Context: an optimization exercise on an open-source flow, tuned for small area. The choices shown serve that exercise and are no tape-out recipe. Where RTL was checked, it was by simulation tests only, not by an equivalence proof against the original. Not every run is shown, and edits may drop behaviour that the tests do not exercise. Only the layout flow was run in runs 3 to 6; the RTL was not checked for function there.

$ cat design/flow/run.sh
#!/bin/bash
# synth_recipe.tcl (not shown) runs the flow's synth.tcl, then flattens the netlist and writes it again
# the make line also repeats each setting of config.mk as NAME=value (left out here)
make -C /OpenROAD-flow-scripts/flow DESIGN_CONFIG=/design/flow/config.mk WORK_HOME=/design/flow/orfs CLKGATE_MAP_FILE= SYNTH_SCRIPT=/design/flow/synth_recipe.tcl finish
$ cat design/flow/config.mk
export PLATFORM = sky130hd
export DESIGN_NAME = Top_FirFilter_Flex
export DESIGN_NICKNAME = Top_FirFilter_Flex
export VERILOG_FILES = /design/flow/design.v
export SDC_FILE = /design/flow/constraint.sdc
export NUM_CORES = 4
export LEC_CHECK = 0
export CAP_MARGIN = 20
export CORE_MARGIN = 2
export CORE_UTILIZATION = 40
export SLEW_MARGIN = 20
$ cat design/flow/constraint.sdc
create_clock -name core_clock -period 10.0 [get_ports {iClk12M}]
set_input_delay 2.0000 -clock core_clock [delete_from_list [all_inputs] [get_ports {iClk12M}]]
set_output_delay 2.0000 -clock core_clock [all_outputs]
set_load 0.01 [all_outputs]
$ cat design/flow/design.v
`timescale 1ns/10ps
module SpSram #(
  parameter SRAM_DEPTH = 10,
  parameter DATA_WIDTH = 16 ) (
  input                             iClk,      
  input                             iRsn,      
  input                             iCsn,      
  input                             iWrn,      
  input  [log_b2(SRAM_DEPTH-1)-1:0] iAddr,     
  input  [DATA_WIDTH-1:0]           iWrDt,     
  output [DATA_WIDTH-1:0]           oRdDt      
  );
  integer          i;
  reg  [DATA_WIDTH-1:0] rMem[0:SRAM_DEPTH-1];     
  reg  [DATA_WIDTH-1:0] rRdDt;
  function integer log_b2(input integer iDepth);
  begin
    log_b2 = 0;
    while (iDepth)
    begin
      log_b2 = log_b2  + 1;
      iDepth = iDepth >> 1;
    end
  end
  endfunction
  always @(posedge iClk)
  begin
    if (!iRsn)
    begin
      for (i=0 ; i<SRAM_DEPTH ; i=i+1)
      begin
        rMem[i] <= {DATA_WIDTH{1'b0}};
      end
    end
    else if (iCsn == 1'b0 && iWrn == 1'b0)
    begin
      rMem[iAddr] <= iWrDt[DATA_WIDTH-1:0];
    end
  end
  always @(posedge iClk)
  begin
    if (!iRsn)
    begin
      rRdDt <= {DATA_WIDTH{1'b0}};
    end
    else if (iCsn == 1'b0 && iWrn == 1'b1)
    begin
      rRdDt <= rMem[iAddr][DATA_WIDTH-1:0];
    end
  end
  assign oRdDt = rRdDt[DATA_WIDTH-1:0];
endmodule
`timescale 1ns/10ps
module AccessMux_Flex (
  input            iUpdateFlag,
  input  [1:0]     iCurState,
  input            iCsn,
  input            iWrn,
  input  [3:0]     iAddr,
  input            iCsn_Fsm,
  input            iWrn_Fsm,
  input  [3:0]     iAddr_Fsm,
  output            oCsn_Mux,
  output            oWrn_Mux,
  output  [3:0]     oAddr_Mux
  );
  localparam p_Idle   = 2'b00;
  localparam p_Update = 2'b01;
  localparam p_MemRd  = 2'b10;
  assign oCsn_Mux  = (iCurState == p_Update) ? iCsn : iCsn_Fsm;
  assign oWrn_Mux  = (iCurState == p_Update) ? iWrn : iWrn_Fsm;
  assign oAddr_Mux = (iCurState == p_Update) ? iAddr[3:0] : iAddr_Fsm[3:0];
endmodule
`timescale 1ns/10ps
module AddrDecoder_Flex  (
    input       [5:0]           iAddr,
    input                       iCsn,
    input                       iWrn,
    output  wire [3:0]          oAddr,
    output  reg                 oCsn_1,
    output  reg                 oCsn_2,
    output  reg                 oCsn_3,
    output  reg                 oCsn_4,
    output  reg                 oWrn_1,
    output  reg                 oWrn_2,
    output  reg                 oWrn_3,
    output  reg                 oWrn_4
);
always @(*)
begin
    if(iCsn==1)
    begin
            oCsn_1 <= 1'b1;
            oCsn_2 <= 1'b1;
            oCsn_3 <= 1'b1;
            oCsn_4 <= 1'b1;
            oWrn_1 <= 1'b1;
            oWrn_2 <= 1'b1;
            oWrn_3 <= 1'b1;
            oWrn_4 <= 1'b1;      
    end
    else
    begin
        if(iWrn==1)
        begin
            oCsn_1 <= 1'b1;
            oCsn_2 <= 1'b1;
            oCsn_3 <= 1'b1;
            oCsn_4 <= 1'b1;
            oWrn_1 <= 1'b1;
            oWrn_2 <= 1'b1;
            oWrn_3 <= 1'b1;
            oWrn_4 <= 1'b1; 
        end
        else
        begin
            case (iAddr[5:4])
                2'b00 : begin
                    oCsn_1 <= 1'b0;
                    oCsn_2 <= 1'b1;
                    oCsn_3 <= 1'b1;
                    oCsn_4 <= 1'b1;
                    oWrn_1 <= 1'b0;
                    oWrn_2 <= 1'b1;
                    oWrn_3 <= 1'b1;
                    oWrn_4 <= 1'b1;
                end
                2'b01 : begin
                    oCsn_1 <= 1'b1;
                    oCsn_2 <= 1'b0;
                    oCsn_3 <= 1'b1;
                    oCsn_4 <= 1'b1;
                    oWrn_1 <= 1'b1;
                    oWrn_2 <= 1'b0;
                    oWrn_3 <= 1'b1;
                    oWrn_4 <= 1'b1;
                end
                2'b10 : begin
                    oCsn_1 <= 1'b1;
                    oCsn_2 <= 1'b1;
                    oCsn_3 <= 1'b0;
                    oCsn_4 <= 1'b1;
                    oWrn_1 <= 1'b1;
                    oWrn_2 <= 1'b1;
                    oWrn_3 <= 1'b0;
                    oWrn_4 <= 1'b1;
                end
                2'b11 : begin
                    oCsn_1 <= 1'b1;
                    oCsn_2 <= 1'b1;
                    oCsn_3 <= 1'b1;
                    oCsn_4 <= 1'b0;
                    oWrn_1 <= 1'b1;
                    oWrn_2 <= 1'b1;
                    oWrn_3 <= 1'b1;
                    oWrn_4 <= 1'b0;
                end
            endcase
        end
    end
end
assign oAddr = iAddr[3:0];
endmodule
`timescale 1ns/10ps
module Fsm_Flex (
  input                 iClk_12M,       
  input                 iRsn,           
  input                 iEnSample600k,
  input                 iUpdateFlag,    
  output wire           oCsn_Fsm_1,
  output wire           oWrn_Fsm_1,
  output wire           oCsn_Fsm_2,
  output wire           oWrn_Fsm_2,
  output wire           oCsn_Fsm_3,
  output wire           oWrn_Fsm_3,
  output wire           oCsn_Fsm_4,
  output wire           oWrn_Fsm_4,
  output reg  [3:0]     oAddr_Fsm,
  output wire           oEnDelay, 
  output reg [3:0]      oInSel,
  output wire [1:0]     oCurState
  );
  parameter   p_Idle   = 2'b00,
              p_Update = 2'b01,
              p_MemRd  = 2'b10;
  reg    [1:0]     rCurState;      
  reg    [1:0]     rNxtState;      
  wire             wLastRd;
  always @(posedge iClk_12M)
    if (!iRsn)
        rCurState <= p_Idle;
    else if (iEnSample600k == 1'b1)
        rCurState <= rNxtState;
  assign oCurState = rCurState;
  always @(*)
  begin
    case (rCurState)
      p_Idle     :
        if (iUpdateFlag == 1'b1)
          rNxtState <= p_Update;
        else
          rNxtState <= p_Idle;
      p_Update   :
        if (iUpdateFlag == 1'b0)
          rNxtState <= p_MemRd;
        else
          rNxtState <= p_Update;
      p_MemRd  :
        if (iUpdateFlag==1)
          rNxtState <= p_Update;
        else
          rNxtState <= p_MemRd;
      default    :
        rNxtState <= p_Idle;
    endcase
  end
  assign oCsn_Fsm_1 = (rCurState == p_MemRd) ? 1'b0 : 1'b1;     
  assign oCsn_Fsm_2 = (rCurState == p_MemRd) ? 1'b0 : 1'b1;     
  assign oCsn_Fsm_3 = (rCurState == p_MemRd) ? 1'b0 : 1'b1;     
  assign oCsn_Fsm_4 = (rCurState == p_MemRd) ? 1'b0 : 1'b1;     
  assign oEnDelay = (iUpdateFlag == 0) ? iEnSample600k : 1'b0;
  assign oWrn_Fsm_1  = 1'b1;      
  assign oWrn_Fsm_2  = 1'b1;      
  assign oWrn_Fsm_3  = 1'b1;      
  assign oWrn_Fsm_4  = 1'b1;      
  always @(posedge iClk_12M)
  begin
    if (!iRsn)
    begin
      oAddr_Fsm <= 4'b0;
    end
    else if (oEnDelay)
    begin
      oAddr_Fsm <= 4'h0;
    end
    else if (oCsn_Fsm_1 == 1'b0 || oCsn_Fsm_2 == 1'b0 || oCsn_Fsm_3 == 1'b0 || oCsn_Fsm_4 == 1'b0 )
    begin
      if (oAddr_Fsm == 4'b1001)
        oAddr_Fsm <= oAddr_Fsm[3:0];
      else 
        oAddr_Fsm <= oAddr_Fsm[3:0] + 1'b1;
    end
  end
  always @(posedge iClk_12M)
  begin
    if (!iRsn)
      oInSel <= 4'h0;
    else if (oEnDelay == 1'b1)
      oInSel <= 4'h0;
    else
      oInSel <= oAddr_Fsm[3:0];
  end
endmodule
`timescale 1ns/10ps
module FSM_Top_Flex (
  input                         iClk_12M,
  input                         iRsn,
  input                         iEnSample600k,
  input                         iUpdateFlag,
  input         [5:0]           iAddr,
  input                         iCsn,
  input                         iWrn,
  output wire                   oEnDelay,
  output wire   [3:0]           oInSel,
  output wire                    oCsn_Mux_1,
  output wire                    oWrn_Mux_1,
  output wire                    oCsn_Mux_2,
  output wire                    oWrn_Mux_2,
  output wire                    oCsn_Mux_3,
  output wire                    oWrn_Mux_3,
  output wire                    oCsn_Mux_4,
  output wire                    oWrn_Mux_4,
  output wire [3:0]  oAddr_Mux
  );
  wire [3:0]       wAddr;
  wire             wCsn_1;
  wire             wCsn_2;
  wire             wCsn_3;
  wire             wCsn_4;
  wire             wWrn_1;
  wire             wWrn_2;
  wire             wWrn_3;
  wire             wWrn_4;
  wire             wCsn_Fsm_1;
  wire             wCsn_Fsm_2;
  wire             wCsn_Fsm_3;
  wire             wCsn_Fsm_4;
  wire             wWrn_Fsm_1;
  wire             wWrn_Fsm_2;
  wire             wWrn_Fsm_3;
  wire             wWrn_Fsm_4;
  wire [3:0]       wAddr_Fsm;
  wire [1:0]       wCurState;   
  Fsm_Flex inst_Fsm(
    .iClk_12M(iClk_12M),
    .iRsn(iRsn),
    .iEnSample600k(iEnSample600k),
    .iUpdateFlag(iUpdateFlag),
    .oCsn_Fsm_1(wCsn_Fsm_1),
    .oCsn_Fsm_2(wCsn_Fsm_2),
    .oCsn_Fsm_3(wCsn_Fsm_3),
    .oCsn_Fsm_4(wCsn_Fsm_4),
    .oWrn_Fsm_1(wWrn_Fsm_1),
    .oWrn_Fsm_2(wWrn_Fsm_2),
    .oWrn_Fsm_3(wWrn_Fsm_3),
    .oWrn_Fsm_4(wWrn_Fsm_4),
    .oAddr_Fsm(wAddr_Fsm),
    .oEnDelay(oEnDelay),
    .oInSel(oInSel),
    .oCurState(wCurState)
  );
 AddrDecoder_Flex inst_AddrDecoder (
    .iAddr(iAddr),
    .iCsn(iCsn),
    .iWrn(iWrn),
    .oAddr(wAddr),
    .oCsn_1(wCsn_1),
    .oCsn_2(wCsn_2),
    .oCsn_3(wCsn_3),
    .oCsn_4(wCsn_4),
    .oWrn_1(wWrn_1),
    .oWrn_2(wWrn_2),
    .oWrn_3(wWrn_3),
    .oWrn_4(wWrn_4)
 );
 AccessMux_Flex inst_AccessMux_Flex_1 (
    .iUpdateFlag(iUpdateFlag),
    .iCurState(wCurState),
    .iCsn(wCsn_1),
    .iWrn(wWrn_1),
    .iAddr(wAddr),
    .iCsn_Fsm(wCsn_Fsm_1),
    .iWrn_Fsm(wWrn_Fsm_1),
    .iAddr_Fsm(wAddr_Fsm),
    .oCsn_Mux(oCsn_Mux_1),
    .oWrn_Mux(oWrn_Mux_1),
    .oAddr_Mux(oAddr_Mux)
 );
 AccessMux_Flex inst_AccessMux_Flex_2 (
    .iUpdateFlag(iUpdateFlag),
    .iCurState(wCurState),
    .iCsn(wCsn_2),
    .iWrn(wWrn_2),
    .iAddr(wAddr),
    .iCsn_Fsm(wCsn_Fsm_2),
    .iWrn_Fsm(wWrn_Fsm_2),
    .iAddr_Fsm(wAddr_Fsm),
    .oCsn_Mux(oCsn_Mux_2),
    .oWrn_Mux(oWrn_Mux_2),
    .oAddr_Mux()              
 );
AccessMux_Flex inst_AccessMux_Flex_3 (
    .iUpdateFlag(iUpdateFlag),
    .iCurState(wCurState),
    .iCsn(wCsn_3),
    .iWrn(wWrn_3),
    .iAddr(wAddr),
    .iCsn_Fsm(wCsn_Fsm_3),
    .iWrn_Fsm(wWrn_Fsm_3),
    .iAddr_Fsm(wAddr_Fsm),
    .oCsn_Mux(oCsn_Mux_3),
    .oWrn_Mux(oWrn_Mux_3),
    .oAddr_Mux()              
 );
AccessMux_Flex inst_AccessMux_Flex_4 (
    .iUpdateFlag(iUpdateFlag),
    .iCurState(wCurState),
    .iCsn(wCsn_4),
    .iWrn(wWrn_4),
    .iAddr(wAddr),
    .iCsn_Fsm(wCsn_Fsm_4),
    .iWrn_Fsm(wWrn_Fsm_4),
    .iAddr_Fsm(wAddr_Fsm),
    .oCsn_Mux(oCsn_Mux_4),
    .oWrn_Mux(oWrn_Mux_4),
    .oAddr_Mux()              
 );
endmodule
`timescale 1ns/10ps
module DelayChain_Flex (
 input                            iClk,
 input                            iRsn,
 input                            iEnDelay,
 input         [2:0]              iFirIn,
 output reg    [2:0]              oTap_0,
 output reg    [2:0]              oTap_1,
 output reg    [2:0]              oTap_2,
 output reg    [2:0]              oTap_3,
 output reg    [2:0]              oTap_4,
 output reg    [2:0]              oTap_5,
 output reg    [2:0]              oTap_6,
 output reg    [2:0]              oTap_7,
 output reg    [2:0]              oTap_8,
 output reg    [2:0]              oTap_9,
 output wire   [2:0]              oTap
);
assign oTap = oTap_9;
always @(posedge iClk) begin
    if(!iRsn) begin
        oTap_0 <= 3'd0;
        oTap_1 <= 3'd0;
        oTap_2 <= 3'd0;
        oTap_3 <= 3'd0;
        oTap_4 <= 3'd0;
        oTap_5 <= 3'd0;
        oTap_6 <= 3'd0;
        oTap_7 <= 3'd0;
        oTap_8 <= 3'd0;
        oTap_9 <= 3'd0;
    end   
    else begin
        if (iEnDelay) begin 
        oTap_0 <= iFirIn;
        oTap_1 <= oTap_0;
        oTap_2 <= oTap_1;
        oTap_3 <= oTap_2;
        oTap_4 <= oTap_3;
        oTap_5 <= oTap_4;
        oTap_6 <= oTap_5;
        oTap_7 <= oTap_6;
        oTap_8 <= oTap_7;
        oTap_9 <= oTap_8;
        end
    end
end
endmodule
`timescale 1ns/10ps
module DelayMux_Flex (
  input   [3:0]    iInSel,
  input   [2:0]    iTap_0,
  input   [2:0]    iTap_1,
  input   [2:0]    iTap_2,
  input   [2:0]    iTap_3,
  input   [2:0]    iTap_4,
  input   [2:0]    iTap_5,
  input   [2:0]    iTap_6,
  input   [2:0]    iTap_7,
  input   [2:0]    iTap_8,
  input   [2:0]    iTap_9,
  output  [2:0]    oTap_Mux
  );
 assign oTap_Mux = (iInSel == 4'd0) ? iTap_0 :
                  (iInSel == 4'd1) ? iTap_1 :
                  (iInSel == 4'd2) ? iTap_2 :
                  (iInSel == 4'd3) ? iTap_3 :
                  (iInSel == 4'd4) ? iTap_4 :
                  (iInSel == 4'd5) ? iTap_5 :
                  (iInSel == 4'd6) ? iTap_6 :
                  (iInSel == 4'd7) ? iTap_7 :
                  (iInSel == 4'd8) ? iTap_8 :
                  (iInSel == 4'd9) ? iTap_9 :
                  3'b000;
endmodule
`timescale 1ns/10ps
module DelayChainTop_Flex (
  input                     iClk,
  input                     iRsn,
  input                     iEnDelay,
  input      [2:0]          iFirIn,
  input      [3:0]          iInSel,
  output wire [2:0]         oTap_Mux,
  output wire[2:0]          oChain
  );
  wire   [2:0]          wTap_0;
  wire   [2:0]          wTap_1;
  wire   [2:0]          wTap_2;
  wire   [2:0]          wTap_3;
  wire   [2:0]          wTap_4;
  wire   [2:0]          wTap_5;
  wire   [2:0]          wTap_6;
  wire   [2:0]          wTap_7;
  wire   [2:0]          wTap_8;
  wire   [2:0]          wTap_9;
  DelayChain_Flex inst_DelayChain (
    .iClk               (iClk),
    .iRsn               (iRsn),
    .iEnDelay           (iEnDelay),
    .iFirIn             (iFirIn),
    .oTap_0             (wTap_0),
    .oTap_1             (wTap_1),
    .oTap_2             (wTap_2),
    .oTap_3             (wTap_3),
    .oTap_4             (wTap_4),
    .oTap_5             (wTap_5),
    .oTap_6             (wTap_6),
    .oTap_7             (wTap_7),
    .oTap_8             (wTap_8),
    .oTap_9             (wTap_9),
    .oTap               (oChain)    
  );
  DelayMux_Flex inst_DelayMux (
    .iInSel             (iInSel),
    .iTap_0             (wTap_0),
    .iTap_1             (wTap_1),
    .iTap_2             (wTap_2),
    .iTap_3             (wTap_3),
    .iTap_4             (wTap_4),
    .iTap_5             (wTap_5),
    .iTap_6             (wTap_6),
    .iTap_7             (wTap_7),
    .iTap_8             (wTap_8),
    .iTap_9             (wTap_9),
    .oTap_Mux           (oTap_Mux)
  );
endmodule
`timescale 1ns/10ps
module  Multiplier_16x3_Flex (
    input                        iClk_12M,
    input                        iRsn,
    input       [3:0]            iInSel,   
    input       [15:0]           ia,
    input       [2:0]            ib,
    output reg  [15:0]           oMulOut,
    output reg  [3:0]            oInSel
);
wire              [15:0]         abs_a; 
wire              [2:0]          abs_b;
wire                             sBitSum;    
assign  abs_a = (ia[15]==1) ? ~ia + 1'b1 : ia;
assign  abs_b = (ib[2]==1) ? ~ib + 1'b1 : ib;
assign  sBitSum = (ia[15]==ib[2]) ? 1'b0 : 1'b1;
wire    signed    [15:0]         partial_0 = abs_b[0] ? abs_a : 16'b0 ;
wire    signed    [16:0]         partial_1 = abs_b[1] ? (abs_a << 1) : 17'b0;
wire    signed    [17:0]         partial_2 = abs_b[2] ? (abs_a << 2) : 18'b0;  
wire    signed    [18:0]         wSum = partial_0 + partial_1 + partial_2;
wire                             wSatCon;
wire     signed    [15:0]        wSatSum;
assign wSatCon =  (wSum >= 18'b00_0111_1111_1111_1111) ? 1'b1 : 1'b0;
assign wSatSum = (wSatCon == 1'b1 && sBitSum == 0) ? 16'h7FFF : 
                 (wSatCon == 1'b1 && sBitSum == 1) ? 16'h8000 :
                 (wSatCon == 1'b0 && sBitSum == 0) ? wSum : ~wSum + 1'b1;
always @(posedge iClk_12M)
begin
    if (!iRsn)begin
        oMulOut <= 16'h0;
        oInSel <= 4'h0;
    end
    else begin
        oMulOut <= wSatSum[15:0];
        oInSel <= iInSel;
    end
end
endmodule
`timescale 1ns/10ps
module Accumulator_Flex (
  input                 iClk,      
  input                 iRsn,      
  input       [15:0]    iRdDt,
  input       [3:0]     iInSel,
  input                 iEnDelay,    
  output reg  [15:0]    oAccOut
  );
  wire   [15:0]         wAccInA;
  wire   [15:0]         wAccInB;
  wire signed  [20:0]   wAccSum;
  wire                  wSatCon_1;
  wire                  wSatCon_2;
  wire   [15:0]         wAccSumSat;
  reg    [15:0]         rAccDt;
  assign wAccInA = (iInSel == 4'b0000) ? 16'h0 : rAccDt[15:0];
  assign wAccInB = iRdDt[15:0];
  assign wAccSum = {{5{wAccInA[15]}}, wAccInA[15:0]} + {{5{wAccInB[15]}}, wAccInB[15:0]};
  assign wSatCon_1 =  (iInSel==4'b1001) ? (( wAccSum > 20'sb0000_0111_1111_1111_1111 ) ?  1'b1 : 1'b0) : 1'b0;
  assign wSatCon_2 =  (iInSel==4'b1001) ? (( wAccSum < 20'sb1111_1000_0000_0000_0000 ) ?  1'b1 : 1'b0) : 1'b0;
  assign wAccSumSat = (wSatCon_1 == 1'b1) ? 16'h7FFF :
                      (wSatCon_2 == 1'b1) ? 16'h8000 : wAccSum[15:0];
  always @(posedge iClk)
  begin
    if (!iRsn)
      rAccDt <= 16'h0;
    else if (iInSel[3:0] != 4'b1001)
      rAccDt <= wAccSumSat[15:0];
  end
  always @(posedge iClk)
  begin
    if (!iRsn)
      oAccOut <= 16'h0;
    else if (iInSel[3:0]==4'b1001)
      oAccOut <= wAccSumSat[15:0];
  end
endmodule
`timescale 1ns/10ps
module MACTop_Flex (
  input                iClk_12M,       
  input                iRsn,           
  input  [15:0]        iCoeff,
  input  [2:0]         iFIRin,
  input  [3:0]         iInSel,
  input                iEnDelay,
  output wire [15:0]    oMac
  );
  wire   [15:0]        wMulOut;
  wire   [3:0]         wInSel;
  Multiplier_16x3_Flex inst_Multiplier_16x3 (
    .iClk_12M           (iClk_12M),
    .iRsn               (iRsn),
    .ia                 (iCoeff),
    .ib                 (iFIRin),
    .iInSel             (iInSel[3:0]),
    .oInSel             (wInSel[3:0]),
    .oMulOut            (wMulOut[15:0]) 
  );
  Accumulator_Flex inst_Accumulator (
    .iClk               (iClk_12M),
    .iRsn               (iRsn),
    .iRdDt              (wMulOut[15:0]),
    .iInSel             (wInSel[3:0]),
    .iEnDelay           (iEnDelay),
    .oAccOut            (oMac)
  );
endmodule
`timescale 1ns/10ps
module  MacFinalSum_Flex (
input                   iClk_12M,
input                   iRsn,
input                   iEnDelay,
input                   iEnSample_600k,
input       [15:0]      iMac_1,
input       [15:0]      iMac_2,
input       [15:0]      iMac_3,
input       [15:0]      iMac_4,
output  reg [15:0]      oFirOut
);
wire    signed  [17:0]    wMacSum;
wire                      wSatCon_1;
wire                      wSatCon_2;
wire        [15:0]        wMacSumSat;
assign wMacSum = {{2{iMac_1[15]}}, iMac_1} + {{2{iMac_2[15]}}, iMac_2} + {{2{iMac_3[15]}}, iMac_3} + {{2{iMac_4[15]}}, iMac_4};
  assign wSatCon_1 =  (wMacSum >= 18'sb00_0111_1111_1111_1111) ? 1'b1 : 1'b0;
  assign wSatCon_2 =  (wMacSum <= 18'sb11_1000_0000_0000_0000) ? 1'b1 : 1'b0;
  assign wMacSumSat = (wSatCon_1 == 1'b1) ? 16'h7FFF :
                      (wSatCon_2 == 1'b1) ? 16'h8000 : wMacSum[15:0];
always @(posedge iClk_12M)
begin
    if (!iRsn)
        oFirOut <= 16'h0;
    else if (iEnDelay == 1'b1)
        oFirOut <= wMacSumSat[15:0];
end
endmodule
`timescale 1ns/10ps
module Top_FirFilter_Flex (
    input  wire        iClk12M,
    input  wire        iRsn, 
    input  wire        iEnSample600k,
    input  wire        iCoeffUpdateFlag,  
    input  wire        iCsnRam,
    input  wire        iWrnRam,
    input  wire [5:0]  iAddrRam,
    input  wire [15:0] iWrDtRam,
    input  wire [2:0]  iFirIn,
    output wire [15:0] oFirOut
);
    wire        wCsnRam1;
    wire        wWrnRam1;
    wire [3:0]  wAddrRam1;
    wire [15:0] wWtDtRam1;
    wire [15:0] wRdDtRam1;  
    wire        wCsnRam2;
    wire        wWrnRam2;
    wire [3:0]  wAddrRam2;
    wire [15:0] wWtDtRam2;
    wire [15:0] wRdDtRam2;
    wire        wCsnRam3;
    wire        wWrnRam3;
    wire [3:0]  wAddrRam3;
    wire [15:0] wWtDtRam3;
    wire [15:0] wRdDtRam3;
    wire        wCsnRam4;
    wire        wWrnRam4;
    wire [3:0]  wAddrRam4;
    wire [15:0] wWtDtRam4;
    wire [15:0] wRdDtRam4;
    wire        wEnDelay;  
    wire [3:0]  wInSel;    
    wire [2:0]  wDelay1_10;   
    wire [2:0]  wDelay11_20;  
    wire [2:0]  wDelay21_30;  
    wire [2:0]  wDelay31_40;  
    wire [2:0]  wChain_1, wChain_2, wChain_3, wChain_4;
    wire [15:0] wCoeff1_10;
    wire [15:0] wCoeff11_20;
    wire [15:0] wCoeff21_30;
    wire [15:0] wCoeff31_40;
    assign wCoeff1_10  = wRdDtRam1;
    assign wCoeff11_20 = wRdDtRam2;
    assign wCoeff21_30 = wRdDtRam3;
    assign wCoeff31_40 = wRdDtRam4;
    wire [15:0] wMac1;
    wire [15:0] wMac2;
    wire [15:0] wMac3;
    wire [15:0] wMac4;
    assign wWtDtRam1 = iWrDtRam;
    assign wWtDtRam2 = iWrDtRam;
    assign wWtDtRam3 = iWrDtRam;
    assign wWtDtRam4 = iWrDtRam;
    wire [3:0] wAddr_Mux_Shared; 
    assign wAddrRam1 = wAddr_Mux_Shared;
    assign wAddrRam2 = wAddr_Mux_Shared;
    assign wAddrRam3 = wAddr_Mux_Shared;
    assign wAddrRam4 = wAddr_Mux_Shared;
    FSM_Top_Flex inst_FSM_Top (
        .iClk_12M       (iClk12M),
        .iRsn           (iRsn),
        .iEnSample600k  (iEnSample600k),
        .iUpdateFlag    (iCoeffUpdateFlag),
        .iAddr          (iAddrRam),
        .iCsn           (iCsnRam),
        .iWrn           (iWrnRam),
        .oEnDelay       (wEnDelay),
        .oInSel         (wInSel),
        .oAddr_Mux      (wAddr_Mux_Shared),  
        .oCsn_Mux_1(wCsnRam1), .oWrn_Mux_1(wWrnRam1),
        .oCsn_Mux_2(wCsnRam2), .oWrn_Mux_2(wWrnRam2),
        .oCsn_Mux_3(wCsnRam3), .oWrn_Mux_3(wWrnRam3),
        .oCsn_Mux_4(wCsnRam4), .oWrn_Mux_4(wWrnRam4)
    );
    SpSram #(.SRAM_DEPTH(16), .DATA_WIDTH(16)) inst_Sram_1 (
        .iClk(iClk12M), .iRsn(iRsn), 
        .iCsn(wCsnRam1), .iWrn(wWrnRam1), .iAddr(wAddrRam1), 
        .iWrDt(wWtDtRam1), .oRdDt(wRdDtRam1) 
    );
    SpSram #(.SRAM_DEPTH(16), .DATA_WIDTH(16)) inst_Sram_2 (
        .iClk(iClk12M), .iRsn(iRsn), 
        .iCsn(wCsnRam2), .iWrn(wWrnRam2), .iAddr(wAddrRam2), 
        .iWrDt(wWtDtRam2), .oRdDt(wRdDtRam2) 
    );
    SpSram #(.SRAM_DEPTH(16), .DATA_WIDTH(16)) inst_Sram_3 (
        .iClk(iClk12M), .iRsn(iRsn), 
        .iCsn(wCsnRam3), .iWrn(wWrnRam3), .iAddr(wAddrRam3), 
        .iWrDt(wWtDtRam3), .oRdDt(wRdDtRam3) 
    );
    SpSram #(.SRAM_DEPTH(16), .DATA_WIDTH(16)) inst_Sram_4 (
        .iClk(iClk12M), .iRsn(iRsn), 
        .iCsn(wCsnRam4), .iWrn(wWrnRam4), .iAddr(wAddrRam4), 
        .iWrDt(wWtDtRam4), .oRdDt(wRdDtRam4) 
    );
    DelayChainTop_Flex inst_Delay_1 (.iClk(iClk12M), .iRsn(iRsn), .iEnDelay(wEnDelay), .iFirIn(iFirIn),      .iInSel(wInSel), .oTap_Mux(wDelay1_10),  .oChain(wChain_1));
    DelayChainTop_Flex inst_Delay_2 (.iClk(iClk12M), .iRsn(iRsn), .iEnDelay(wEnDelay), .iFirIn(wChain_1),    .iInSel(wInSel), .oTap_Mux(wDelay11_20), .oChain(wChain_2));
    DelayChainTop_Flex inst_Delay_3 (.iClk(iClk12M), .iRsn(iRsn), .iEnDelay(wEnDelay), .iFirIn(wChain_2),    .iInSel(wInSel), .oTap_Mux(wDelay21_30), .oChain(wChain_3));
    DelayChainTop_Flex inst_Delay_4 (.iClk(iClk12M), .iRsn(iRsn), .iEnDelay(wEnDelay), .iFirIn(wChain_3),    .iInSel(wInSel), .oTap_Mux(wDelay31_40), .oChain(wChain_4));
    MACTop_Flex inst_MAC_1 (.iClk_12M(iClk12M), .iRsn(iRsn), .iCoeff(wCoeff1_10),  .iFIRin(wDelay1_10),  .iInSel(wInSel), .iEnDelay(wEnDelay), .oMac(wMac1));
    MACTop_Flex inst_MAC_2 (.iClk_12M(iClk12M), .iRsn(iRsn), .iCoeff(wCoeff11_20), .iFIRin(wDelay11_20), .iInSel(wInSel), .iEnDelay(wEnDelay), .oMac(wMac2));
    MACTop_Flex inst_MAC_3 (.iClk_12M(iClk12M), .iRsn(iRsn), .iCoeff(wCoeff21_30), .iFIRin(wDelay21_30), .iInSel(wInSel), .iEnDelay(wEnDelay), .oMac(wMac3));
    MACTop_Flex inst_MAC_4 (.iClk_12M(iClk12M), .iRsn(iRsn), .iCoeff(wCoeff31_40), .iFIRin(wDelay31_40), .iInSel(wInSel), .iEnDelay(wEnDelay), .oMac(wMac4));
    MacFinalSum_Flex inst_FinalSum (
        .iClk_12M(iClk12M), .iRsn(iRsn), 
        .iEnDelay(wEnDelay), .iEnSample_600k(iEnSample600k),
        .iMac_1(wMac1), .iMac_2(wMac2), .iMac_3(wMac3), .iMac_4(wMac4),
        .oFirOut(oFirOut)
    );
endmodule
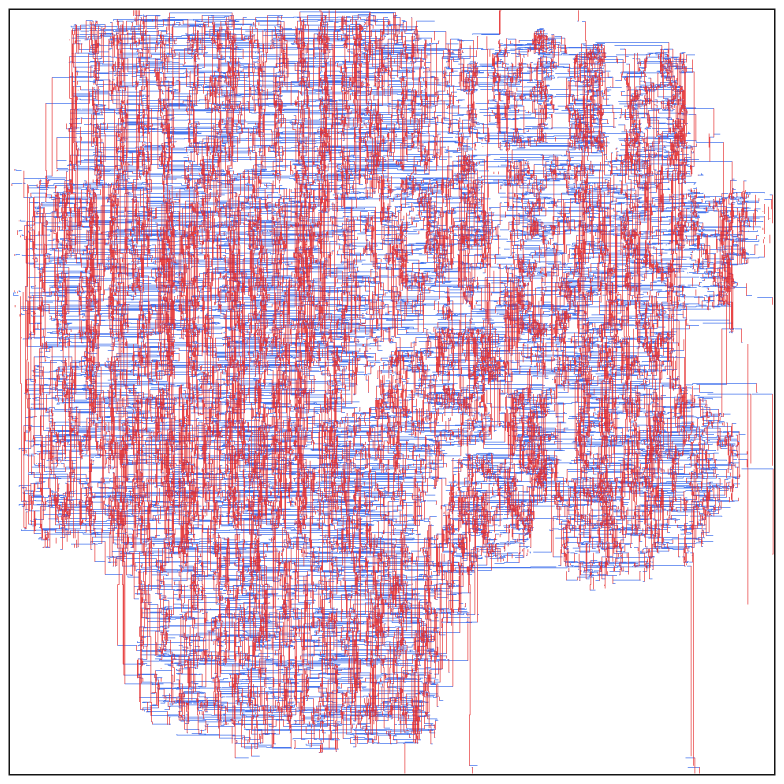
Run 1: wiring by layer
Two of the layers only.
[metal 2] red | wire length: 101 mm
[metal 1] blue | wire length: 98.6 mm
WL per Instance: 20.3 microns
routed wire length: 217 mm
via total after detailed routing: 58800

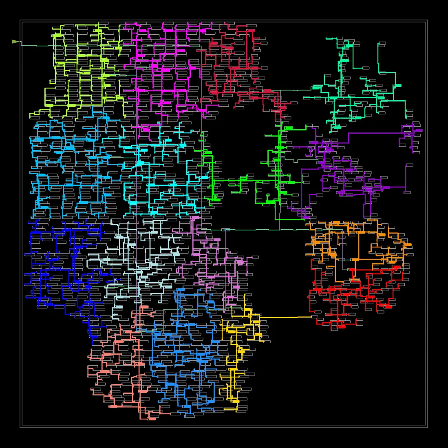
Run 1: clock tree branches
cts bufs inserted: 161
buffer type at the clock tree root: clkbuf_16
total number of H-tree levels: 4

==> Implementation_results.wiki, run 1 <==
{| class="wikitable"
! Metric !! Value
|-
| Outcome || finished clean
|-
| Part of the Yosys area used for sequential elements || between 40% and 50%
|-
| Top cell family by delay on the critical path || compound AO/OA/AOI/OAI gates
|-
| Worst Path Class, Setup || flip-flop to flip-flop
|-
| Largest area contributor in the synthesized netlist || edfxtp_1
|-
| Count of yosys warnings during synthesis || 7
|-
| Hold Crit Start || inst_MAC_4.inst_Accumulator.rAccDt[0]
|-
| Highest signal layer in the routed design || met5
|-
| Most common library cell in the layout ignoring fill and taps || nand2_1
|-
| Instance count on the critical path || 20
|-
| Die Width || approximately 450 microns
|-
| Buffering stage count on the worst path with inverters included || 1
|-
| Data required time of the worst path || ~11 ns
|-
| Category of the worst setup path launch point || flip-flop
|-
| Dominant synthesized flop cell || edfxtp_1
|-
| Start point of the critical path || inst_FSM_Top.inst_Fsm.oInSel[2]
|-
| Number of sinks driven by the clock tree || approximately 1400
|-
| Post-Route Skew || 0.0653 ns
|-
| Headroom to the max-slew limit || 22.0%
|-
| Fin nets || ~8300
|-
| Half-perimeter wire length of the detailed placement result || about 140 mm
|-
| Buffer depth of the longest clock path || 3
|-
| Final Setup Violations || 0
|-
| Cell area after layout || ~86000 sq um
|-
| Post-cts resize count || 0
|-
| Timing endpoint of the critical path || inst_MAC_4.inst_Multiplier_16x3.oMulOut[2]
|-
| Largest cells by area after synthesis || edfxtp_1 39%, dfxtp_1 10%, and2_1 8.6%
|-
| Global-route usage over all layers || 21.5%
|-
| Count of standard-cell rows || about 160
|-
| Flops & latches, synth || approximately 1400
|-
| Post-Synthesis Net Count || 8576
|-
| Number of instances in the synthesized netlist || 8267
|-
| Endpoint with the worst hold slack || inst_MAC_4.inst_Accumulator.rAccDt[0]
|-
| Starting Density || between 40% and 50%
|-
| Fraction of layout instances using a drive strength above 1 || 5.99%
|-
| Unrepaired setup endpoints after global routing || no
|-
| Met1 usage in global routing || between 30% and 40%
|-
| Worst reg2reg path depth || 20
|-
| Critical Path AT || ~9.1 ns
|-
| Netlist area before placement || between 70000 and 80000 sq um
|-
| Adder-cell share of the synthesized area || 5.36%
|-
| Number of max-cap violations || 0
|-
| Commonest non-fill, non-tap cells in the layout || 1590 x nand2_1, 1068 x and2_1, 1024 x edfxtp_1
|-
| Achievable Freq || about 120 MHz
|-
| Post-synthesis to final-layout area growth || 9.99%
|-
| Minimum hold slack || approximately 0.45 ns
|-
| Gp weighted congestion || 0.867
|-
| Share of the synthesized netlist area taken by xor and xnor gates || 2.06%
|-
| Maximum number of pins on one net before global-route repair || 170
|-
| Clock-pin slew reported for the worst setup and hold paths after clock tree synthesis || around 0.06 ns
|-
| Endpoint of the worst register-to-register path || inst_MAC_4.inst_Multiplier_16x3.oMulOut[2]
|-
| Met3 demand-to-capacity share in global routing || 2.76%
|-
| Portion of synthesized cell area occupied by the leading cell type || around two fifths
|-
| Number of global-route vias before repair || approximately 57000
|-
| Routed vias/inst || roughly 5.5
|-
| Area fraction in compound gates after synthesis || between 10% and 20%
|-
| Final critical delay including setup and external delays || roughly 8.5 ns
|-
| Total gr overflow || 0
|-
| Area fraction in and, or, nand and nor cells after synthesis || 26.8%
|-
| Initial DRC Count || about 5400
|-
| Clock tree from TritonCTS || done
|-
| Reg2reg start || inst_FSM_Top.inst_Fsm.oInSel[2]
|-
| Count of TritonRoute iterations in the first routing pass || 6
|-
| Worst-path cell chain || nand2b_1 -> a221oi_1 -> o22ai_1 -> nand2_1 -> clkinv_1 -> ha_1 -> mux2i_1 -> nor2_1 -> fa_1 -> ha_1 -> fa_1 -> a21oi_1 -> o21a_1 -> o21a_1 -> nor2_1 -> o31ai_1 -> mux2i_1 -> nand4b_1 -> o211ai_1 -> o311ai_0
|-
| Slew Limit Fails || 0
|-
| Grt peak-use layer || met2
|-
| Setup Buffers After CTS || 0
|-
| Hold Path Class || flip-flop to flip-flop
|-
| Number of instances on the worst hold path || 2
|-
| Number of antenna violations at the first check in global routing || 4
|-
| Met3 wirelength from detailed routing || approximately 13 mm
|-
| Fraction of met2 tracks used by global routing || roughly a third
|-
| Critical Path Max Stage Delay || 0.96 ns
|-
| Count of distinct cell types in the synthesized netlist || approximately 110
|-
| Final Hold Vio Count || 0
|-
| CORE AREA || between 150000 and 200000 sq um
|-
| Clock insertion delay at the later pin of the skew report || 0.83 ns
|-
| Die footprint || 199000 sq um
|-
| Total placed instance area || 80500 sq um
|-
| Met2 wire length || between 100 and 150 mm
|-
| EDFF count, synth || between 1000 and 1500
|-
| Share of cell area taken by muxes after synthesis || 1.70%
|-
| Tcrit/Tclk final || roughly 85%
|-
| Die extent in y || ~450 microns
|-
| Share of synthesized registers carrying an async set or reset || 0%
|-
| Wire length of the first global-routing pass || about 340 mm
|-
| Cell with the most instances after synthesis || nand2_1
|-
| FF-to-FF setup slack || approximately 1.5 ns
|-
| Maximum net fanout on the critical path || 28
|-
| CP max-delay cell || o211ai_1
|-
| Drc violations || 0
|-
| Antenna-violating nets left || 0
|-
| Final sum of negative setup slack || 0 ns
|-
| Met1 WL || between 90 and 100 mm
|-
| Setup crit end kind || flip-flop
|-
| Cts-stage hold buffer count || 0
|-
| Tightest Pin Transition || 1.17 ns
|-
| Largest family of logic cells by synthesized area || simple AND/OR/NAND/NOR gates
|-
| Top cells by count, synth || 1590 x nand2_1, 1068 x and2_1, 1024 x edfxtp_1
|-
| Syn_area_per_cell || 9.44 sq um
|}
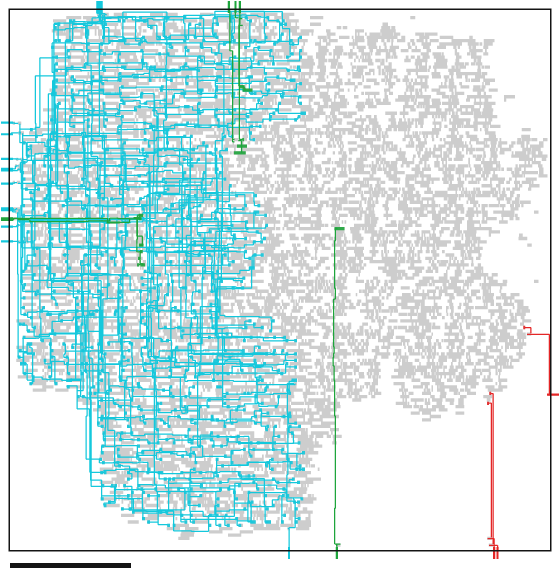
Run 1: port wiring
Bar = 100 microns.
[iFirIn] red | bits: 3 | direction: input | end cells: 3 | wire: 343 microns
[iAddrRam] green | bits: 6 | direction: input | end cells: 15 | wire: 899 microns
[iWrDtRam] cyan | bits: 16 | direction: input | end cells: 1024 | wire: 24.2 mm
number of top-level pins: 47
Port Buf Inserts: 46

[run 1: per-stage QoR]
step | cells | util (%) | setup slack [ns]
after CTS | 10700 | 44.1 | 1.48
after global placement | 10400 | 41.4 | 1.57
after detailed placement | 10400 | 41.4 | 1.49
after global routing | 10700 | 44.1 | 0.793
final | 10700 | 44.1 | 1.53
after floorplan | 8267 | - | 3.61
[run 1: cell families (layout without fill, tap and decap cells)]
family          count (synthesis)  count (layout)
simple gates                 4264            4264
flops                        1430            1430
compound gates               1159            1159
buf+inv                       825             703
fa+ha+maj                     280             280
xor+xnor                      183             183
mux                           126             126
other cells                     0               2
[run 1: cell type report]
cell class                      count  area [sq um]
Sequential cell                  1430         38900
Timing Repair Buffer              180          1450
Clock buffer                      217          4390
Multi-Input combinational cell   6012         36100
Antenna cell                        2          5.00
Tap cell                         2542          3180
Fill cell                       18300        109000
Inverter                          228           863
Clock inverter                     78           873
--- run 2 (changed files replaced; the others as in run 1) ---
==> design/flow/design.v <==
`timescale 1ns/10ps
module CoefRing (
  input             iClk,
  input      [9:0]  iWe,
  input      [15:0] iWrDt,
  output     [15:0] oC
);
  reg [15:0] rMem [0:9];
  integer p;
  always @(posedge iClk) begin
    for (p = 0; p < 10; p = p + 1)
      rMem[p] <= iWe[p] ? iWrDt : rMem[(p + 1) % 10];
  end
  assign oC = rMem[0];
endmodule
`timescale 1ns/10ps
module DelayLine (
  input            iClk,
  input            iRsn,
  input            iShift,
  input      [2:0] iX,
  input      [3:0] iPh,     
  output     [2:0] oTap0,
  output     [2:0] oTap1,
  output     [2:0] oTap2,
  output     [2:0] oTap3
);
  reg [2:0] rX [0:39];
  reg [5:0] rCnt;
  integer k;
  always @(posedge iClk) begin
    if (iShift) begin
      rX[0] <= iX;
      for (k = 1; k < 40; k = k + 1)
        rX[k] <= rX[k - 1];
    end
  end
  always @(posedge iClk) begin
    if (!iRsn)
      rCnt <= 6'd0;
    else if (iShift && rCnt != 6'd40)
      rCnt <= rCnt + 6'd1;
  end
  wire [3:0] wW = 4'd9 - iPh;
  reg [2:0] rTap [0:3];
  integer b;
  always @(*) begin
    for (b = 0; b < 4; b = b + 1) begin
      case (iPh)
        4'd9:    rTap[b] = rX[10 * b + 0];
        4'd8:    rTap[b] = rX[10 * b + 1];
        4'd7:    rTap[b] = rX[10 * b + 2];
        4'd6:    rTap[b] = rX[10 * b + 3];
        4'd5:    rTap[b] = rX[10 * b + 4];
        4'd4:    rTap[b] = rX[10 * b + 5];
        4'd3:    rTap[b] = rX[10 * b + 6];
        4'd2:    rTap[b] = rX[10 * b + 7];
        4'd1:    rTap[b] = rX[10 * b + 8];
        default: rTap[b] = rX[10 * b + 9];
      endcase
      if ({2'b00, wW} + 10 * b >= rCnt)
        rTap[b] = 3'd0;
    end
  end
  assign oTap0 = rTap[0];
  assign oTap1 = rTap[1];
  assign oTap2 = rTap[2];
  assign oTap3 = rTap[3];
endmodule
`timescale 1ns/10ps
module FirLane (
  input             iClk,
  input             iClr,      
  input             iProc,     
  input             iLast,     
  input      [15:0] iC,
  input      [2:0]  iX,
  output reg [15:0] oAcc
);
  wire wXp3 = (iX == 3'b011);
  wire wXp2 = (iX == 3'b010);
  wire wXp1 = (iX == 3'b001);
  wire wXm1 = (iX == 3'b111);
  wire wXm2 = (iX == 3'b110);
  wire wXm3 = (iX == 3'b101);
  wire wXm4 = (iX == 3'b100);
  wire wP14 = ~iC[15] &  iC[14];                        
  wire wN14 =  iC[15] & (~iC[14] | (iC[13:0] == 14'd0));  
  wire wP13 = ~iC[15] & (iC[14] | iC[13]);              
  wire wN13 =  iC[15] & (~(iC[14] & iC[13]) | (iC[12:0] == 13'd0));  
  wire wG3  = ~iC[15] & (iC[14:0] >= 15'd10923);        
  wire wL3  =  iC[15] & (~iC[14:0] >= 15'd10922);       
  wire wM1  =  iC[15] & (iC[14:1] == 14'd0);            
  wire wM0  =  wM1 & ~iC[0];                            
  wire wX1  = ~iC[15] & (&iC[14:0]);                    
  wire wOvP = (wXp2 & wP14) | (wXm2 & wN14) | (wXp3 & wG3) | (wXm3 & wL3) |
              (wXm4 & wN13) | (wXm1 & wM0);
  wire wOvN = (wXp1 & wM1) | (wXm1 & wX1) | (wXp2 & wN14) | (wXm2 & wP14) |
              (wXp3 & wL3) | (wXm3 & wG3) | (wXm4 & wP13);
  wire wOv  = wOvP | wOvN;
  wire wSel2 = wXp3 | wXp2 | wXm2;
  wire wSel4 = wXm3 | wXm4;
  wire wNegA = wXm2 | wXm3 | wXm4;
  wire wSelB = wXp3 | wXp1 | wXm3 | wXm1;
  wire wNegB = wXm1;
  wire [16:0] wC2 = {iC[15], iC, 1'b0};
  wire [16:0] wC4 = {iC, 2'b00};
  wire [16:0] wC1 = {iC[15], iC};
  wire [16:0] wK  = wOvP ? 17'h07FFF : 17'h18000;
  wire [16:0] wA = wOv ? wK :
                   (({17{wSel2}} & wC2) | ({17{wSel4}} & wC4)) ^ {17{wNegA}};
  wire [16:0] wB = wOv ? 17'd0 : (({17{wSelB}} & wC1) ^ {17{wNegB}});
  wire        wCin = ~wOv & (wNegA | wNegB);
  wire [16:0] wAcc = {oAcc[15], oAcc};
  wire [16:0] wS1 = wAcc ^ wA ^ wB;
  wire [17:0] wC1s = {(wAcc & wA) | (wAcc & wB) | (wA & wB), wCin};
  wire [17:0] wCy;
  wire [16:0] wSum;
  assign wCy[0] = 1'b0;
  genvar i;
  generate
    for (i = 0; i < 17; i = i + 1) begin : gAdd
      assign wSum[i]  = wS1[i] ^ wC1s[i] ^ wCy[i];
      assign wCy[i+1] = (wS1[i] & wC1s[i]) | (wS1[i] & wCy[i]) | (wC1s[i] & wCy[i]);
    end
  endgenerate
  wire        wSat = iLast & (wSum[16] ^ wSum[15]);
  wire [15:0] wNext = wSat ? {wSum[16], {15{~wSum[16]}}} : wSum[15:0];
  always @(posedge iClk) begin
    if (iClr)
      oAcc <= 16'd0;
    else if (iProc)
      oAcc <= wNext;
  end
endmodule
`timescale 1ns/10ps
module FinalSum (
  input  [15:0] iA0,
  input  [15:0] iA1,
  input  [15:0] iA2,
  input  [15:0] iA3,
  output [15:0] oR
);
  wire [17:0] wA0 = {{2{iA0[15]}}, iA0};
  wire [17:0] wA1 = {{2{iA1[15]}}, iA1};
  wire [17:0] wA2 = {{2{iA2[15]}}, iA2};
  wire [17:0] wA3 = {{2{iA3[15]}}, iA3};
  wire [17:0] wS1 = wA0 ^ wA1 ^ wA2;
  wire [17:0] wC1 = {(wA0[16:0] & wA1[16:0]) | (wA0[16:0] & wA2[16:0]) | (wA1[16:0] & wA2[16:0]), 1'b0};
  wire [17:0] wS2 = wS1 ^ wC1 ^ wA3;
  wire [17:0] wC2 = {(wS1[16:0] & wC1[16:0]) | (wS1[16:0] & wA3[16:0]) | (wC1[16:0] & wA3[16:0]), 1'b0};
  wire [18:0] wCy;
  wire [17:0] wSum;
  assign wCy[0] = 1'b0;
  genvar i;
  generate
    for (i = 0; i < 18; i = i + 1) begin : gAdd
      assign wSum[i]  = wS2[i] ^ wC2[i] ^ wCy[i];
      assign wCy[i+1] = (wS2[i] & wC2[i]) | (wS2[i] & wCy[i]) | (wC2[i] & wCy[i]);
    end
  endgenerate
  wire wOv = (wSum[17] != wSum[16]) | (wSum[16] != wSum[15]);
  assign oR = wOv ? {wSum[17], {15{~wSum[17]}}} : wSum[15:0];
endmodule
`timescale 1ns/10ps
module Top_FirFilter_Flex (
    input  wire        iClk12M,
    input  wire        iRsn,
    input  wire        iEnSample600k,
    input  wire        iCoeffUpdateFlag,
    input  wire        iCsnRam,
    input  wire        iWrnRam,
    input  wire [5:0]  iAddrRam,
    input  wire [15:0] iWrDtRam,
    input  wire [2:0]  iFirIn,
    output reg  [15:0] oFirOut
);
  reg        rUpd;
  reg        rRun;
  wire       wSample  = iEnSample600k & ~iCoeffUpdateFlag;
  wire       wRunTick = wSample & (rUpd | rRun);
  always @(posedge iClk12M) begin
    if (!iRsn) begin
      rUpd <= 1'b0;
      rRun <= 1'b0;
    end else if (iEnSample600k) begin
      rUpd <= iCoeffUpdateFlag;
      rRun <= ~iCoeffUpdateFlag & (rUpd | rRun);
    end
  end
  reg  [3:0] rPh;
  always @(posedge iClk12M) begin
    if (!iRsn)
      rPh <= 4'd9;
    else
      rPh <= (rPh == 4'd0) ? 4'd9 : rPh - 4'd1;
  end
  wire [3:0] wWord  = iAddrRam[3:0];
  wire       wWrite = rUpd & ~iCsnRam & ~iWrnRam & (wWord <= 4'd9);
  wire [4:0] wPosS  = {1'b0, wWord} + {1'b0, rPh};
  wire [3:0] wPos   = (wPosS >= 5'd10) ? wPosS[3:0] - 4'd10 : wPosS[3:0];
  wire [15:0] wWrDt = iWrDtRam & {16{iRsn}};
  reg [9:0] rWe [0:3];
  integer b, p;
  always @(*) begin
    for (b = 0; b < 4; b = b + 1)
      for (p = 0; p < 10; p = p + 1)
        rWe[b][p] = ~iRsn | (wWrite & (iAddrRam[5:4] == b) & (wPos == p));
  end
  wire [15:0] wC0, wC1, wC2, wC3;
  CoefRing inst_Ring0 (.iClk(iClk12M), .iWe(rWe[0]), .iWrDt(wWrDt), .oC(wC0));
  CoefRing inst_Ring1 (.iClk(iClk12M), .iWe(rWe[1]), .iWrDt(wWrDt), .oC(wC1));
  CoefRing inst_Ring2 (.iClk(iClk12M), .iWe(rWe[2]), .iWrDt(wWrDt), .oC(wC2));
  CoefRing inst_Ring3 (.iClk(iClk12M), .iWe(rWe[3]), .iWrDt(wWrDt), .oC(wC3));
  wire [2:0] wX0, wX1, wX2, wX3;
  DelayLine inst_Delay (.iClk(iClk12M), .iRsn(iRsn), .iShift(wSample), .iX(iFirIn),
                        .iPh(rPh), .oTap0(wX0), .oTap1(wX1), .oTap2(wX2), .oTap3(wX3));
  reg  rBusy;    
  reg  rAct;     
  wire wStart = (rPh == 4'd9);
  wire wLast  = (rPh == 4'd0);
  wire wProc  = rBusy & (rAct | wStart);
  wire wClr   = ~iRsn | wRunTick;
  always @(posedge iClk12M) begin
    if (!iRsn) begin
      rBusy <= 1'b0;
      rAct  <= 1'b0;
    end else if (wRunTick) begin
      rBusy <= 1'b1;
      rAct  <= 1'b0;
    end else if (wProc) begin
      rBusy <= ~wLast;
      rAct  <= ~wLast;
    end
  end
  wire [15:0] wAcc0, wAcc1, wAcc2, wAcc3;
  FirLane inst_Lane0 (.iClk(iClk12M), .iClr(wClr), .iProc(wProc), .iLast(wLast),
                      .iC(wC0), .iX(wX0), .oAcc(wAcc0));
  FirLane inst_Lane1 (.iClk(iClk12M), .iClr(wClr), .iProc(wProc), .iLast(wLast),
                      .iC(wC1), .iX(wX1), .oAcc(wAcc1));
  FirLane inst_Lane2 (.iClk(iClk12M), .iClr(wClr), .iProc(wProc), .iLast(wLast),
                      .iC(wC2), .iX(wX2), .oAcc(wAcc2));
  FirLane inst_Lane3 (.iClk(iClk12M), .iClr(wClr), .iProc(wProc), .iLast(wLast),
                      .iC(wC3), .iX(wX3), .oAcc(wAcc3));
  wire [15:0] wR;
  FinalSum inst_Sum (.iA0(wAcc0), .iA1(wAcc1), .iA2(wAcc2), .iA3(wAcc3), .oR(wR));
  always @(posedge iClk12M) begin
    if (!iRsn)
      oFirOut <= 16'd0;
    else if (wSample)
      oFirOut <= wR;
  end
endmodule
==> design/flow/config.mk <==
export PLATFORM = sky130hd
export DESIGN_NAME = Top_FirFilter_Flex
export DESIGN_NICKNAME = Top_FirFilter_Flex
export VERILOG_FILES = /design/flow/design.v
export SDC_FILE = /design/flow/constraint.sdc
export NUM_CORES = 4
export LEC_CHECK = 0
export ABC_AREA = 1
export CAP_MARGIN = 20
export CORE_MARGIN = 2
export CORE_UTILIZATION = 40
export SLEW_MARGIN = 20
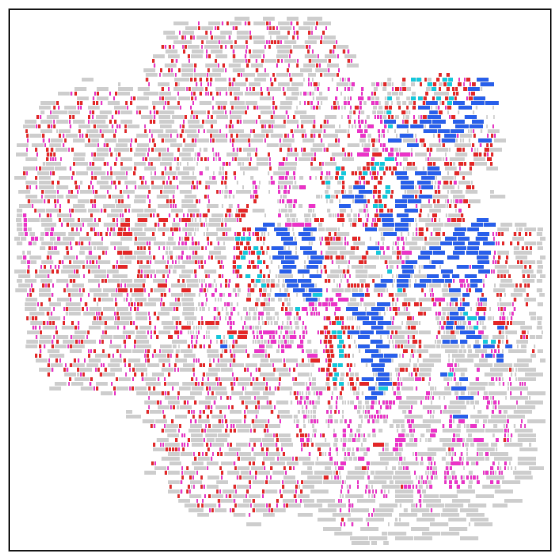
Run 2: gate families picked out
[fa/ha/maj cells] blue | cells: 209
[xor and xnor cells] cyan | cells: 71
[aoi and oai cells] red | cells: 1105
[nand cells] magenta | cells: 1366 | where: all over the die
most common library cell in the layout ignoring fill and taps: nand2_1
fraction of area in multi-input gates: 40.4%

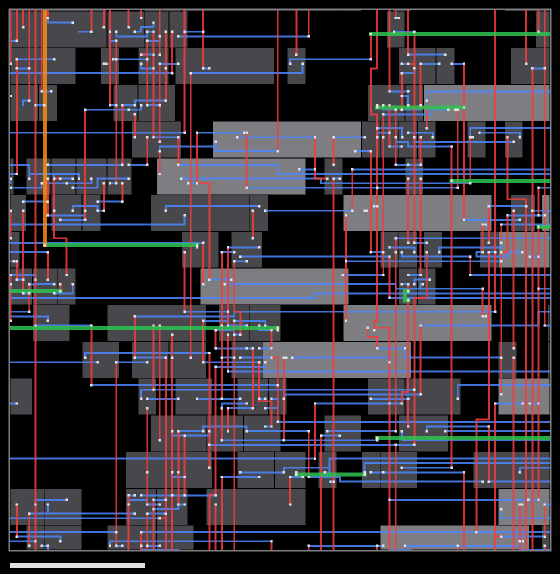
Run 2: close-up of the layout
Bar = 10 microns. Window x 215 to 255, y 58 to 98 microns. Cells in gray, sequential cells in the stronger gray; small squares are vias.
[metal 3] green
[metal 4] orange
[metal 1] blue
[metal 2] red
cells with their middle in the window: 94
sequential cells in the window: 8
netlist names of flops here include: inst_Delay.rX (8)
most frequent: buf_4 (18), nand2_1 (17)

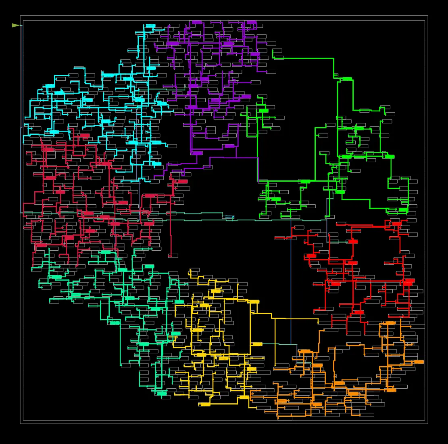
Run 2: clock tree branches
number of sinks driven by the clock tree: 854
cts bufs inserted: 90
total number of H-tree levels: 3
seq_cells: 854

==> run 2 against run 1 <==
Compared with the run above: via count shrank 48%; maximum frequency shrank 14%; first-iteration DRC count shrank 54%; final cell count shrank 44%; largest cell class is now multi-input combinational cells.
==> Implementation_results.wiki, run 2 <==
{| class="wikitable"
! Metric !! Value
|-
| Outcome || finished clean
|-
| Post-Synthesis Net Count || 4738 (-45%)
|-
| Number of global-route vias before repair || 28300 (-50%)
|-
| Number of top-level pins || 47 (unchanged)
|-
| Unrepaired setup endpoints after global routing || yes
|-
| Clock-pin slew reported for the worst setup and hold paths after clock tree synthesis || 0.07 ns (about the same)
|-
| Non-clock buffering overhead || 5.65% (+4.0 points)
|-
| Dominant synthesized flop cell || dfxtp_1
|-
| Antenna-violating nets left || 0 (unchanged)
|-
| Flops & latches, synth || 854 (-40%)
|-
| Cell area after layout || 45600 sq um (-47%)
|-
| Largest cells by area after synthesis || dfxtp_1 38%, nand2_1 11%, o21ai_0 10%
|-
| Half-perimeter wire length of the detailed placement result || 74.7 mm (-45%)
|-
| Clock tree from TritonCTS || done
|-
| Part of the Yosys area used for sequential elements || 47.7% (-2.2 points)
|-
| Number of buffers outside the clock class in the layout || 297 (+65%)
|-
| Grt peak-use layer || met2
|-
| Final sum of negative setup slack || 0 ns (unchanged)
|-
| Share of synthesized registers carrying an async set or reset || 0% (unchanged)
|-
| Cell with the most instances after synthesis || nand2_1
|-
| Worst Path Class, Setup || flip-flop to flip-flop
|-
| Port Buf Inserts || 46 (unchanged)
|-
| Routed wire length || 107 mm (-51%)
|-
| Data required time of the worst path || 10.53 ns (-0.08 ns)
|-
| Placed Instances || 5784 (-44%)
|-
| Headroom to the max-slew limit || 24.6% (+2.6 points)
|-
| Count of standard-cell rows || 113 (-30%)
|-
| Largest area contributor in the synthesized netlist || dfxtp_1
|-
| Fill cell total of the finished layout || 9085 (-50%)
|-
| Post-Route Skew || 0.0545 ns (-0.0107 ns)
|-
| Syn_area_per_cell || 8.54 sq um (-9.5%)
|-
| Adder-cell share of the synthesized area || 10.2% (+4.8 points)
|-
| Final Hold Vio Count || 0 (unchanged)
|-
| Die extent in y || 314 microns (-30%)
|-
| Met2 wire length || 44.8 mm (-56%)
|-
| Post-Route Utilization || 48.0% (+3.8 points)
|-
| Fraction of layout instances using a drive strength above 1 || 16.1% (+10 points)
|-
| Maximum number of pins on one net before global-route repair || 79 (-54%)
|-
| Gp weighted congestion || 0.898 (+3.7%)
|-
| Global-route usage over all layers || 21.6% (about the same)
|-
| Setup Slack @ Placement || -0.340 ns (-1.83 ns)
|-
| CP max-delay cell || fa_1
|-
| Highest signal layer in the routed design || met4
|-
| Tightest Pin Transition || 1.13 ns (-0.0390 ns)
|-
| Largest family of logic cells by synthesized area || simple AND/OR/NAND/NOR gates
|-
| Count of yosys warnings during synthesis || 9 (+2)
|-
| Tap Count || 1265 (-50%)
|-
| Starting Density || 40.4% (+0.28 points)
|-
| Critical Path AT || 10.40 ns (+1.32 ns)
|-
| Minimum hold slack || 0.416 ns (-0.0298 ns)
|-
| Met1 usage in global routing || 31.9% (+1.5 points)
|-
| Met1 WL || 51.7 mm (-48%)
|-
| Slew Limit Fails || 0 (unchanged)
|-
| Die footprint || 98500 sq um (-50%)
|-
| Number of max-cap violations || 0 (unchanged)
|-
| Critical Path Max Stage Delay || 0.51 ns (-0.45 ns)
|-
| WL per Instance || 17.9 microns (-12%)
|-
| Initial DRC Count || 2499 (-54%)
|-
| Drc violations || 0 (unchanged)
|-
| Tcrit/Tclk final || 98.7% (+14 points)
|-
| Sequential cell area share || 40.1% (-5.2 points)
|-
| Number of antenna violations at the first check in global routing || 0 (-4)
|-
| EDFF count, synth || 120 (-88%)
|-
| Achievable Freq || 101 MHz (-14%)
|-
| Sequential cell area || 18300 sq um (-53%)
|-
| Top cells by count, synth || 1088 x nand2_1, 789 x o21ai_0, 734 x dfxtp_1
|-
| Top cell family by delay on the critical path || adder cells
|-
| Category of the worst setup path launch point || flip-flop
|-
| CORE AREA || 95000 sq um (-51%)
|-
| Area fraction in and, or, nand and nor cells after synthesis || 18.1% (-8.7 points)
|-
| Portion of synthesized cell area occupied by the leading cell type || 38.3% (-1.1 points)
|-
| Hold Path Class || flip-flop to flip-flop
|-
| Final critical delay including setup and external delays || 9.87 ns (+1.39 ns)
|-
| Area used by multi-input combinational logic || 18400 sq um (-49%)
|-
| Met3 wirelength from detailed routing || 7.11 mm (-44%)
|-
| Share of the synthesized netlist area taken by xor and xnor gates || 1.62% (-0.44 points)
|-
| Buffer type at the clock tree root || clkbuf_16
|-
| Wire length of the first global-routing pass || 166 mm (-51%)
|-
| Buffer depth of the longest clock path || 3 (unchanged)
|-
| Fraction of met2 tracks used by global routing || 32.0% (-2.8 points)
|-
| Fin nets || 4871 (-41%)
|-
| Via total after detailed routing || 30300 (-48%)
|-
| Final Setup Violations || 0 (unchanged)
|-
| Netlist area before placement || 38400 sq um (-51%)
|-
| Area fraction of clock buffers and clock inverters || 6.85% (+0.71 points)
|-
| Maximum net fanout on the critical path || 7 (-75%)
|-
| Buffering stage count on the worst path with inverters included || 11 (+10)
|-
| Clock buffer cells || 117 (-46%)
|-
| Routed vias/inst || 5.08 (-7.7%)
|-
| Cts-stage hold buffer count || 0 (unchanged)
|-
| Clock insertion delay at the later pin of the skew report || 0.70 ns (-0.13 ns)
|-
| Most area-hungry cell class in the final design || multi-input combinational cells
|-
| Non-clk invs || 411 (+80%)
|-
| Die Width || 314 microns (-30%)
|-
| Number of instances in the synthesized netlist || 4498 (-46%)
|-
| Area fraction in compound gates after synthesis || 15.6% (+5.4 points)
|-
| Filler-free cell count of the finished design || 5968 (-44%)
|-
| Count of TritonRoute iterations in the first routing pass || 6 (unchanged)
|-
| Slack of the critical path || 0.134 ns (-1.39 ns)
|-
| Commonest non-fill, non-tap cells in the layout || 1046 x nand2_1, 783 x o21ai_0, 731 x dfxtp_1
|-
| Multi-input combinational cell count || 2977 (-50%)
|-
| Total gr overflow || 0 (unchanged)
|-
| Met3 demand-to-capacity share in global routing || 3.95% (+1.2 points)
|-
| Setup crit end kind || flip-flop
|-
| Post-synthesis to final-layout area growth || 18.7%
|-
| ANT cells || 1 (-1)
|-
| Share of cell area taken by muxes after synthesis || 0% (-1.7 points)
|-
| Count of distinct cell types in the synthesized netlist || 50 (-53%)
|-
| Total placed instance area || 41600 sq um (-48%)
|-
| Most repeated library cell on the critical path || fa_2
|}
## run 2: changes by cell type in the layout (fill, tap and decap cells not counted), sizes merged, moves of 107 or more
cell,delta
and3,-107
nand3,-443
ha,-150
mux2i,-110
a21oi,-147
o21ai,+618
a311oi,-136
nand2,-465
edfxtp,-904
dfxtp,+328
nor2,-264
inv,+183
and2,-1067
## run 2: final timing paths
check | slack [ns] | cells past startpoint | to | startpoint
setup / recovery | 0.13 | 47 | inst_Lane0.oAcc[12] | rPh[2]
hold / removal | 0.42 | 2 | inst_Ring3.rMem[4][13] | inst_Ring3.rMem[5][13]
setup reg to reg | 0.13 | 47 | inst_Lane0.oAcc[12] | rPh[2]
hold reg to reg | 0.42 | 2 | inst_Ring3.rMem[4][13] | inst_Ring3.rMem[5][13]
## run 2: timing repair
action,in CTS,in global routing
setup buffers,4,12
setup endpoints to repair,63,64
cloned,3,0
pin swaps,6,25
gates resized for setup,36,111
Run 2, port wiring:
Bar = 100 microns.
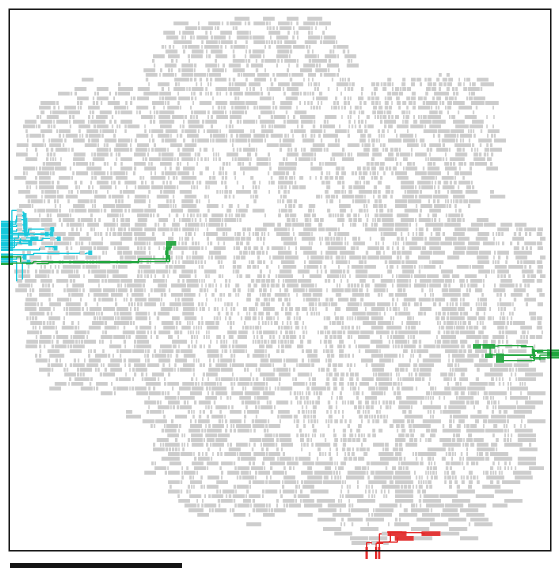

==> run 3, diff against run 2 <==
--- a/design/flow/design.v
+++ b/design/flow/design.v
@@ -19,11 +19,11 @@
   input            iRsn,
   input            iShift,
   input      [2:0] iX,
-  input      [3:0] iPh,     
-  output     [2:0] oTap0,
-  output     [2:0] oTap1,
-  output     [2:0] oTap2,
-  output     [2:0] oTap3
+  input      [3:0] iPh,
+  output reg [2:0] oTap0,
+  output reg [2:0] oTap1,
+  output reg [2:0] oTap2,
+  output reg [2:0] oTap3
 );
   reg [2:0] rX [0:39];
   reg [5:0] rCnt;
@@ -41,31 +41,30 @@
     else if (iShift && rCnt != 6'd40)
       rCnt <= rCnt + 6'd1;
   end
-  wire [3:0] wW = 4'd9 - iPh;
+  wire [3:0] wWn = (iPh == 4'd0) ? 4'd0 : 4'd10 - iPh;
+  wire [3:0] wJ  = wWn + {3'd0, ~iShift};
   reg [2:0] rTap [0:3];
-  integer b;
+  integer b, j, vK;
   always @(*) begin
     for (b = 0; b < 4; b = b + 1) begin
-      case (iPh)
-        4'd9:    rTap[b] = rX[10 * b + 0];
-        4'd8:    rTap[b] = rX[10 * b + 1];
-        4'd7:    rTap[b] = rX[10 * b + 2];
-        4'd6:    rTap[b] = rX[10 * b + 3];
-        4'd5:    rTap[b] = rX[10 * b + 4];
-        4'd4:    rTap[b] = rX[10 * b + 5];
-        4'd3:    rTap[b] = rX[10 * b + 6];
-        4'd2:    rTap[b] = rX[10 * b + 7];
-        4'd1:    rTap[b] = rX[10 * b + 8];
-        default: rTap[b] = rX[10 * b + 9];
-      endcase
-      if ({2'b00, wW} + 10 * b >= rCnt)
-        rTap[b] = 3'd0;
-    end
-  end
-  assign oTap0 = rTap[0];
-  assign oTap1 = rTap[1];
-  assign oTap2 = rTap[2];
-  assign oTap3 = rTap[3];
+      rTap[b] = 3'd0;
+      for (j = 0; j < 11; j = j + 1) begin
+        vK = 10 * b + j - 1;
+        if (wJ == j) begin
+          if (vK < 0)
+            rTap[b] = iX;
+          else if (vK < rCnt)
+            rTap[b] = rX[vK];
+        end
+      end
+    end
+  end
+  always @(posedge iClk) begin
+    oTap0 <= rTap[0];
+    oTap1 <= rTap[1];
+    oTap2 <= rTap[2];
+    oTap3 <= rTap[3];
+  end
 endmodule
 `timescale 1ns/10ps
 module FirLane (
@@ -84,33 +83,32 @@
   wire wXm2 = (iX == 3'b110);
   wire wXm3 = (iX == 3'b101);
   wire wXm4 = (iX == 3'b100);
-  wire wP14 = ~iC[15] &  iC[14];                        
-  wire wN14 =  iC[15] & (~iC[14] | (iC[13:0] == 14'd0));  
-  wire wP13 = ~iC[15] & (iC[14] | iC[13]);              
-  wire wN13 =  iC[15] & (~(iC[14] & iC[13]) | (iC[12:0] == 13'd0));  
-  wire wG3  = ~iC[15] & (iC[14:0] >= 15'd10923);        
-  wire wL3  =  iC[15] & (~iC[14:0] >= 15'd10922);       
-  wire wM1  =  iC[15] & (iC[14:1] == 14'd0);            
-  wire wM0  =  wM1 & ~iC[0];                            
-  wire wX1  = ~iC[15] & (&iC[14:0]);                    
+  wire wP14 = ~iC[15] &  iC[14];                                       
+  wire wN14 =  iC[15] & (~iC[14] | (iC[13:0] == 14'd0));               
+  wire wP13 = ~iC[15] & (iC[14] | iC[13]);                             
+  wire wN13 =  iC[15] & (~(iC[14] & iC[13]) | (iC[12:0] == 13'd0));    
+  wire wG3  = ~iC[15] & (iC[14:0] >= 15'd10923);                       
+  wire wL3  =  iC[15] & (~iC[14:0] >= 15'd10922);                      
+  wire wM1  =  iC[15] & (iC[14:1] == 14'd0);                           
+  wire wM0  =  wM1 & ~iC[0];                                           
+  wire wX1  = ~iC[15] & (&iC[14:0]);                                   
   wire wOvP = (wXp2 & wP14) | (wXm2 & wN14) | (wXp3 & wG3) | (wXm3 & wL3) |
               (wXm4 & wN13) | (wXm1 & wM0);
   wire wOvN = (wXp1 & wM1) | (wXm1 & wX1) | (wXp2 & wN14) | (wXm2 & wP14) |
               (wXp3 & wL3) | (wXm3 & wG3) | (wXm4 & wP13);
   wire wOv  = wOvP | wOvN;
-  wire wSel2 = wXp3 | wXp2 | wXm2;
-  wire wSel4 = wXm3 | wXm4;
-  wire wNegA = wXm2 | wXm3 | wXm4;
-  wire wSelB = wXp3 | wXp1 | wXm3 | wXm1;
-  wire wNegB = wXm1;
-  wire [16:0] wC2 = {iC[15], iC, 1'b0};
-  wire [16:0] wC4 = {iC, 2'b00};
+  wire wSel2 = ~wOv & iX[1];
+  wire wSel4 = ~wOv & iX[2] & ~iX[1];
+  wire wSelB = ~wOv & iX[0];
+  wire wInvL = wOv ? wOvP : iX[2];     
+  wire wInvH = wOv ? wOvN : iX[2];     
+  wire wCin  = ~wOv & iX[2];
+  wire [16:0] wC2 = {iC, 1'b0};
+  wire [16:0] wC4 = {iC[14:0], 2'b00};
   wire [16:0] wC1 = {iC[15], iC};
-  wire [16:0] wK  = wOvP ? 17'h07FFF : 17'h18000;
-  wire [16:0] wA = wOv ? wK :
-                   (({17{wSel2}} & wC2) | ({17{wSel4}} & wC4)) ^ {17{wNegA}};
-  wire [16:0] wB = wOv ? 17'd0 : (({17{wSelB}} & wC1) ^ {17{wNegB}});
-  wire        wCin = ~wOv & (wNegA | wNegB);
+  wire [16:0] wInv = {{2{wInvH}}, {15{wInvL}}};
+  wire [16:0] wA = (({17{wSel2}} & wC2) | ({17{wSel4}} & wC4)) ^ wInv;
+  wire [16:0] wB = {17{wSelB}} & wC1;
   wire [16:0] wAcc = {oAcc[15], oAcc};
   wire [16:0] wS1 = wAcc ^ wA ^ wB;
   wire [17:0] wC1s = {(wAcc & wA) | (wAcc & wB) | (wA & wB), wCin};
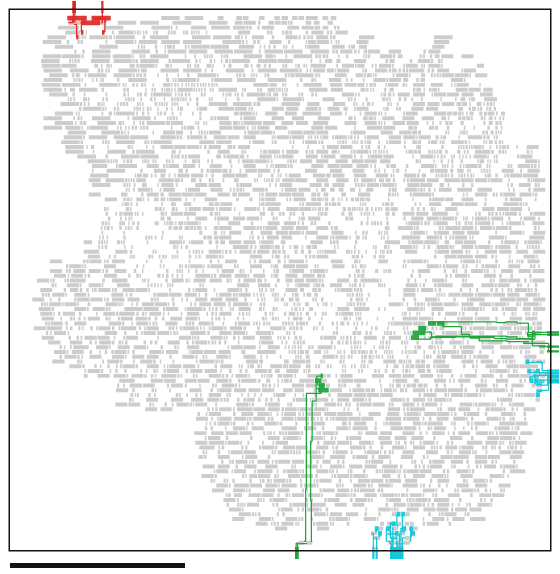
Run 3: port wiring
Bar = 100 microns.
[iWrDtRam] cyan | bits: 16 | direction: input | end cells: 16 | wire: 272 microns
[iAddrRam] green | bits: 6 | direction: input | end cells: 11 | wire: 569 microns
[iFirIn] red | bits: 3 | direction: input | end cells: 6 | wire: 61.2 microns

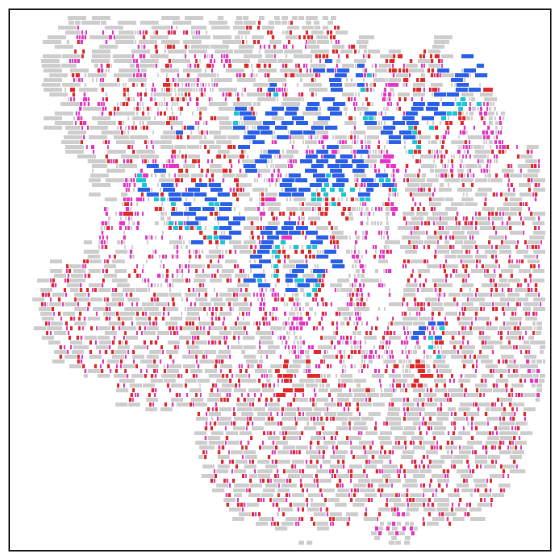
Run 3: gate families picked out
[nand cells] magenta | cells: 1289 | where: all over the die
[aoi and oai cells] red | cells: 1021 | where: all over the die
[fa/ha/maj cells] blue | cells: 190
[xor and xnor cells] cyan | cells: 74
filler-free cell count of the finished design: 5587
fraction of area in multi-input gates: 39.2%

==> run 3 against run 2 <==
Compared with the run above: clock skew down 0.014 ns; sequential cell count is 12 higher; largest cell class is now registers; critical endpoint is now inst_Lane3.oAcc[14]; hold slack worse by 0.012 ns; still clean on timing, DRC and antenna; first-iteration DRC count rose by 8.6%; final cell count decreased by 6.4%; via count decreased by 5.0%; wire length shrank 2.6%; count of clock-buffer cells in the layout rose by 7; synthesized cell count is 3.6% lower.
==> Implementation_results.wiki, run 3 <==
{| class="wikitable"
! Metric !! Value
|-
| Clock buffer cells || 124 (+6.0%)
|-
| Top cell family by delay on the critical path || adder cells
|-
| Fin nets || 4550 (-6.6%)
|-
| CP max-delay cell || fa_1
|-
| Final Setup Violations || 0 (unchanged)
|-
| Largest area contributor in the synthesized netlist || dfxtp_1
|-
| Tcrit/Tclk final || 95.7% (-3.0 points)
|-
| Clock insertion delay at the later pin of the skew report || 0.67 ns (-0.03 ns)
|-
| Top cells by count, synth || 1112 x nand2_1, 746 x dfxtp_1, 736 x o21ai_0
|-
| Area fraction in and, or, nand and nor cells after synthesis || 17.7% (-0.44 points)
|-
| Area fraction in compound gates after synthesis || 14.3% (-1.2 points)
|-
| Portion of synthesized cell area occupied by the leading cell type || 40.4% (+2.2 points)
|-
| Reg2reg start || inst_Delay.oTap3[2]
|-
| Minimum hold slack || 0.404 ns (-0.0122 ns)
|-
| Hold Path Class || flip-flop to flip-flop
|-
| CORE AREA || 91500 sq um (-3.7%)
|-
| Total number of H-tree levels || 3 (unchanged)
|-
| Drc violations || 0 (unchanged)
|-
| Post-Synthesis Net Count || 4555 (-3.9%)
|-
| Number of instances in the synthesized netlist || 4334 (-3.6%)
|-
| Sequential cell area || 18600 sq um (+1.6%)
|-
| Commonest non-fill, non-tap cells in the layout || 1090 x nand2_1, 735 x o21ai_0, 712 x dfxtp_1
|-
| Worst reg2reg path depth || 40 (-15%)
|-
| Adder-cell share of the synthesized area || 9.93% (-0.24 points)
|-
| Timing endpoint of the critical path || inst_Lane3.oAcc[14]
|-
| Share of the synthesized netlist area taken by xor and xnor gates || 1.75% (+0.13 points)
|-
| Data required time of the worst path || 10.59 ns (+0.06 ns)
|-
| Final Hold Vio Count || 0 (unchanged)
|-
| Cts-stage hold buffer count || 0 (unchanged)
|-
| Start point of the critical path || inst_Delay.oTap3[2]
|-
| ANT cells || 0 (-1)
|-
| Count of yosys warnings during synthesis || 9 (unchanged)
|-
| Post-Route Skew || 0.0402 ns (-0.0144 ns)
|-
| Endpoint of the worst register-to-register path || inst_Lane3.oAcc[14]
|-
| Endpoint with the worst hold slack || inst_Ring0.rMem[0][1]
|-
| Antenna-violating nets left || 0 (unchanged)
|-
| Number of global-route vias before repair || 27600 (-2.3%)
|-
| Hold Crit Start || inst_Ring0.rMem[1][1]
|-
| Critical Path AT || 10.16 ns (-0.24 ns)
|-
| Setup Slack @ Placement || 0.100 ns (+0.440 ns)
|-
| Routed vias/inst || 5.15 (+1.5%)
|-
| Cell with the most instances after synthesis || nand2_1
|-
| Maximum number of pins on one net before global-route repair || 89 (+13%)
|-
| Most area-hungry cell class in the final design || registers
|-
| Die Width || 308 microns (-1.9%)
|-
| Most common library cell in the layout ignoring fill and taps || nand2_1
|-
| Half-perimeter wire length of the detailed placement result || 72.9 mm (-2.4%)
|-
| Non-clock buffering overhead || 2.66% (-3.0 points)
|-
| Part of the Yosys area used for sequential elements || 50.2% (+2.5 points)
|-
| Instance count on the critical path || 40 (-15%)
|-
| Seq_cells || 866 (+1.4%)
|-
| Wire length of the first global-routing pass || 162 mm (-2.6%)
|-
| Largest family of logic cells by synthesized area || simple AND/OR/NAND/NOR gates
|-
| Count of TritonRoute iterations in the first routing pass || 6 (unchanged)
|-
| Share of cell area taken by muxes after synthesis || 0.0271% (+0.027 points)
|-
| FF-to-FF setup slack || 0.43 ns (+0.30 ns)
|-
| Number of antenna violations at the first check in global routing || 5 (+5)
|-
| Buffering stage count on the worst path with inverters included || 10 (-1)
|-
| Outcome || finished clean
|-
| Cts bufs inserted || 92 (+2.2%)
|-
| Area used by multi-input combinational logic || 16500 sq um (-10%)
|-
| Netlist area before placement || 36900 sq um (-3.8%)
|-
| Syn_area_per_cell || 8.52 sq um (-0.14%)
|-
| Number of buffers outside the clock class in the layout || 131 (-56%)
|-
| Number of instances on the worst hold path || 2 (unchanged)
|-
| Gp weighted congestion || 0.970 (+8.0%)
|-
| Maximum net fanout on the critical path || 8 (+1)
|-
| Slack of the critical path || 0.430 ns (+0.296 ns)
|-
| Total placed instance area || 38700 sq um (-7.1%)
|-
| Share of synthesized registers carrying an async set or reset || 0% (unchanged)
|-
| EDFF count, synth || 120 (unchanged)
|-
| Area fraction of clock buffers and clock inverters || 7.58% (+0.73 points)
|-
| Placed Instances || 5407 (-6.5%)
|-
| Fraction of layout instances using a drive strength above 1 || 9.50% (-6.6 points)
|-
| Headroom to the max-slew limit || 25.1% (+0.44 points)
|-
| Category of the worst setup path launch point || flip-flop
|-
| Clock-pin slew reported for the worst setup and hold paths after clock tree synthesis || 0.06 ns (about the same)
|-
| Starting Density || 40.4% (-0.048 points)
|-
| Number of top-level pins || 47 (unchanged)
|-
| Achievable Freq || 104 MHz (+3.1%)
|-
| Dominant synthesized flop cell || dfxtp_1
|-
| Largest cells by area after synthesis || dfxtp_1 40%, nand2_1 11%, o21ai_0 10%
|-
| Cell area after layout || 42200 sq um (-7.4%)
|-
| Fill cell total of the finished layout || 8783 (-3.3%)
|-
| Tightest Pin Transition || 1.11 ns (-0.0127 ns)
|-
| Critical Path Max Stage Delay || 0.53 ns (+0.02 ns)
|-
| Die extent in y || 308 microns (-1.9%)
|-
| Post-synthesis to final-layout area growth || 14.3%
|}
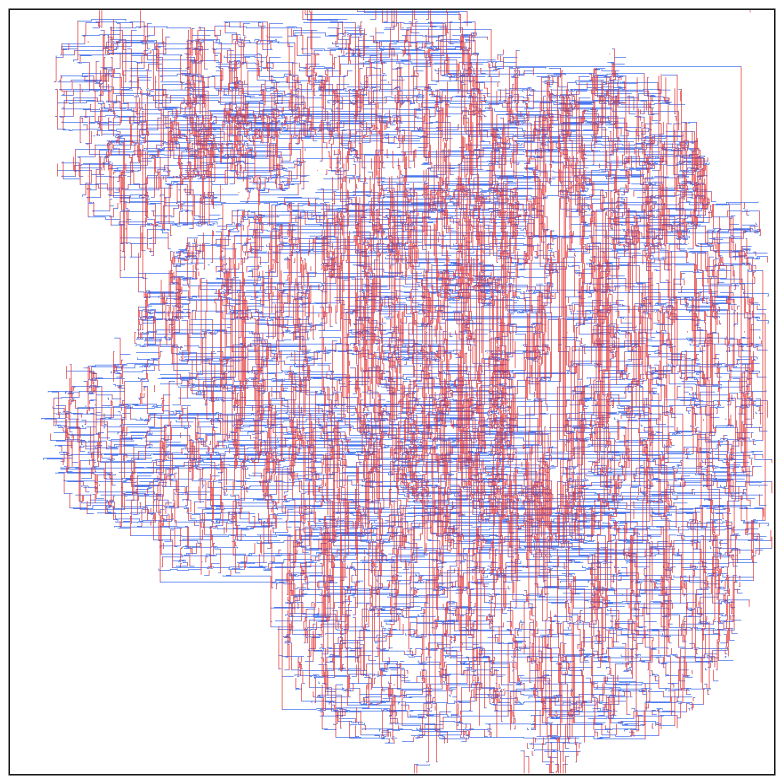
Run 3: wiring by layer
Two of the layers only.
[metal 1] blue | wire length: 47.3 mm
[metal 2] red | wire length: 48.0 mm
routed wire length: 104 mm
via total after detailed routing: 28800
WL per Instance: 18.6 microns

==> run 3: cell count changes after synthesis, moves of 19 or more <==
cell,before,now
nor2_1,150,276
a21oi_2,40,10
o21ai_0,789,736
a21oi_1,130,171
inv_1,387,322
o211ai_1,58,2
nand2_2,27,4
buf_2,5,62
nand4_1,65,29
nand3_1,149,126
ha_1,37,18
nand2_1,1088,1112
clkbuf_1,220,152
==> run 3: kinds of logic after synthesis <==
kind of cell	Yosys count
simple gates	1617
compound gates	1021
flops	866
buf+inv	565
fa+ha+maj	190
xor+xnor	74
mux	1
==> run 3: per-layer routing <==
layer  GRT usage (%)  up-vias  routed length, microns
li1                -    14100                       -
met1            29.9    13800                   47300
met2            36.0      764                   48000
met3            3.17      184                    5640
met4            6.69        4                    3080
met5               0        -                      25
==> run 3: repair_timing <==
action                     4_1_cts  5_1_grt
setup endpoints to repair        0       63
gates resized for setup          0       98
buffers inserted                 0       10
Run 3, close-up of the layout:
Bar = 10 microns. Window x 211 to 251, y 57 to 97 microns. Cells in gray, sequential cells in the stronger gray; small squares are vias.
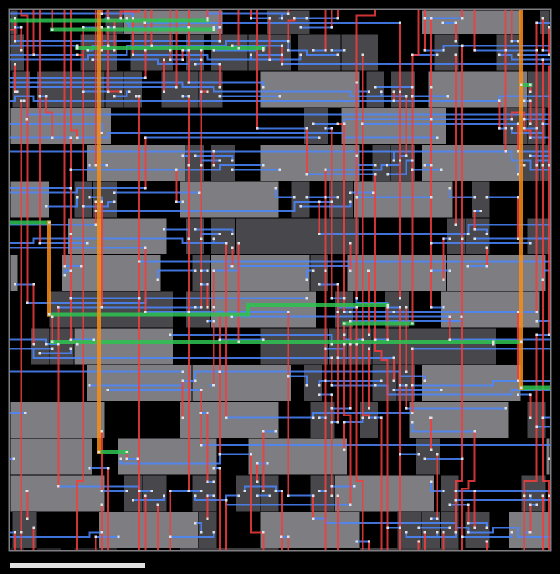

==> run 4, diff against run 3 <==
--- a/design/flow/config.mk
+++ b/design/flow/config.mk
@@ -9,4 +9,6 @@
 export CAP_MARGIN = 20
 export CORE_MARGIN = 2
 export CORE_UTILIZATION = 40
+export CTS_CLUSTER_DIAMETER = 100
+export CTS_CLUSTER_SIZE = 30
 export SLEW_MARGIN = 20
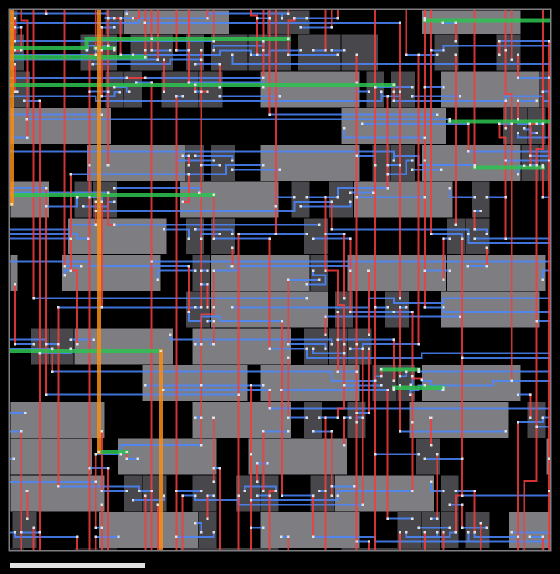
Run 4: close-up of the layout
Bar = 10 microns. Window x 211 to 251, y 57 to 97 microns. Cells in gray, sequential cells in the stronger gray; small squares are vias.
[metal 3] green
[metal 1] blue
[metal 4] orange
[metal 2] red
netlist names of flops here include: inst_Ring1.rMem (33)
most frequent: nand2_1 (31), dfxtp_1 (28), o21ai_0 (26)
cells with their middle in the window: 100
sequential cells in the window: 33

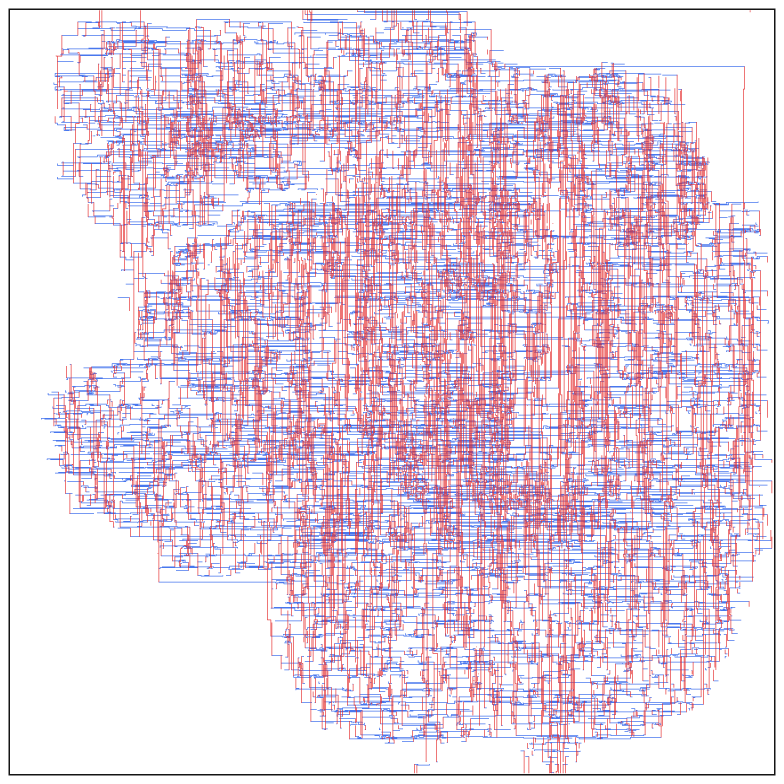
Run 4: wiring by layer
Two of the layers only.
[metal 2] red | wire length: 47.5 mm
[metal 1] blue | wire length: 47.0 mm
routed wire length: 102 mm
global-route usage over all layers: 21.5%

==> run 4 against run 3 <==
Compared with the run above: via count down 1.6%; die area unchanged; critical endpoint unchanged; largest cell class unchanged.
==> Implementation_results.wiki, run 4 <==
{| class="wikitable"
! Metric !! Value
|-
| Outcome || finished clean
|-
| Post-Route Skew || 0.0476 ns (+0.00740 ns)
|-
| Met2 wire length || 47.5 mm (-1.0%)
|-
| Total number of H-tree levels || 2 (-1)
|-
| Post-cts resize count || 0 (unchanged)
|-
| Most common library cell in the layout ignoring fill and taps || nand2_1
|-
| CORE AREA || 91500 sq um (unchanged)
|-
| Via total after detailed routing || 28300 (-1.6%)
|-
| Total placed instance area || 38700 sq um (unchanged)
|-
| Fin nets || 4503 (-1.0%)
|-
| Number of antenna violations at the first check in global routing || 3 (-2)
|-
| Met1 usage in global routing || 30.0% (+0.13 points)
|-
| Tightest Pin Transition || 1.17 ns (+0.0531 ns)
|-
| Cell area after layout || 40300 sq um (-4.6%)
|-
| Largest area contributor in the synthesized netlist || dfxtp_1
|-
| Count of standard-cell rows || about 110
|-
| Worst Path Class, Setup || flip-flop to flip-flop
|-
| Minimum hold slack || 0.414 ns (+0.00938 ns)
|-
| Die Width || 308 microns (unchanged)
|-
| Number of top-level pins || 47 (unchanged)
|-
| Gp weighted congestion || 0.970 (unchanged)
|-
| Achievable Freq || 104 MHz (-0.17%)
|-
| Die extent in y || 308 microns (unchanged)
|-
| Number of max-cap violations || 0
|-
| Buffer depth of the longest clock path || 3
|-
| Highest signal layer in the routed design || met4
|-
| Cts bufs inserted || 38 (-59%)
|-
| Placed Instances || 5407 (unchanged)
|-
| Area fraction in and, or, nand and nor cells after synthesis || 17.7% (unchanged)
|-
| ANT cells || 0 (unchanged)
|-
| Critical Path Max Stage Delay || 0.53 ns (about the same)
|-
| Final Hold Vio Count || 0 (unchanged)
|-
| Setup Slack @ Placement || 0.100 ns (unchanged)
|-
| Maximum number of pins on one net before global-route repair || 89 (unchanged)
|-
| Post-Route Utilization || between 40% and 50%
|-
| Maximum net fanout on the critical path || 8 (unchanged)
|-
| Hold Path Class || flip-flop to flip-flop
|-
| Commonest non-fill, non-tap cells in the layout || 1090 x nand2_1, 735 x o21ai_0, 708 x dfxtp_1
|-
| Count of yosys warnings during synthesis || 9 (unchanged)
|-
| Post-synthesis to final-layout area growth || 9.05%
|-
| Number of instances in the synthesized netlist || 4334 (unchanged)
|-
| Fraction of layout instances using a drive strength above 1 || 7.68% (-1.8 points)
|-
| Adder-cell share of the synthesized area || 9.93% (unchanged)
|-
| Cell with the most instances after synthesis || nand2_1
|-
| Cts-stage hold buffer count || 0 (unchanged)
|-
| Category of the worst setup path launch point || flip-flop
|-
| Count of TritonRoute iterations in the first routing pass || 6 (unchanged)
|-
| Setup Buffers After CTS || 0 (unchanged)
|-
| Met3 demand-to-capacity share in global routing || 2.45% (-0.73 points)
|-
| Headroom to the max-slew limit || 21.5% (-3.6 points)
|-
| Syn_area_per_cell || 8.52 sq um (unchanged)
|-
| Dominant synthesized flop cell || dfxtp_1
|-
| Drc violations || 0 (unchanged)
|-
| Grt peak-use layer || met2
|-
| Half-perimeter wire length of the detailed placement result || 72.9 mm (unchanged)
|-
| CP max-delay cell || fa_1
|-
| Number of global-route vias before repair || 26900 (-2.6%)
|-
| Antenna-violating nets left || 0 (unchanged)
|-
| Fraction of met2 tracks used by global routing || 35.7% (-0.30 points)
|-
| Slew Limit Fails || 0
|-
| Clock insertion delay at the later pin of the skew report || 0.64 ns (-0.03 ns)
|-
| EDFF count, synth || 120 (unchanged)
|-
| Final Setup Violations || 0 (unchanged)
|-
| Largest cells by area after synthesis || dfxtp_1 40%, nand2_1 11%, o21ai_0 10%
|-
| Fill cell total of the finished layout || 8969 (+2.1%)
|-
| Clock-pin slew reported for the worst setup and hold paths after clock tree synthesis || 0.11 ns (+0.05 ns)
|-
| Share of cell area taken by muxes after synthesis || 0.0271% (unchanged)
|-
| Share of the synthesized netlist area taken by xor and xnor gates || 1.75% (unchanged)
|-
| Filler-free cell count of the finished design || 5482 (-1.9%)
|-
| Met1 WL || 47.0 mm (-0.49%)
|-
| Top cells by count, synth || 1112 x nand2_1, 746 x dfxtp_1, 736 x o21ai_0
|-
| Largest family of logic cells by synthesized area || simple AND/OR/NAND/NOR gates
|-
| Routed vias/inst || 5.17 (+0.27%)
|-
| Share of synthesized registers carrying an async set or reset || 0% (unchanged)
|-
| Slack of the critical path || 0.414 ns (-0.0162 ns)
|-
| Post-Synthesis Net Count || 4555 (unchanged)
|-
| WL per Instance || 18.6 microns (+0.11%)
|-
| Tcrit/Tclk final || 95.9% (+0.16 points)
|-
| Portion of synthesized cell area occupied by the leading cell type || 40.4% (unchanged)
|-
| Starting Density || 40.4% (unchanged)
|-
| Data required time of the worst path || 10.56 ns (-0.03 ns)
|-
| Met3 wirelength from detailed routing || 5.20 mm (-7.7%)
|-
| Critical Path AT || 10.15 ns (about the same)
|-
| Part of the Yosys area used for sequential elements || 50.2% (unchanged)
|-
| Area fraction in compound gates after synthesis || 14.3% (unchanged)
|-
| Netlist area before placement || 36900 sq um (unchanged)
|-
| Wire length of the first global-routing pass || 159 mm (-1.6%)
|}
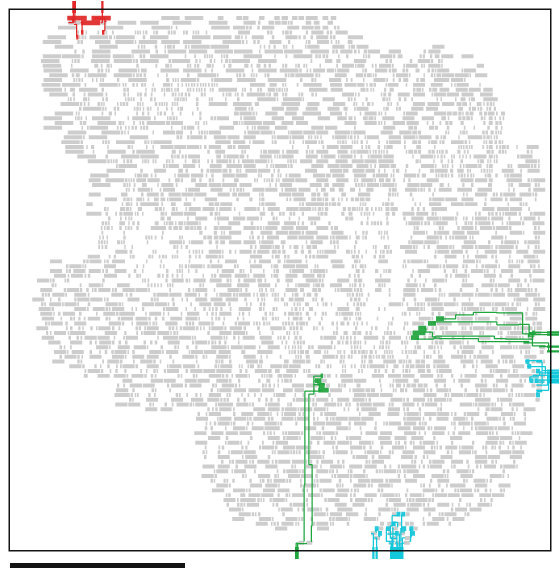
Run 4: port wiring
Bar = 100 microns.
[iFirIn] red | bits: 3 | direction: input | end cells: 6 | wire: 61.0 microns
[iAddrRam] green | bits: 6 | direction: input | end cells: 11 | wire: 572 microns
[iWrDtRam] cyan | bits: 16 | direction: input | end cells: 16 | wire: 274 microns

run 4: layout make-up:
type                       count  area (sq um)  area share, %
sequential                   866         18600           46.2
timing repair inverter         1          7.51         0.0186
tap                         1186          1480           3.68
timing repair buffer         138          1160           2.89
inverter                     331          1270           3.14
clock inverter                11           181          0.450
clock buffer                  43          1010           2.51
multi-input combinational   2906         16600           41.1
run 4: path summary, 6_finish.rpt:
check / from / to / slack, ns / cells after the start
max: inst_Delay.oTap3[2] / inst_Lane3.oAcc[14] / 0.41 / 40
min: inst_Ring2.rMem[4][9] / inst_Ring2.rMem[3][9] / 0.41 / 2
max reg2reg: inst_Delay.oTap3[2] / inst_Lane3.oAcc[14] / 0.41 / 40
min reg2reg: inst_Ring2.rMem[4][9] / inst_Ring2.rMem[3][9] / 0.41 / 2
run 4: worst max-delay path: cells and delay by family (launching register included):
kind	cells	cell delay [ns]
compound gates	2	0.40
xor+xnor	2	0.35
fa+ha+maj	17	6.21
buf+inv	10	1.02
flops	1	0.46
simple gates	9	1.09
==> run 5, diff against run 4 <==
--- a/design/flow/config.mk
+++ b/design/flow/config.mk
@@ -9,6 +9,6 @@
 export CAP_MARGIN = 20
 export CORE_MARGIN = 2
 export CORE_UTILIZATION = 40
-export CTS_CLUSTER_DIAMETER = 100
-export CTS_CLUSTER_SIZE = 30
+export CTS_CLUSTER_DIAMETER = 80
+export CTS_CLUSTER_SIZE = 25
 export SLEW_MARGIN = 20
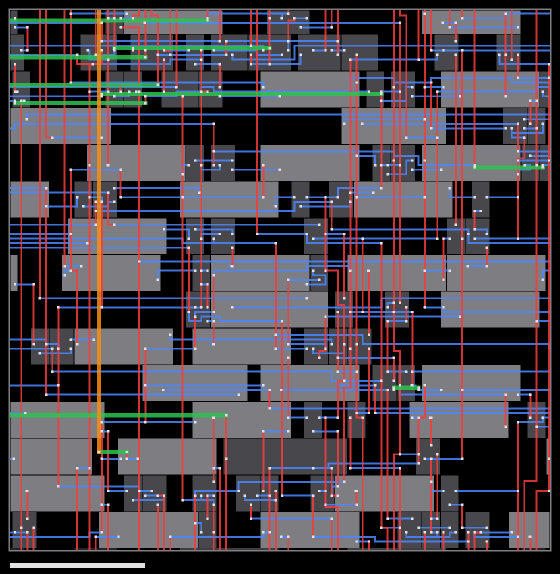
Run 5: close-up of the layout
Bar = 10 microns. Window x 211 to 251, y 57 to 97 microns. Cells in gray, sequential cells in the stronger gray; small squares are vias.
[metal 4] orange
[metal 1] blue
[metal 3] green
[metal 2] red
cells with their middle in the window: 100
most frequent: nand2_1 (31), dfxtp_1 (28), o21ai_0 (26)
sequential cells in the window: 32
netlist names of flops here include: inst_Ring1.rMem (32)

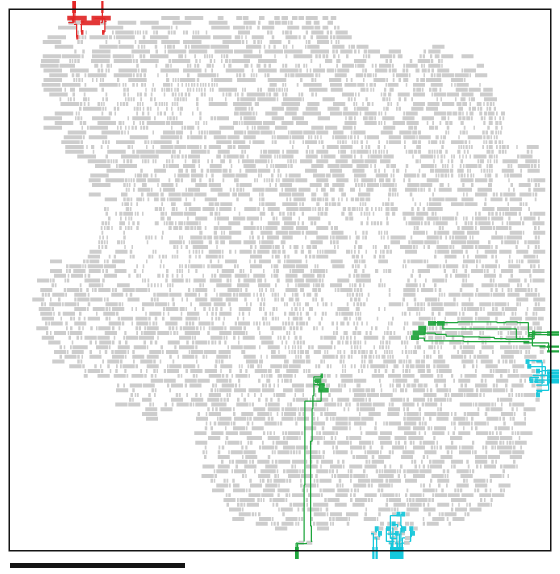
Run 5: port wiring
Bar = 100 microns.
[iAddrRam] green | bits: 6 | direction: input | end cells: 11 | wire: 561 microns
[iWrDtRam] cyan | bits: 16 | direction: input | end cells: 16 | wire: 273 microns
[iFirIn] red | bits: 3 | direction: input | end cells: 6 | wire: 60.0 microns

==> run 5 against run 4 <==
Compared with the run above: synthesized cell count unchanged; cell area grew 0.46%; final cell count is 0.22% higher; setup slack improved by 0.014 ns; clock skew is 0.011 ns lower; critical path depth did not move; core utilization increased by 0.20 points; maximum frequency rose by 0.15%; sequential share of layout area shrank 0.22 points; first-iteration DRC count down 7.1%; highest routed layer unchanged.
==> Implementation_results.wiki, run 5 <==
{| class="wikitable"
! Metric !! Value
|-
| Tap Count || 1186 (unchanged)
|-
| EDFF count, synth || 120 (unchanged)
|-
| Endpoint of the worst register-to-register path || inst_Lane3.oAcc[14]
|-
| Cell with the most instances after synthesis || nand2_1
|-
| Post-Route Utilization || 44.2% (+0.20 points)
|-
| Met2 wire length || 48.0 mm (+0.96%)
|-
| Met3 wirelength from detailed routing || 5.74 mm (+10%)
|-
| Adder-cell share of the synthesized area || 9.93% (unchanged)
|-
| Maximum number of pins on one net before global-route repair || 89 (unchanged)
|-
| Most area-hungry cell class in the final design || registers
|-
| Non-clock buffering overhead || 2.84% (-0.050 points)
|-
| Outcome || finished clean
|-
| CORE AREA || 91500 sq um (unchanged)
|-
| Half-perimeter wire length of the detailed placement result || 72.9 mm (unchanged)
|-
| Count of distinct cell types in the synthesized netlist || 50
|-
| Count of yosys warnings during synthesis || 9 (unchanged)
|-
| Initial DRC Count || ~2500
|-
| Flops & latches, synth || around 870
|-
| Placed Instances || 5407 (unchanged)
|-
| Top cell family by delay on the critical path || adder cells
|-
| Achievable Freq || 104 MHz (+0.15%)
|-
| Setup Slack @ Placement || 0.100 ns (unchanged)
|-
| Area used by multi-input combinational logic || 16600 sq um (about the same)
|-
| Reg2reg start || inst_Delay.oTap3[2]
|-
| FF-to-FF setup slack || 0.43 ns (about the same)
|-
| Gp weighted congestion || 0.970 (unchanged)
|-
| Slew Limit Fails || 0 (unchanged)
|-
| ANT cells || 0 (unchanged)
|-
| Number of global-route vias before repair || 27000 (+0.32%)
|-
| Wire length of the first global-routing pass || 159 mm (about the same)
|-
| Area fraction of clock buffers and clock inverters || 3.47% (+0.50 points)
|-
| Tightest Pin Transition || 1.04 ns (-0.132 ns)
|-
| Cell area after layout || 40500 sq um (+0.46%)
|-
| Count of TritonRoute iterations in the first routing pass || 6 (unchanged)
|-
| Fraction of layout instances using a drive strength above 1 || 7.80% (+0.12 points)
|-
| Buffering stage count on the worst path with inverters included || 10 (unchanged)
|-
| Buffer type at the clock tree root || clkbuf_16
|-
| Buffer depth of the longest clock path || 3 (unchanged)
|-
| Met3 demand-to-capacity share in global routing || 2.47% (+0.021 points)
|-
| Top cells by count, synth || 1112 x nand2_1, 746 x dfxtp_1, 736 x o21ai_0
|-
| Fin nets || 4509 (+0.13%)
|-
| Tcrit/Tclk final || 95.7% (-0.14 points)
|-
| Post-Synthesis Net Count || 4555 (unchanged)
|-
| Total placed instance area || 38700 sq um (unchanged)
|-
| WL per Instance || 18.7 microns (about the same)
|-
| Fraction of met2 tracks used by global routing || 35.8% (+0.063 points)
|-
| Worst Path Class, Setup || flip-flop to flip-flop
|-
| Portion of synthesized cell area occupied by the leading cell type || 40.4% (unchanged)
|-
| Critical Path AT || 10.15 ns (about the same)
|-
| Share of the synthesized netlist area taken by xor and xnor gates || 1.75% (unchanged)
|-
| Post-Route Skew || 0.0365 ns (-0.0111 ns)
|-
| Worst reg2reg path depth || 40 (unchanged)
|-
| Clock tree from TritonCTS || done
|-
| Final Hold Vio Count || 0 (unchanged)
|-
| Setup crit end kind || flip-flop
|-
| Netlist area before placement || 36900 sq um (unchanged)
|-
| Part of the Yosys area used for sequential elements || 50.2% (unchanged)
|-
| Seq_cells || 866 (unchanged)
|-
| Share of cell area taken by muxes after synthesis || 0.0271% (unchanged)
|-
| Number of antenna violations at the first check in global routing || 3 (unchanged)
|-
| Grt peak-use layer || met2
|-
| Largest family of logic cells by synthesized area || simple AND/OR/NAND/NOR gates
|-
| Most common library cell in the layout ignoring fill and taps || nand2_1
|-
| Syn_area_per_cell || 8.52 sq um (unchanged)
|-
| Slack of the critical path || 0.428 ns (+0.0141 ns)
|-
| Highest signal layer in the routed design || met4
|-
| Final Setup Violations || 0 (unchanged)
|-
| Largest cells by area after synthesis || dfxtp_1 40%, nand2_1 11%, o21ai_0 10%
|-
| Via total after detailed routing || 28400 (+0.34%)
|-
| Number of buffers outside the clock class in the layout || 136 (-1.4%)
|-
| Most repeated library cell on the critical path || fa_1
|-
| Share of synthesized registers carrying an async set or reset || 0% (unchanged)
|-
| Minimum hold slack || 0.408 ns (-0.00571 ns)
|-
| Total number of H-tree levels || 2 (unchanged)
|-
| Post-synthesis to final-layout area growth || 9.55%
|-
| Area fraction in and, or, nand and nor cells after synthesis || 17.7% (unchanged)
|-
| Commonest non-fill, non-tap cells in the layout || 1090 x nand2_1, 735 x o21ai_0, 711 x dfxtp_1
|-
| CP max-delay cell || fa_1
|-
| Number of instances in the synthesized netlist || 4334 (unchanged)
|-
| Maximum net fanout on the critical path || 8 (unchanged)
|-
| Count of standard-cell rows || 111 (unchanged)
|-
| Cts bufs inserted || 46 (+21%)
|-
| Die extent in y || 308 microns (unchanged)
|-
| Die footprint || approximately 95000 sq um
|-
| Headroom to the max-slew limit || 30.5% (+9.0 points)
|-
| Dominant synthesized flop cell || dfxtp_1
|-
| Critical Path Max Stage Delay || 0.53 ns (about the same)
|-
| Category of the worst setup path launch point || flip-flop
|-
| Total gr overflow || 0
|-
| Starting Density || 40.4% (unchanged)
|-
| Non-clk invs || 332 (unchanged)
|-
| Number of sinks driven by the clock tree || 866
|-
| Routed wire length || 103 mm (+0.32%)
|-
| Final critical delay including setup and external delays || ~9.6 ns
|-
| Clock buffer cells || 51 (+19%)
|-
| Cts-stage hold buffer count || 0 (unchanged)
|-
| Antenna-violating nets left || 0 (unchanged)
|-
| Endpoint with the worst hold slack || inst_Ring2.rMem[5][1]
|-
| Largest area contributor in the synthesized netlist || dfxtp_1
|-
| Area fraction in compound gates after synthesis || 14.3% (unchanged)
|-
| Hold Path Class || flip-flop to flip-flop
|-
| Final sum of negative setup slack || 0 ns
|-
| Hold Crit Start || inst_Ring2.rMem[6][1]
|-
| Multi-input combinational cell count || 2906 (unchanged)
|-
| Met1 WL || 46.3 mm (-1.5%)
|-
| Met1 usage in global routing || 29.7% (-0.26 points)
|-
| Clock insertion delay at the later pin of the skew report || 0.64 ns (about the same)
|-
| Die Width || 308 microns (unchanged)
|-
| Sequential cell area share || 46.0% (-0.22 points)
|-
| Number of max-cap violations || 0 (unchanged)
|-
| Number of instances on the worst hold path || 2 (unchanged)
|-
| Data required time of the worst path || 10.58 ns (+0.02 ns)
|-
| Routed vias/inst || 5.17 (+0.12%)
|-
| Port Buf Inserts || 46
|-
| Fill cell total of the finished layout || 8958 (-0.12%)
|-
| Clock-pin slew reported for the worst setup and hold paths after clock tree synthesis || 0.10 ns (about the same)
|-
| Drc violations || 0 (unchanged)
|-
| Sequential cell area || 18600 sq um (about the same)
|-
| Number of top-level pins || 47 (unchanged)
|-
| Global-route usage over all layers || 21.5% (about the same)
|}
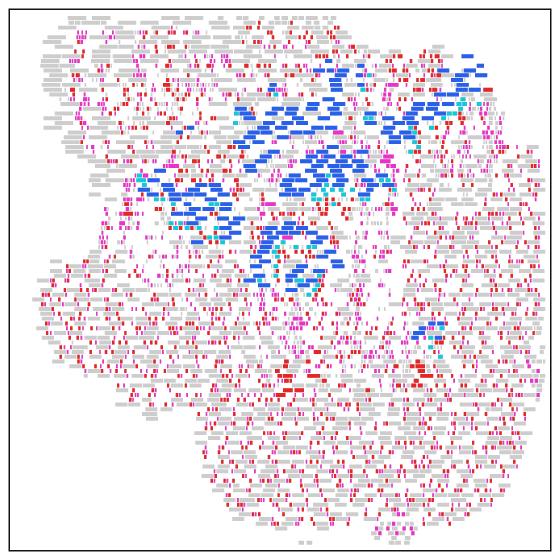
Run 5: gate families picked out
[xor and xnor cells] cyan | cells: 74
[fa/ha/maj cells] blue | cells: 190
[nand cells] magenta | cells: 1289 | where: all over the die
[aoi and oai cells] red | cells: 1021 | where: all over the die
fraction of area in multi-input gates: 40.9%
filler-free cell count of the finished design: 5494

## run 5: worst reg2reg max path: cells and delay by family, from the launching register on
family / cells / cell delay (ns)
fa+ha+maj: 17 / 6.21
xor+xnor: 2 / 0.36
flops: 1 / 0.45
compound gates: 2 / 0.39
simple gates: 9 / 1.08
buf+inv: 10 / 1.02
## run 5: worst max path at each step
stage                                      start                   to  slack, ns  cells past startpoint
final                        inst_Delay.oTap3[2]  inst_Lane3.oAcc[14]       0.43                     40
after global routing         inst_Delay.oTap3[1]   inst_Lane3.oAcc[6]      -0.04                     40
after CTS                  inst_Ring3.rMem[0][6]   inst_Lane3.oAcc[8]       0.10                     43
after detailed placement   inst_Ring3.rMem[0][6]   inst_Lane3.oAcc[8]        0.1                     43
after global placement     inst_Ring3.rMem[0][6]   inst_Lane3.oAcc[3]       0.22                     43
after floorplan           inst_Ring3.rMem[0][14]  inst_Lane3.oAcc[14]       0.73                     44
## run 5: timing repair
item                       CTS  global route
setup endpoints to repair    0            63
buffers inserted             0            15
resized for setup            0           105
==> run 6, diff against run 5 <==
--- a/design/flow/config.mk
+++ b/design/flow/config.mk
@@ -9,6 +9,5 @@
 export CAP_MARGIN = 20
 export CORE_MARGIN = 2
 export CORE_UTILIZATION = 40
-export CTS_CLUSTER_DIAMETER = 80
-export CTS_CLUSTER_SIZE = 25
+export GPL_TIMING_DRIVEN = 0
 export SLEW_MARGIN = 20
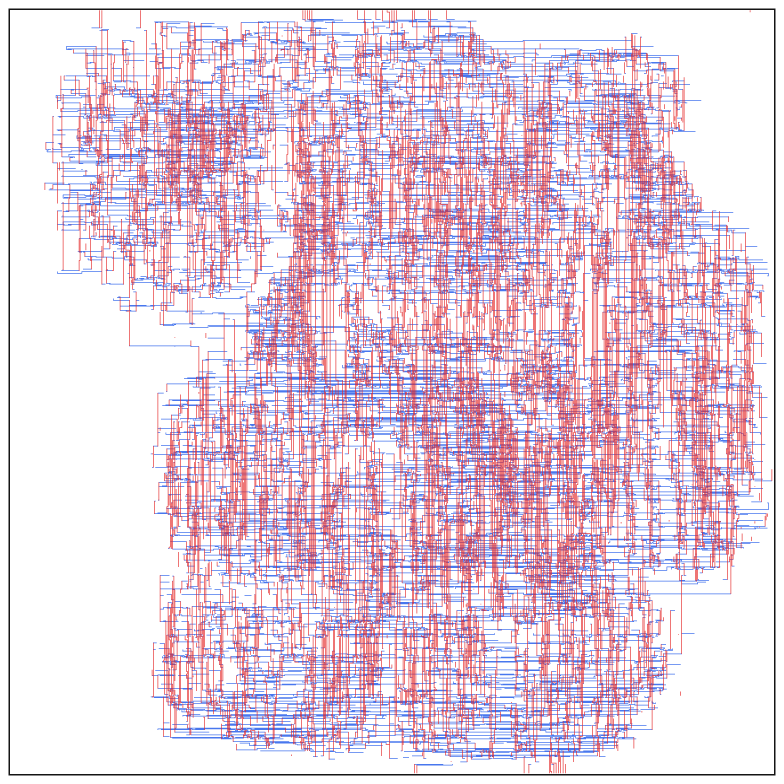
Run 6: wiring by layer
Two of the layers only.
[metal 1] blue | wire length: 49.3 mm
[metal 2] red | wire length: 51.3 mm
routed wire length: 111 mm
global-route usage over all layers: 23.4%
via total after detailed routing: 29700
WL per Instance: 19.3 microns

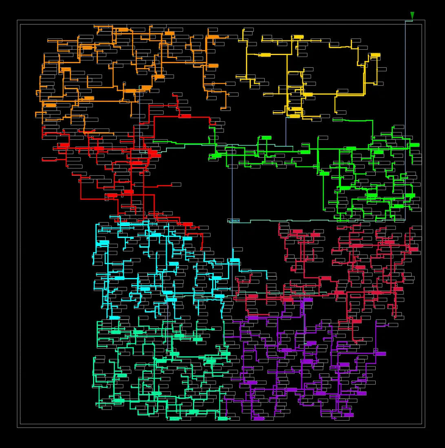
Run 6: clock tree branches
seq_cells: 866
number of sinks driven by the clock tree: 866
cts bufs inserted: 91

==> run 6 against run 5 <==
Compared with the run above: still clean on timing, DRC and antenna; setup slack lost 0.036 ns; sequential cell count unchanged; non-clock buffer count up 166; hold slack better by 0.0098 ns; via count grew 4.6%; final cell count increased by 4.7%; core utilization rose by 2.3 points; critical path type unchanged.
==> Implementation_results.wiki, run 6 <==
{| class="wikitable"
! Metric !! Value
|-
| Outcome || finished clean
|-
| Share of the synthesized netlist area taken by xor and xnor gates || 1.75% (unchanged)
|-
| Met1 WL || 49.3 mm (+6.5%)
|-
| Met1 usage in global routing || 31.2% (+1.5 points)
|-
| Number of instances in the synthesized netlist || 4334 (unchanged)
|-
| Final Setup Violations || 0 (unchanged)
|-
| Gp weighted congestion || 0.962 (-0.91%)
|-
| Fin nets || 4716 (+4.6%)
|-
| Minimum hold slack || 0.418 ns (+0.00984 ns)
|-
| Count of yosys warnings during synthesis || 9 (unchanged)
|-
| Data required time of the worst path || 10.52 ns (-0.06 ns)
|-
| Total number of H-tree levels || 3 (+1)
|-
| Largest cells by area after synthesis || dfxtp_1 40%, nand2_1 11%, o21ai_0 10%
|-
| Drc violations || 0 (unchanged)
|-
| Port Buf Inserts || 45 (-2.2%)
|-
| CORE AREA || 91500 sq um (unchanged)
|-
| Half-perimeter wire length of the detailed placement result || 83.9 mm (+15%)
|-
| Die Width || 308 microns (unchanged)
|-
| Met2 wire length || 51.3 mm (+6.9%)
|-
| Maximum net fanout on the critical path || 10 (+2)
|-
| Slew Limit Fails || 0 (unchanged)
|-
| Clock insertion delay at the later pin of the skew report || 0.68 ns (+0.04 ns)
|-
| Grt peak-use layer || met2
|-
| Area used by multi-input combinational logic || 16400 sq um (-1.1%)
|-
| Clock tree from TritonCTS || done
|-
| Setup Buffers After CTS || 10 (+10)
|-
| Post-Route Utilization || 46.5% (+2.3 points)
|-
| Sequential cell area || 18600 sq um (about the same)
|-
| Number of top-level pins || 47 (unchanged)
|-
| Tcrit/Tclk final || 96.1% (+0.36 points)
|-
| Most repeated library cell on the critical path || fa_1
|-
| Post-Route Skew || 0.0648 ns (+0.0283 ns)
|-
| Largest area contributor in the synthesized netlist || dfxtp_1
|-
| Met3 wirelength from detailed routing || 6.51 mm (+13%)
|-
| Final critical delay including setup and external delays || 9.61 ns (+0.0362 ns)
|-
| Starting Density || 40.4% (unchanged)
|-
| Commonest non-fill, non-tap cells in the layout || 1100 x nand2_1, 736 x o21ai_0, 704 x dfxtp_1
|-
| Post-cts resize count || 31 (+31)
|-
| Die footprint || 94800 sq um (unchanged)
|-
| Syn_area_per_cell || 8.52 sq um (unchanged)
|-
| Headroom to the max-slew limit || 19.3% (-11 points)
|-
| Antenna-violating nets left || 0 (unchanged)
|-
| Total gr overflow || 0 (unchanged)
|-
| Top cells by count, synth || 1112 x nand2_1, 746 x dfxtp_1, 736 x o21ai_0
|-
| Share of cell area taken by muxes after synthesis || 0.0271% (unchanged)
|-
| Achievable Freq || 104 MHz (-0.38%)
|-
| Number of antenna violations at the first check in global routing || 3 (unchanged)
|-
| Hold Path Class || flip-flop to flip-flop
|-
| Fraction of layout instances using a drive strength above 1 || 9.55% (+1.7 points)
|-
| Post-synthesis to final-layout area growth || 15.3%
|-
| Top cell family by delay on the critical path || adder cells
|-
| Most common library cell in the layout ignoring fill and taps || nand2_1
|-
| Netlist area before placement || 36900 sq um (unchanged)
|-
| Portion of synthesized cell area occupied by the leading cell type || 40.4% (unchanged)
|-
| Cell with the most instances after synthesis || nand2_1
|-
| Fill cell total of the finished layout || 8819 (-1.6%)
|-
| Routed vias/inst || 5.17 (-0.11%)
|-
| Wire length of the first global-routing pass || 170 mm (+6.7%)
|-
| Cts-stage hold buffer count || 0 (unchanged)
|-
| Setup crit end kind || flip-flop
|-
| Largest family of logic cells by synthesized area || simple AND/OR/NAND/NOR gates
|-
| Post-Synthesis Net Count || 4555 (unchanged)
|-
| Tightest Pin Transition || 1.20 ns (+0.164 ns)
|-
| Final Hold Vio Count || 0 (unchanged)
|-
| Slack of the critical path || 0.392 ns (-0.0362 ns)
|-
| CP max-delay cell || fa_1
|-
| Fraction of met2 tracks used by global routing || 38.3% (+2.5 points)
|-
| Final sum of negative setup slack || 0 ns (unchanged)
|-
| Count of distinct cell types in the synthesized netlist || 50 (unchanged)
|-
| Number of global-route vias before repair || 29100 (+7.9%)
|-
| Met3 demand-to-capacity share in global routing || 3.70% (+1.2 points)
|-
| Worst Path Class, Setup || flip-flop to flip-flop
|-
| Count of standard-cell rows || 111 (unchanged)
|-
| Area fraction in and, or, nand and nor cells after synthesis || 17.7% (unchanged)
|-
| Share of synthesized registers carrying an async set or reset || 0% (unchanged)
|-
| Initial DRC Count || 2615 (+4.1%)
|-
| Clock-pin slew reported for the worst setup and hold paths after clock tree synthesis || 0.06 ns (-0.04 ns)
|-
| Flops & latches, synth || 866 (unchanged)
|-
| Count of TritonRoute iterations in the first routing pass || 8 (+2)
|-
| Category of the worst setup path launch point || flip-flop
|-
| Buffering stage count on the worst path with inverters included || 7 (-3)
|-
| Placed Instances || 5567 (+3.0%)
|-
| Adder-cell share of the synthesized area || 9.93% (unchanged)
|-
| Highest signal layer in the routed design || met5
|-
| Part of the Yosys area used for sequential elements || 50.2% (unchanged)
|-
| Area fraction in compound gates after synthesis || 14.3% (unchanged)
|-
| Maximum number of pins on one net before global-route repair || 47 (-47%)
|-
| Dominant synthesized flop cell || dfxtp_1
|-
| Critical Path AT || 10.13 ns (-0.02 ns)
|-
| Buffer depth of the longest clock path || 3 (unchanged)
|-
| Total placed instance area || 38900 sq um (+0.69%)
|-
| Number of max-cap violations || 0 (unchanged)
|-
| Setup Slack @ Placement || -0.369 ns (-0.469 ns)
|-
| Die extent in y || 308 microns (unchanged)
|-
| Cell area after layout || 42600 sq um (+5.2%)
|-
| Buffer type at the clock tree root || clkbuf_16
|-
| EDFF count, synth || 120 (unchanged)
|-
| Critical Path Max Stage Delay || 0.51 ns (-0.02 ns)
|-
| ANT cells || 0 (unchanged)
|}
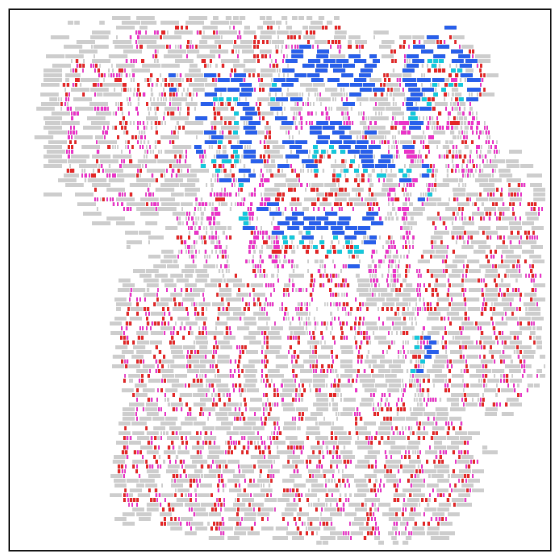
Run 6: gate families picked out
[aoi and oai cells] red | cells: 1021 | where: all over the die
[nand cells] magenta | cells: 1286 | where: all over the die
[xor and xnor cells] cyan | cells: 74
[fa/ha/maj cells] blue | cells: 190
fraction of area in multi-input gates: 38.5%
filler-free cell count of the finished design: 5753

-- run 6: cell count changes in the layout (fill, tap and decap cells not counted), sizes merged --
cell,previous run,this run
buf,91,110
bufinv,0,6
clkbuf,51,277
clkinv,13,25
clkinvlp,6,10
inv,330,325
nand3,139,136
-- run 6: layout make-up --
cell class	count	area share, %
sequential	866	43.7
multi-input combinational	2903	38.5
clock buffer	130	6.28
tap	1186	3.48
inverter	331	3.00
buffer	227	2.47
timing repair buffer	75	1.65
clock inverter	35	0.975
-- run 6: worst paths after layout --
check / end / from / cells after the start / slack [ns]
worst min register to register: inst_Ring3.rMem[8][7] / inst_Ring3.rMem[9][7] / 2 / 0.42
worst max-delay path: inst_Lane2.oAcc[6] / inst_Ring2.rMem[0][3] / 42 / 0.39
worst max register to register: inst_Lane2.oAcc[6] / inst_Ring2.rMem[0][3] / 42 / 0.39
worst min-delay path: inst_Ring3.rMem[8][7] / inst_Ring3.rMem[9][7] / 2 / 0.42
==> run 7, diff against run 6 <==
--- a/design/flow/design.v
+++ b/design/flow/design.v
@@ -26,7 +26,8 @@
   output reg [2:0] oTap3
 );
   reg [2:0] rX [0:39];
-  reg [5:0] rCnt;
+  reg [2:0] rQ;     
+  reg [3:0] rR;     
   integer k;
   always @(posedge iClk) begin
     if (iShift) begin
@@ -36,27 +37,40 @@
     end
   end
   always @(posedge iClk) begin
-    if (!iRsn)
-      rCnt <= 6'd0;
-    else if (iShift && rCnt != 6'd40)
-      rCnt <= rCnt + 6'd1;
+    if (!iRsn) begin
+      rQ <= 3'd0;
+      rR <= 4'd0;
+    end else if (iShift && rQ != 3'd4) begin
+      if (rR == 4'd9) begin
+        rQ <= rQ + 3'd1;
+        rR <= 4'd0;
+      end else
+        rR <= rR + 4'd1;
+    end
   end
   wire [3:0] wWn = (iPh == 4'd0) ? 4'd0 : 4'd10 - iPh;
   wire [3:0] wJ  = wWn + {3'd0, ~iShift};
+  reg [10:0] rOh;
+  integer j;
+  always @(*) begin
+    for (j = 0; j < 11; j = j + 1)
+      rOh[j] = (wJ == j);
+  end
+  wire wLt = (wJ <= rR);
   reg [2:0] rTap [0:3];
-  integer b, j, vK;
+  reg       rVal;
+  integer b;
   always @(*) begin
     for (b = 0; b < 4; b = b + 1) begin
-      rTap[b] = 3'd0;
-      for (j = 0; j < 11; j = j + 1) begin
-        vK = 10 * b + j - 1;
-        if (wJ == j) begin
-          if (vK < 0)
-            rTap[b] = iX;
-          else if (vK < rCnt)
-            rTap[b] = rX[vK];
-        end
-      end
+      rTap[b] = (b == 0) ? (iX & {3{rOh[0]}}) : (rX[10 * b - 1] & {3{rOh[0]}});
+      for (j = 1; j < 11; j = j + 1)
+        rTap[b] = rTap[b] | (rX[10 * b + j - 1] & {3{rOh[j]}});
+      if (rOh[0])
+        rVal = (b == 0) || (b <= rQ);
+      else
+        rVal = (b < rQ) || ((b == rQ) && wLt);
+      if (!rVal)
+        rTap[b] = 3'd0;
     end
   end
   always @(posedge iClk) begin
--- a/design/flow/config.mk
+++ b/design/flow/config.mk
@@ -9,5 +9,6 @@
 export CAP_MARGIN = 20
 export CORE_MARGIN = 2
 export CORE_UTILIZATION = 40
-export GPL_TIMING_DRIVEN = 0
+export CTS_CLUSTER_DIAMETER = 100
+export CTS_CLUSTER_SIZE = 30
 export SLEW_MARGIN = 20
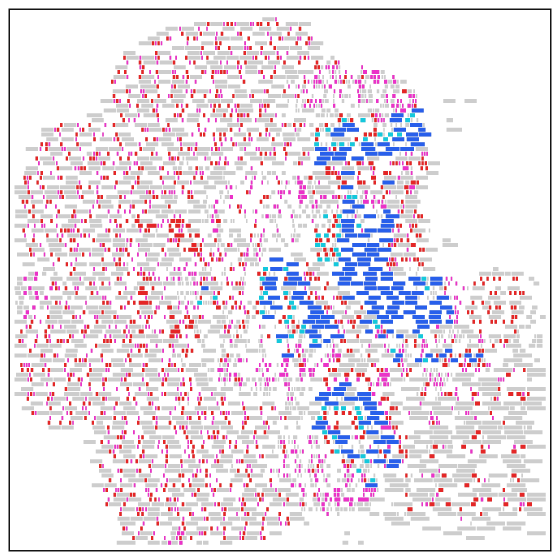
Run 7: gate families picked out
[aoi and oai cells] red | cells: 1004 | where: all over the die
[fa/ha/maj cells] blue | cells: 195
[nand cells] magenta | cells: 1169
[xor and xnor cells] cyan | cells: 71
filler-free cell count of the finished design: 5407
fraction of area in multi-input gates: 39.3%

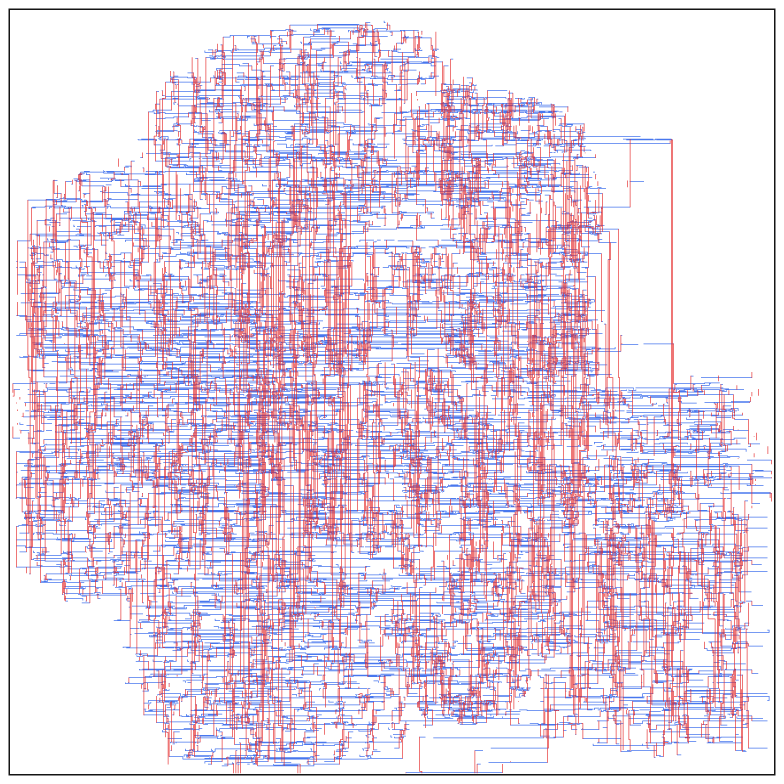
Run 7: wiring by layer
Two of the layers only.
[metal 1] blue | wire length: 48.3 mm
[metal 2] red | wire length: 42.0 mm
via total after detailed routing: 27300
global-route usage over all layers: 20.7%
WL per Instance: 18.1 microns
routed wire length: 97.9 mm

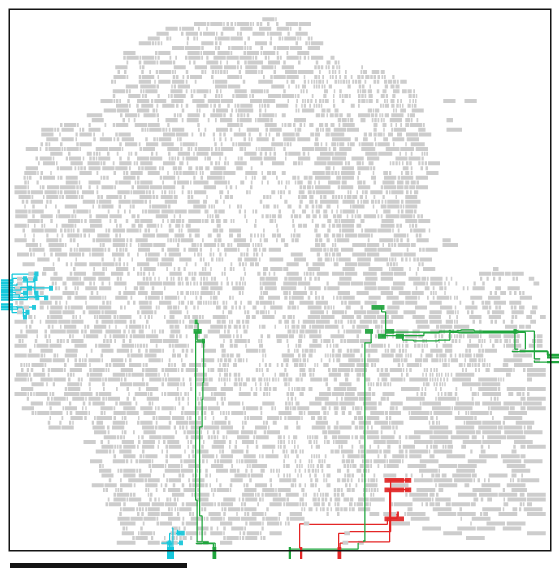
Run 7: port wiring
Bar = 100 microns.
[iWrDtRam] cyan | bits: 16 | direction: input | end cells: 16 | wire: 193 microns
[iAddrRam] green | bits: 6 | direction: input | end cells: 11 | wire: 809 microns
[iFirIn] red | bits: 3 | direction: input | end cells: 6 | wire: 221 microns

==> run 7 against run 6 <==
Compared with the run above: hold slack got worse by 0.017 ns; critical path depth increased by 3; count of clock-buffer cells in the layout decreased by 84.
==> Implementation_results.wiki, run 7 <==
{| class="wikitable"
! Metric !! Value
|-
| Multi-input combinational cell count || 2717 (-6.4%)
|-
| EDFF count, synth || 120 (unchanged)
|-
| Area fraction of clock buffers and clock inverters || 3.16% (-4.1 points)
|-
| Maximum number of pins on one net before global-route repair || 88 (+87%)
|-
| Outcome || finished clean
|-
| Final Hold Vio Count || 0 (unchanged)
|-
| Count of standard-cell rows || 110 (-0.90%)
|-
| Final sum of negative setup slack || 0 ns (unchanged)
|-
| Tightest Pin Transition || 1.10 ns (-0.102 ns)
|-
| Number of antenna violations at the first check in global routing || 1 (-2)
|-
| Sequential cell area share || 45.4% (+1.7 points)
|}
[run 7: cell types whose count changed in the layout (fill, tap and decap cells not counted), sizes merged, moves of 10 or more]
cell / before / now
clkbuf: 277 / 46
buf: 110 / 246
nand2: 1116 / 1001
nor2: 288 / 222
a21oi: 181 / 152
inv: 325 / 297
a221oi: 0 / 23
clkinv: 25 / 9
xor2: 65 / 50
xnor2: 9 / 21
a22o: 0 / 11
a31oi: 12 / 2
[run 7: cell families after synthesis]
family                   Yosys count  synth area share [%]
flip-flops                       867                  50.9
AND/OR/NAND/NOR                 1427                  16.1
multiplexers                       2                0.0618
buffers and inverters            539                  5.95
adder cells (fa/ha/maj)          195                  10.2
AO/OA/AOI/OAI                   1021                  15.0
XOR/XNOR                          71                  1.71
[run 7: metal layers]
metal,vias to the layer above,wire length [microns],track usage (%)
met2,606,42000,31.5
met1,13000,48300,31.0
met4,0,2620,5.64
met3,107,5000,2.52
li1,13600,-,-
met5,-,0,0

re-timing with driven ports:
The flow's constraints put no driver on any port. The routed layouts listed below were extracted and timed again, unchanged, in two steps.
Step 1 assumes that a clkbuf_16 drives the clock port and a buf_2 every other input.
Step 2 also shifts input and output timing later by t, the mid clock arrival at the registers, as if the neighbouring blocks saw the same clock.
Slacks: ideal ports / drivers / drivers and shift; pairs: ideal ports / drivers.
| run | t, ns | slack for setup (ns) | hold slack, ns | worst slew at a driven data input, ns |
|---|---|---|---|---|
| run 1 | 0.899 | 1.526 / 1.526 / 1.526 | 0.446 / 0.446 / 0.446 | 0.11 |
| run 2 | 0.734 | 0.134 / 0.134 / 0.134 | 0.416 / 0.416 / 0.416 | 0.05 |
| run 3 | 0.714 | 0.430 / 0.430 / 0.430 | 0.404 / 0.404 / 0.404 | 0.04 |
| run 4 | 0.683 | 0.414 / 0.414 / 0.414 | 0.414 / 0.414 / 0.414 | 0.03 |
| run 5 | 0.691 | 0.428 / 0.428 / 0.428 | 0.408 / 0.408 / 0.408 | 0.03 |
| run 6 | 0.715 | 0.392 / 0.392 / 0.392 | 0.418 / 0.418 / 0.418 | 0.04 |
| run 7 | 0.666 | 0.455 / 0.455 / 0.455 | 0.401 / 0.401 / 0.401 | 0.04 |
After both steps setup and hold are still met in every run listed.
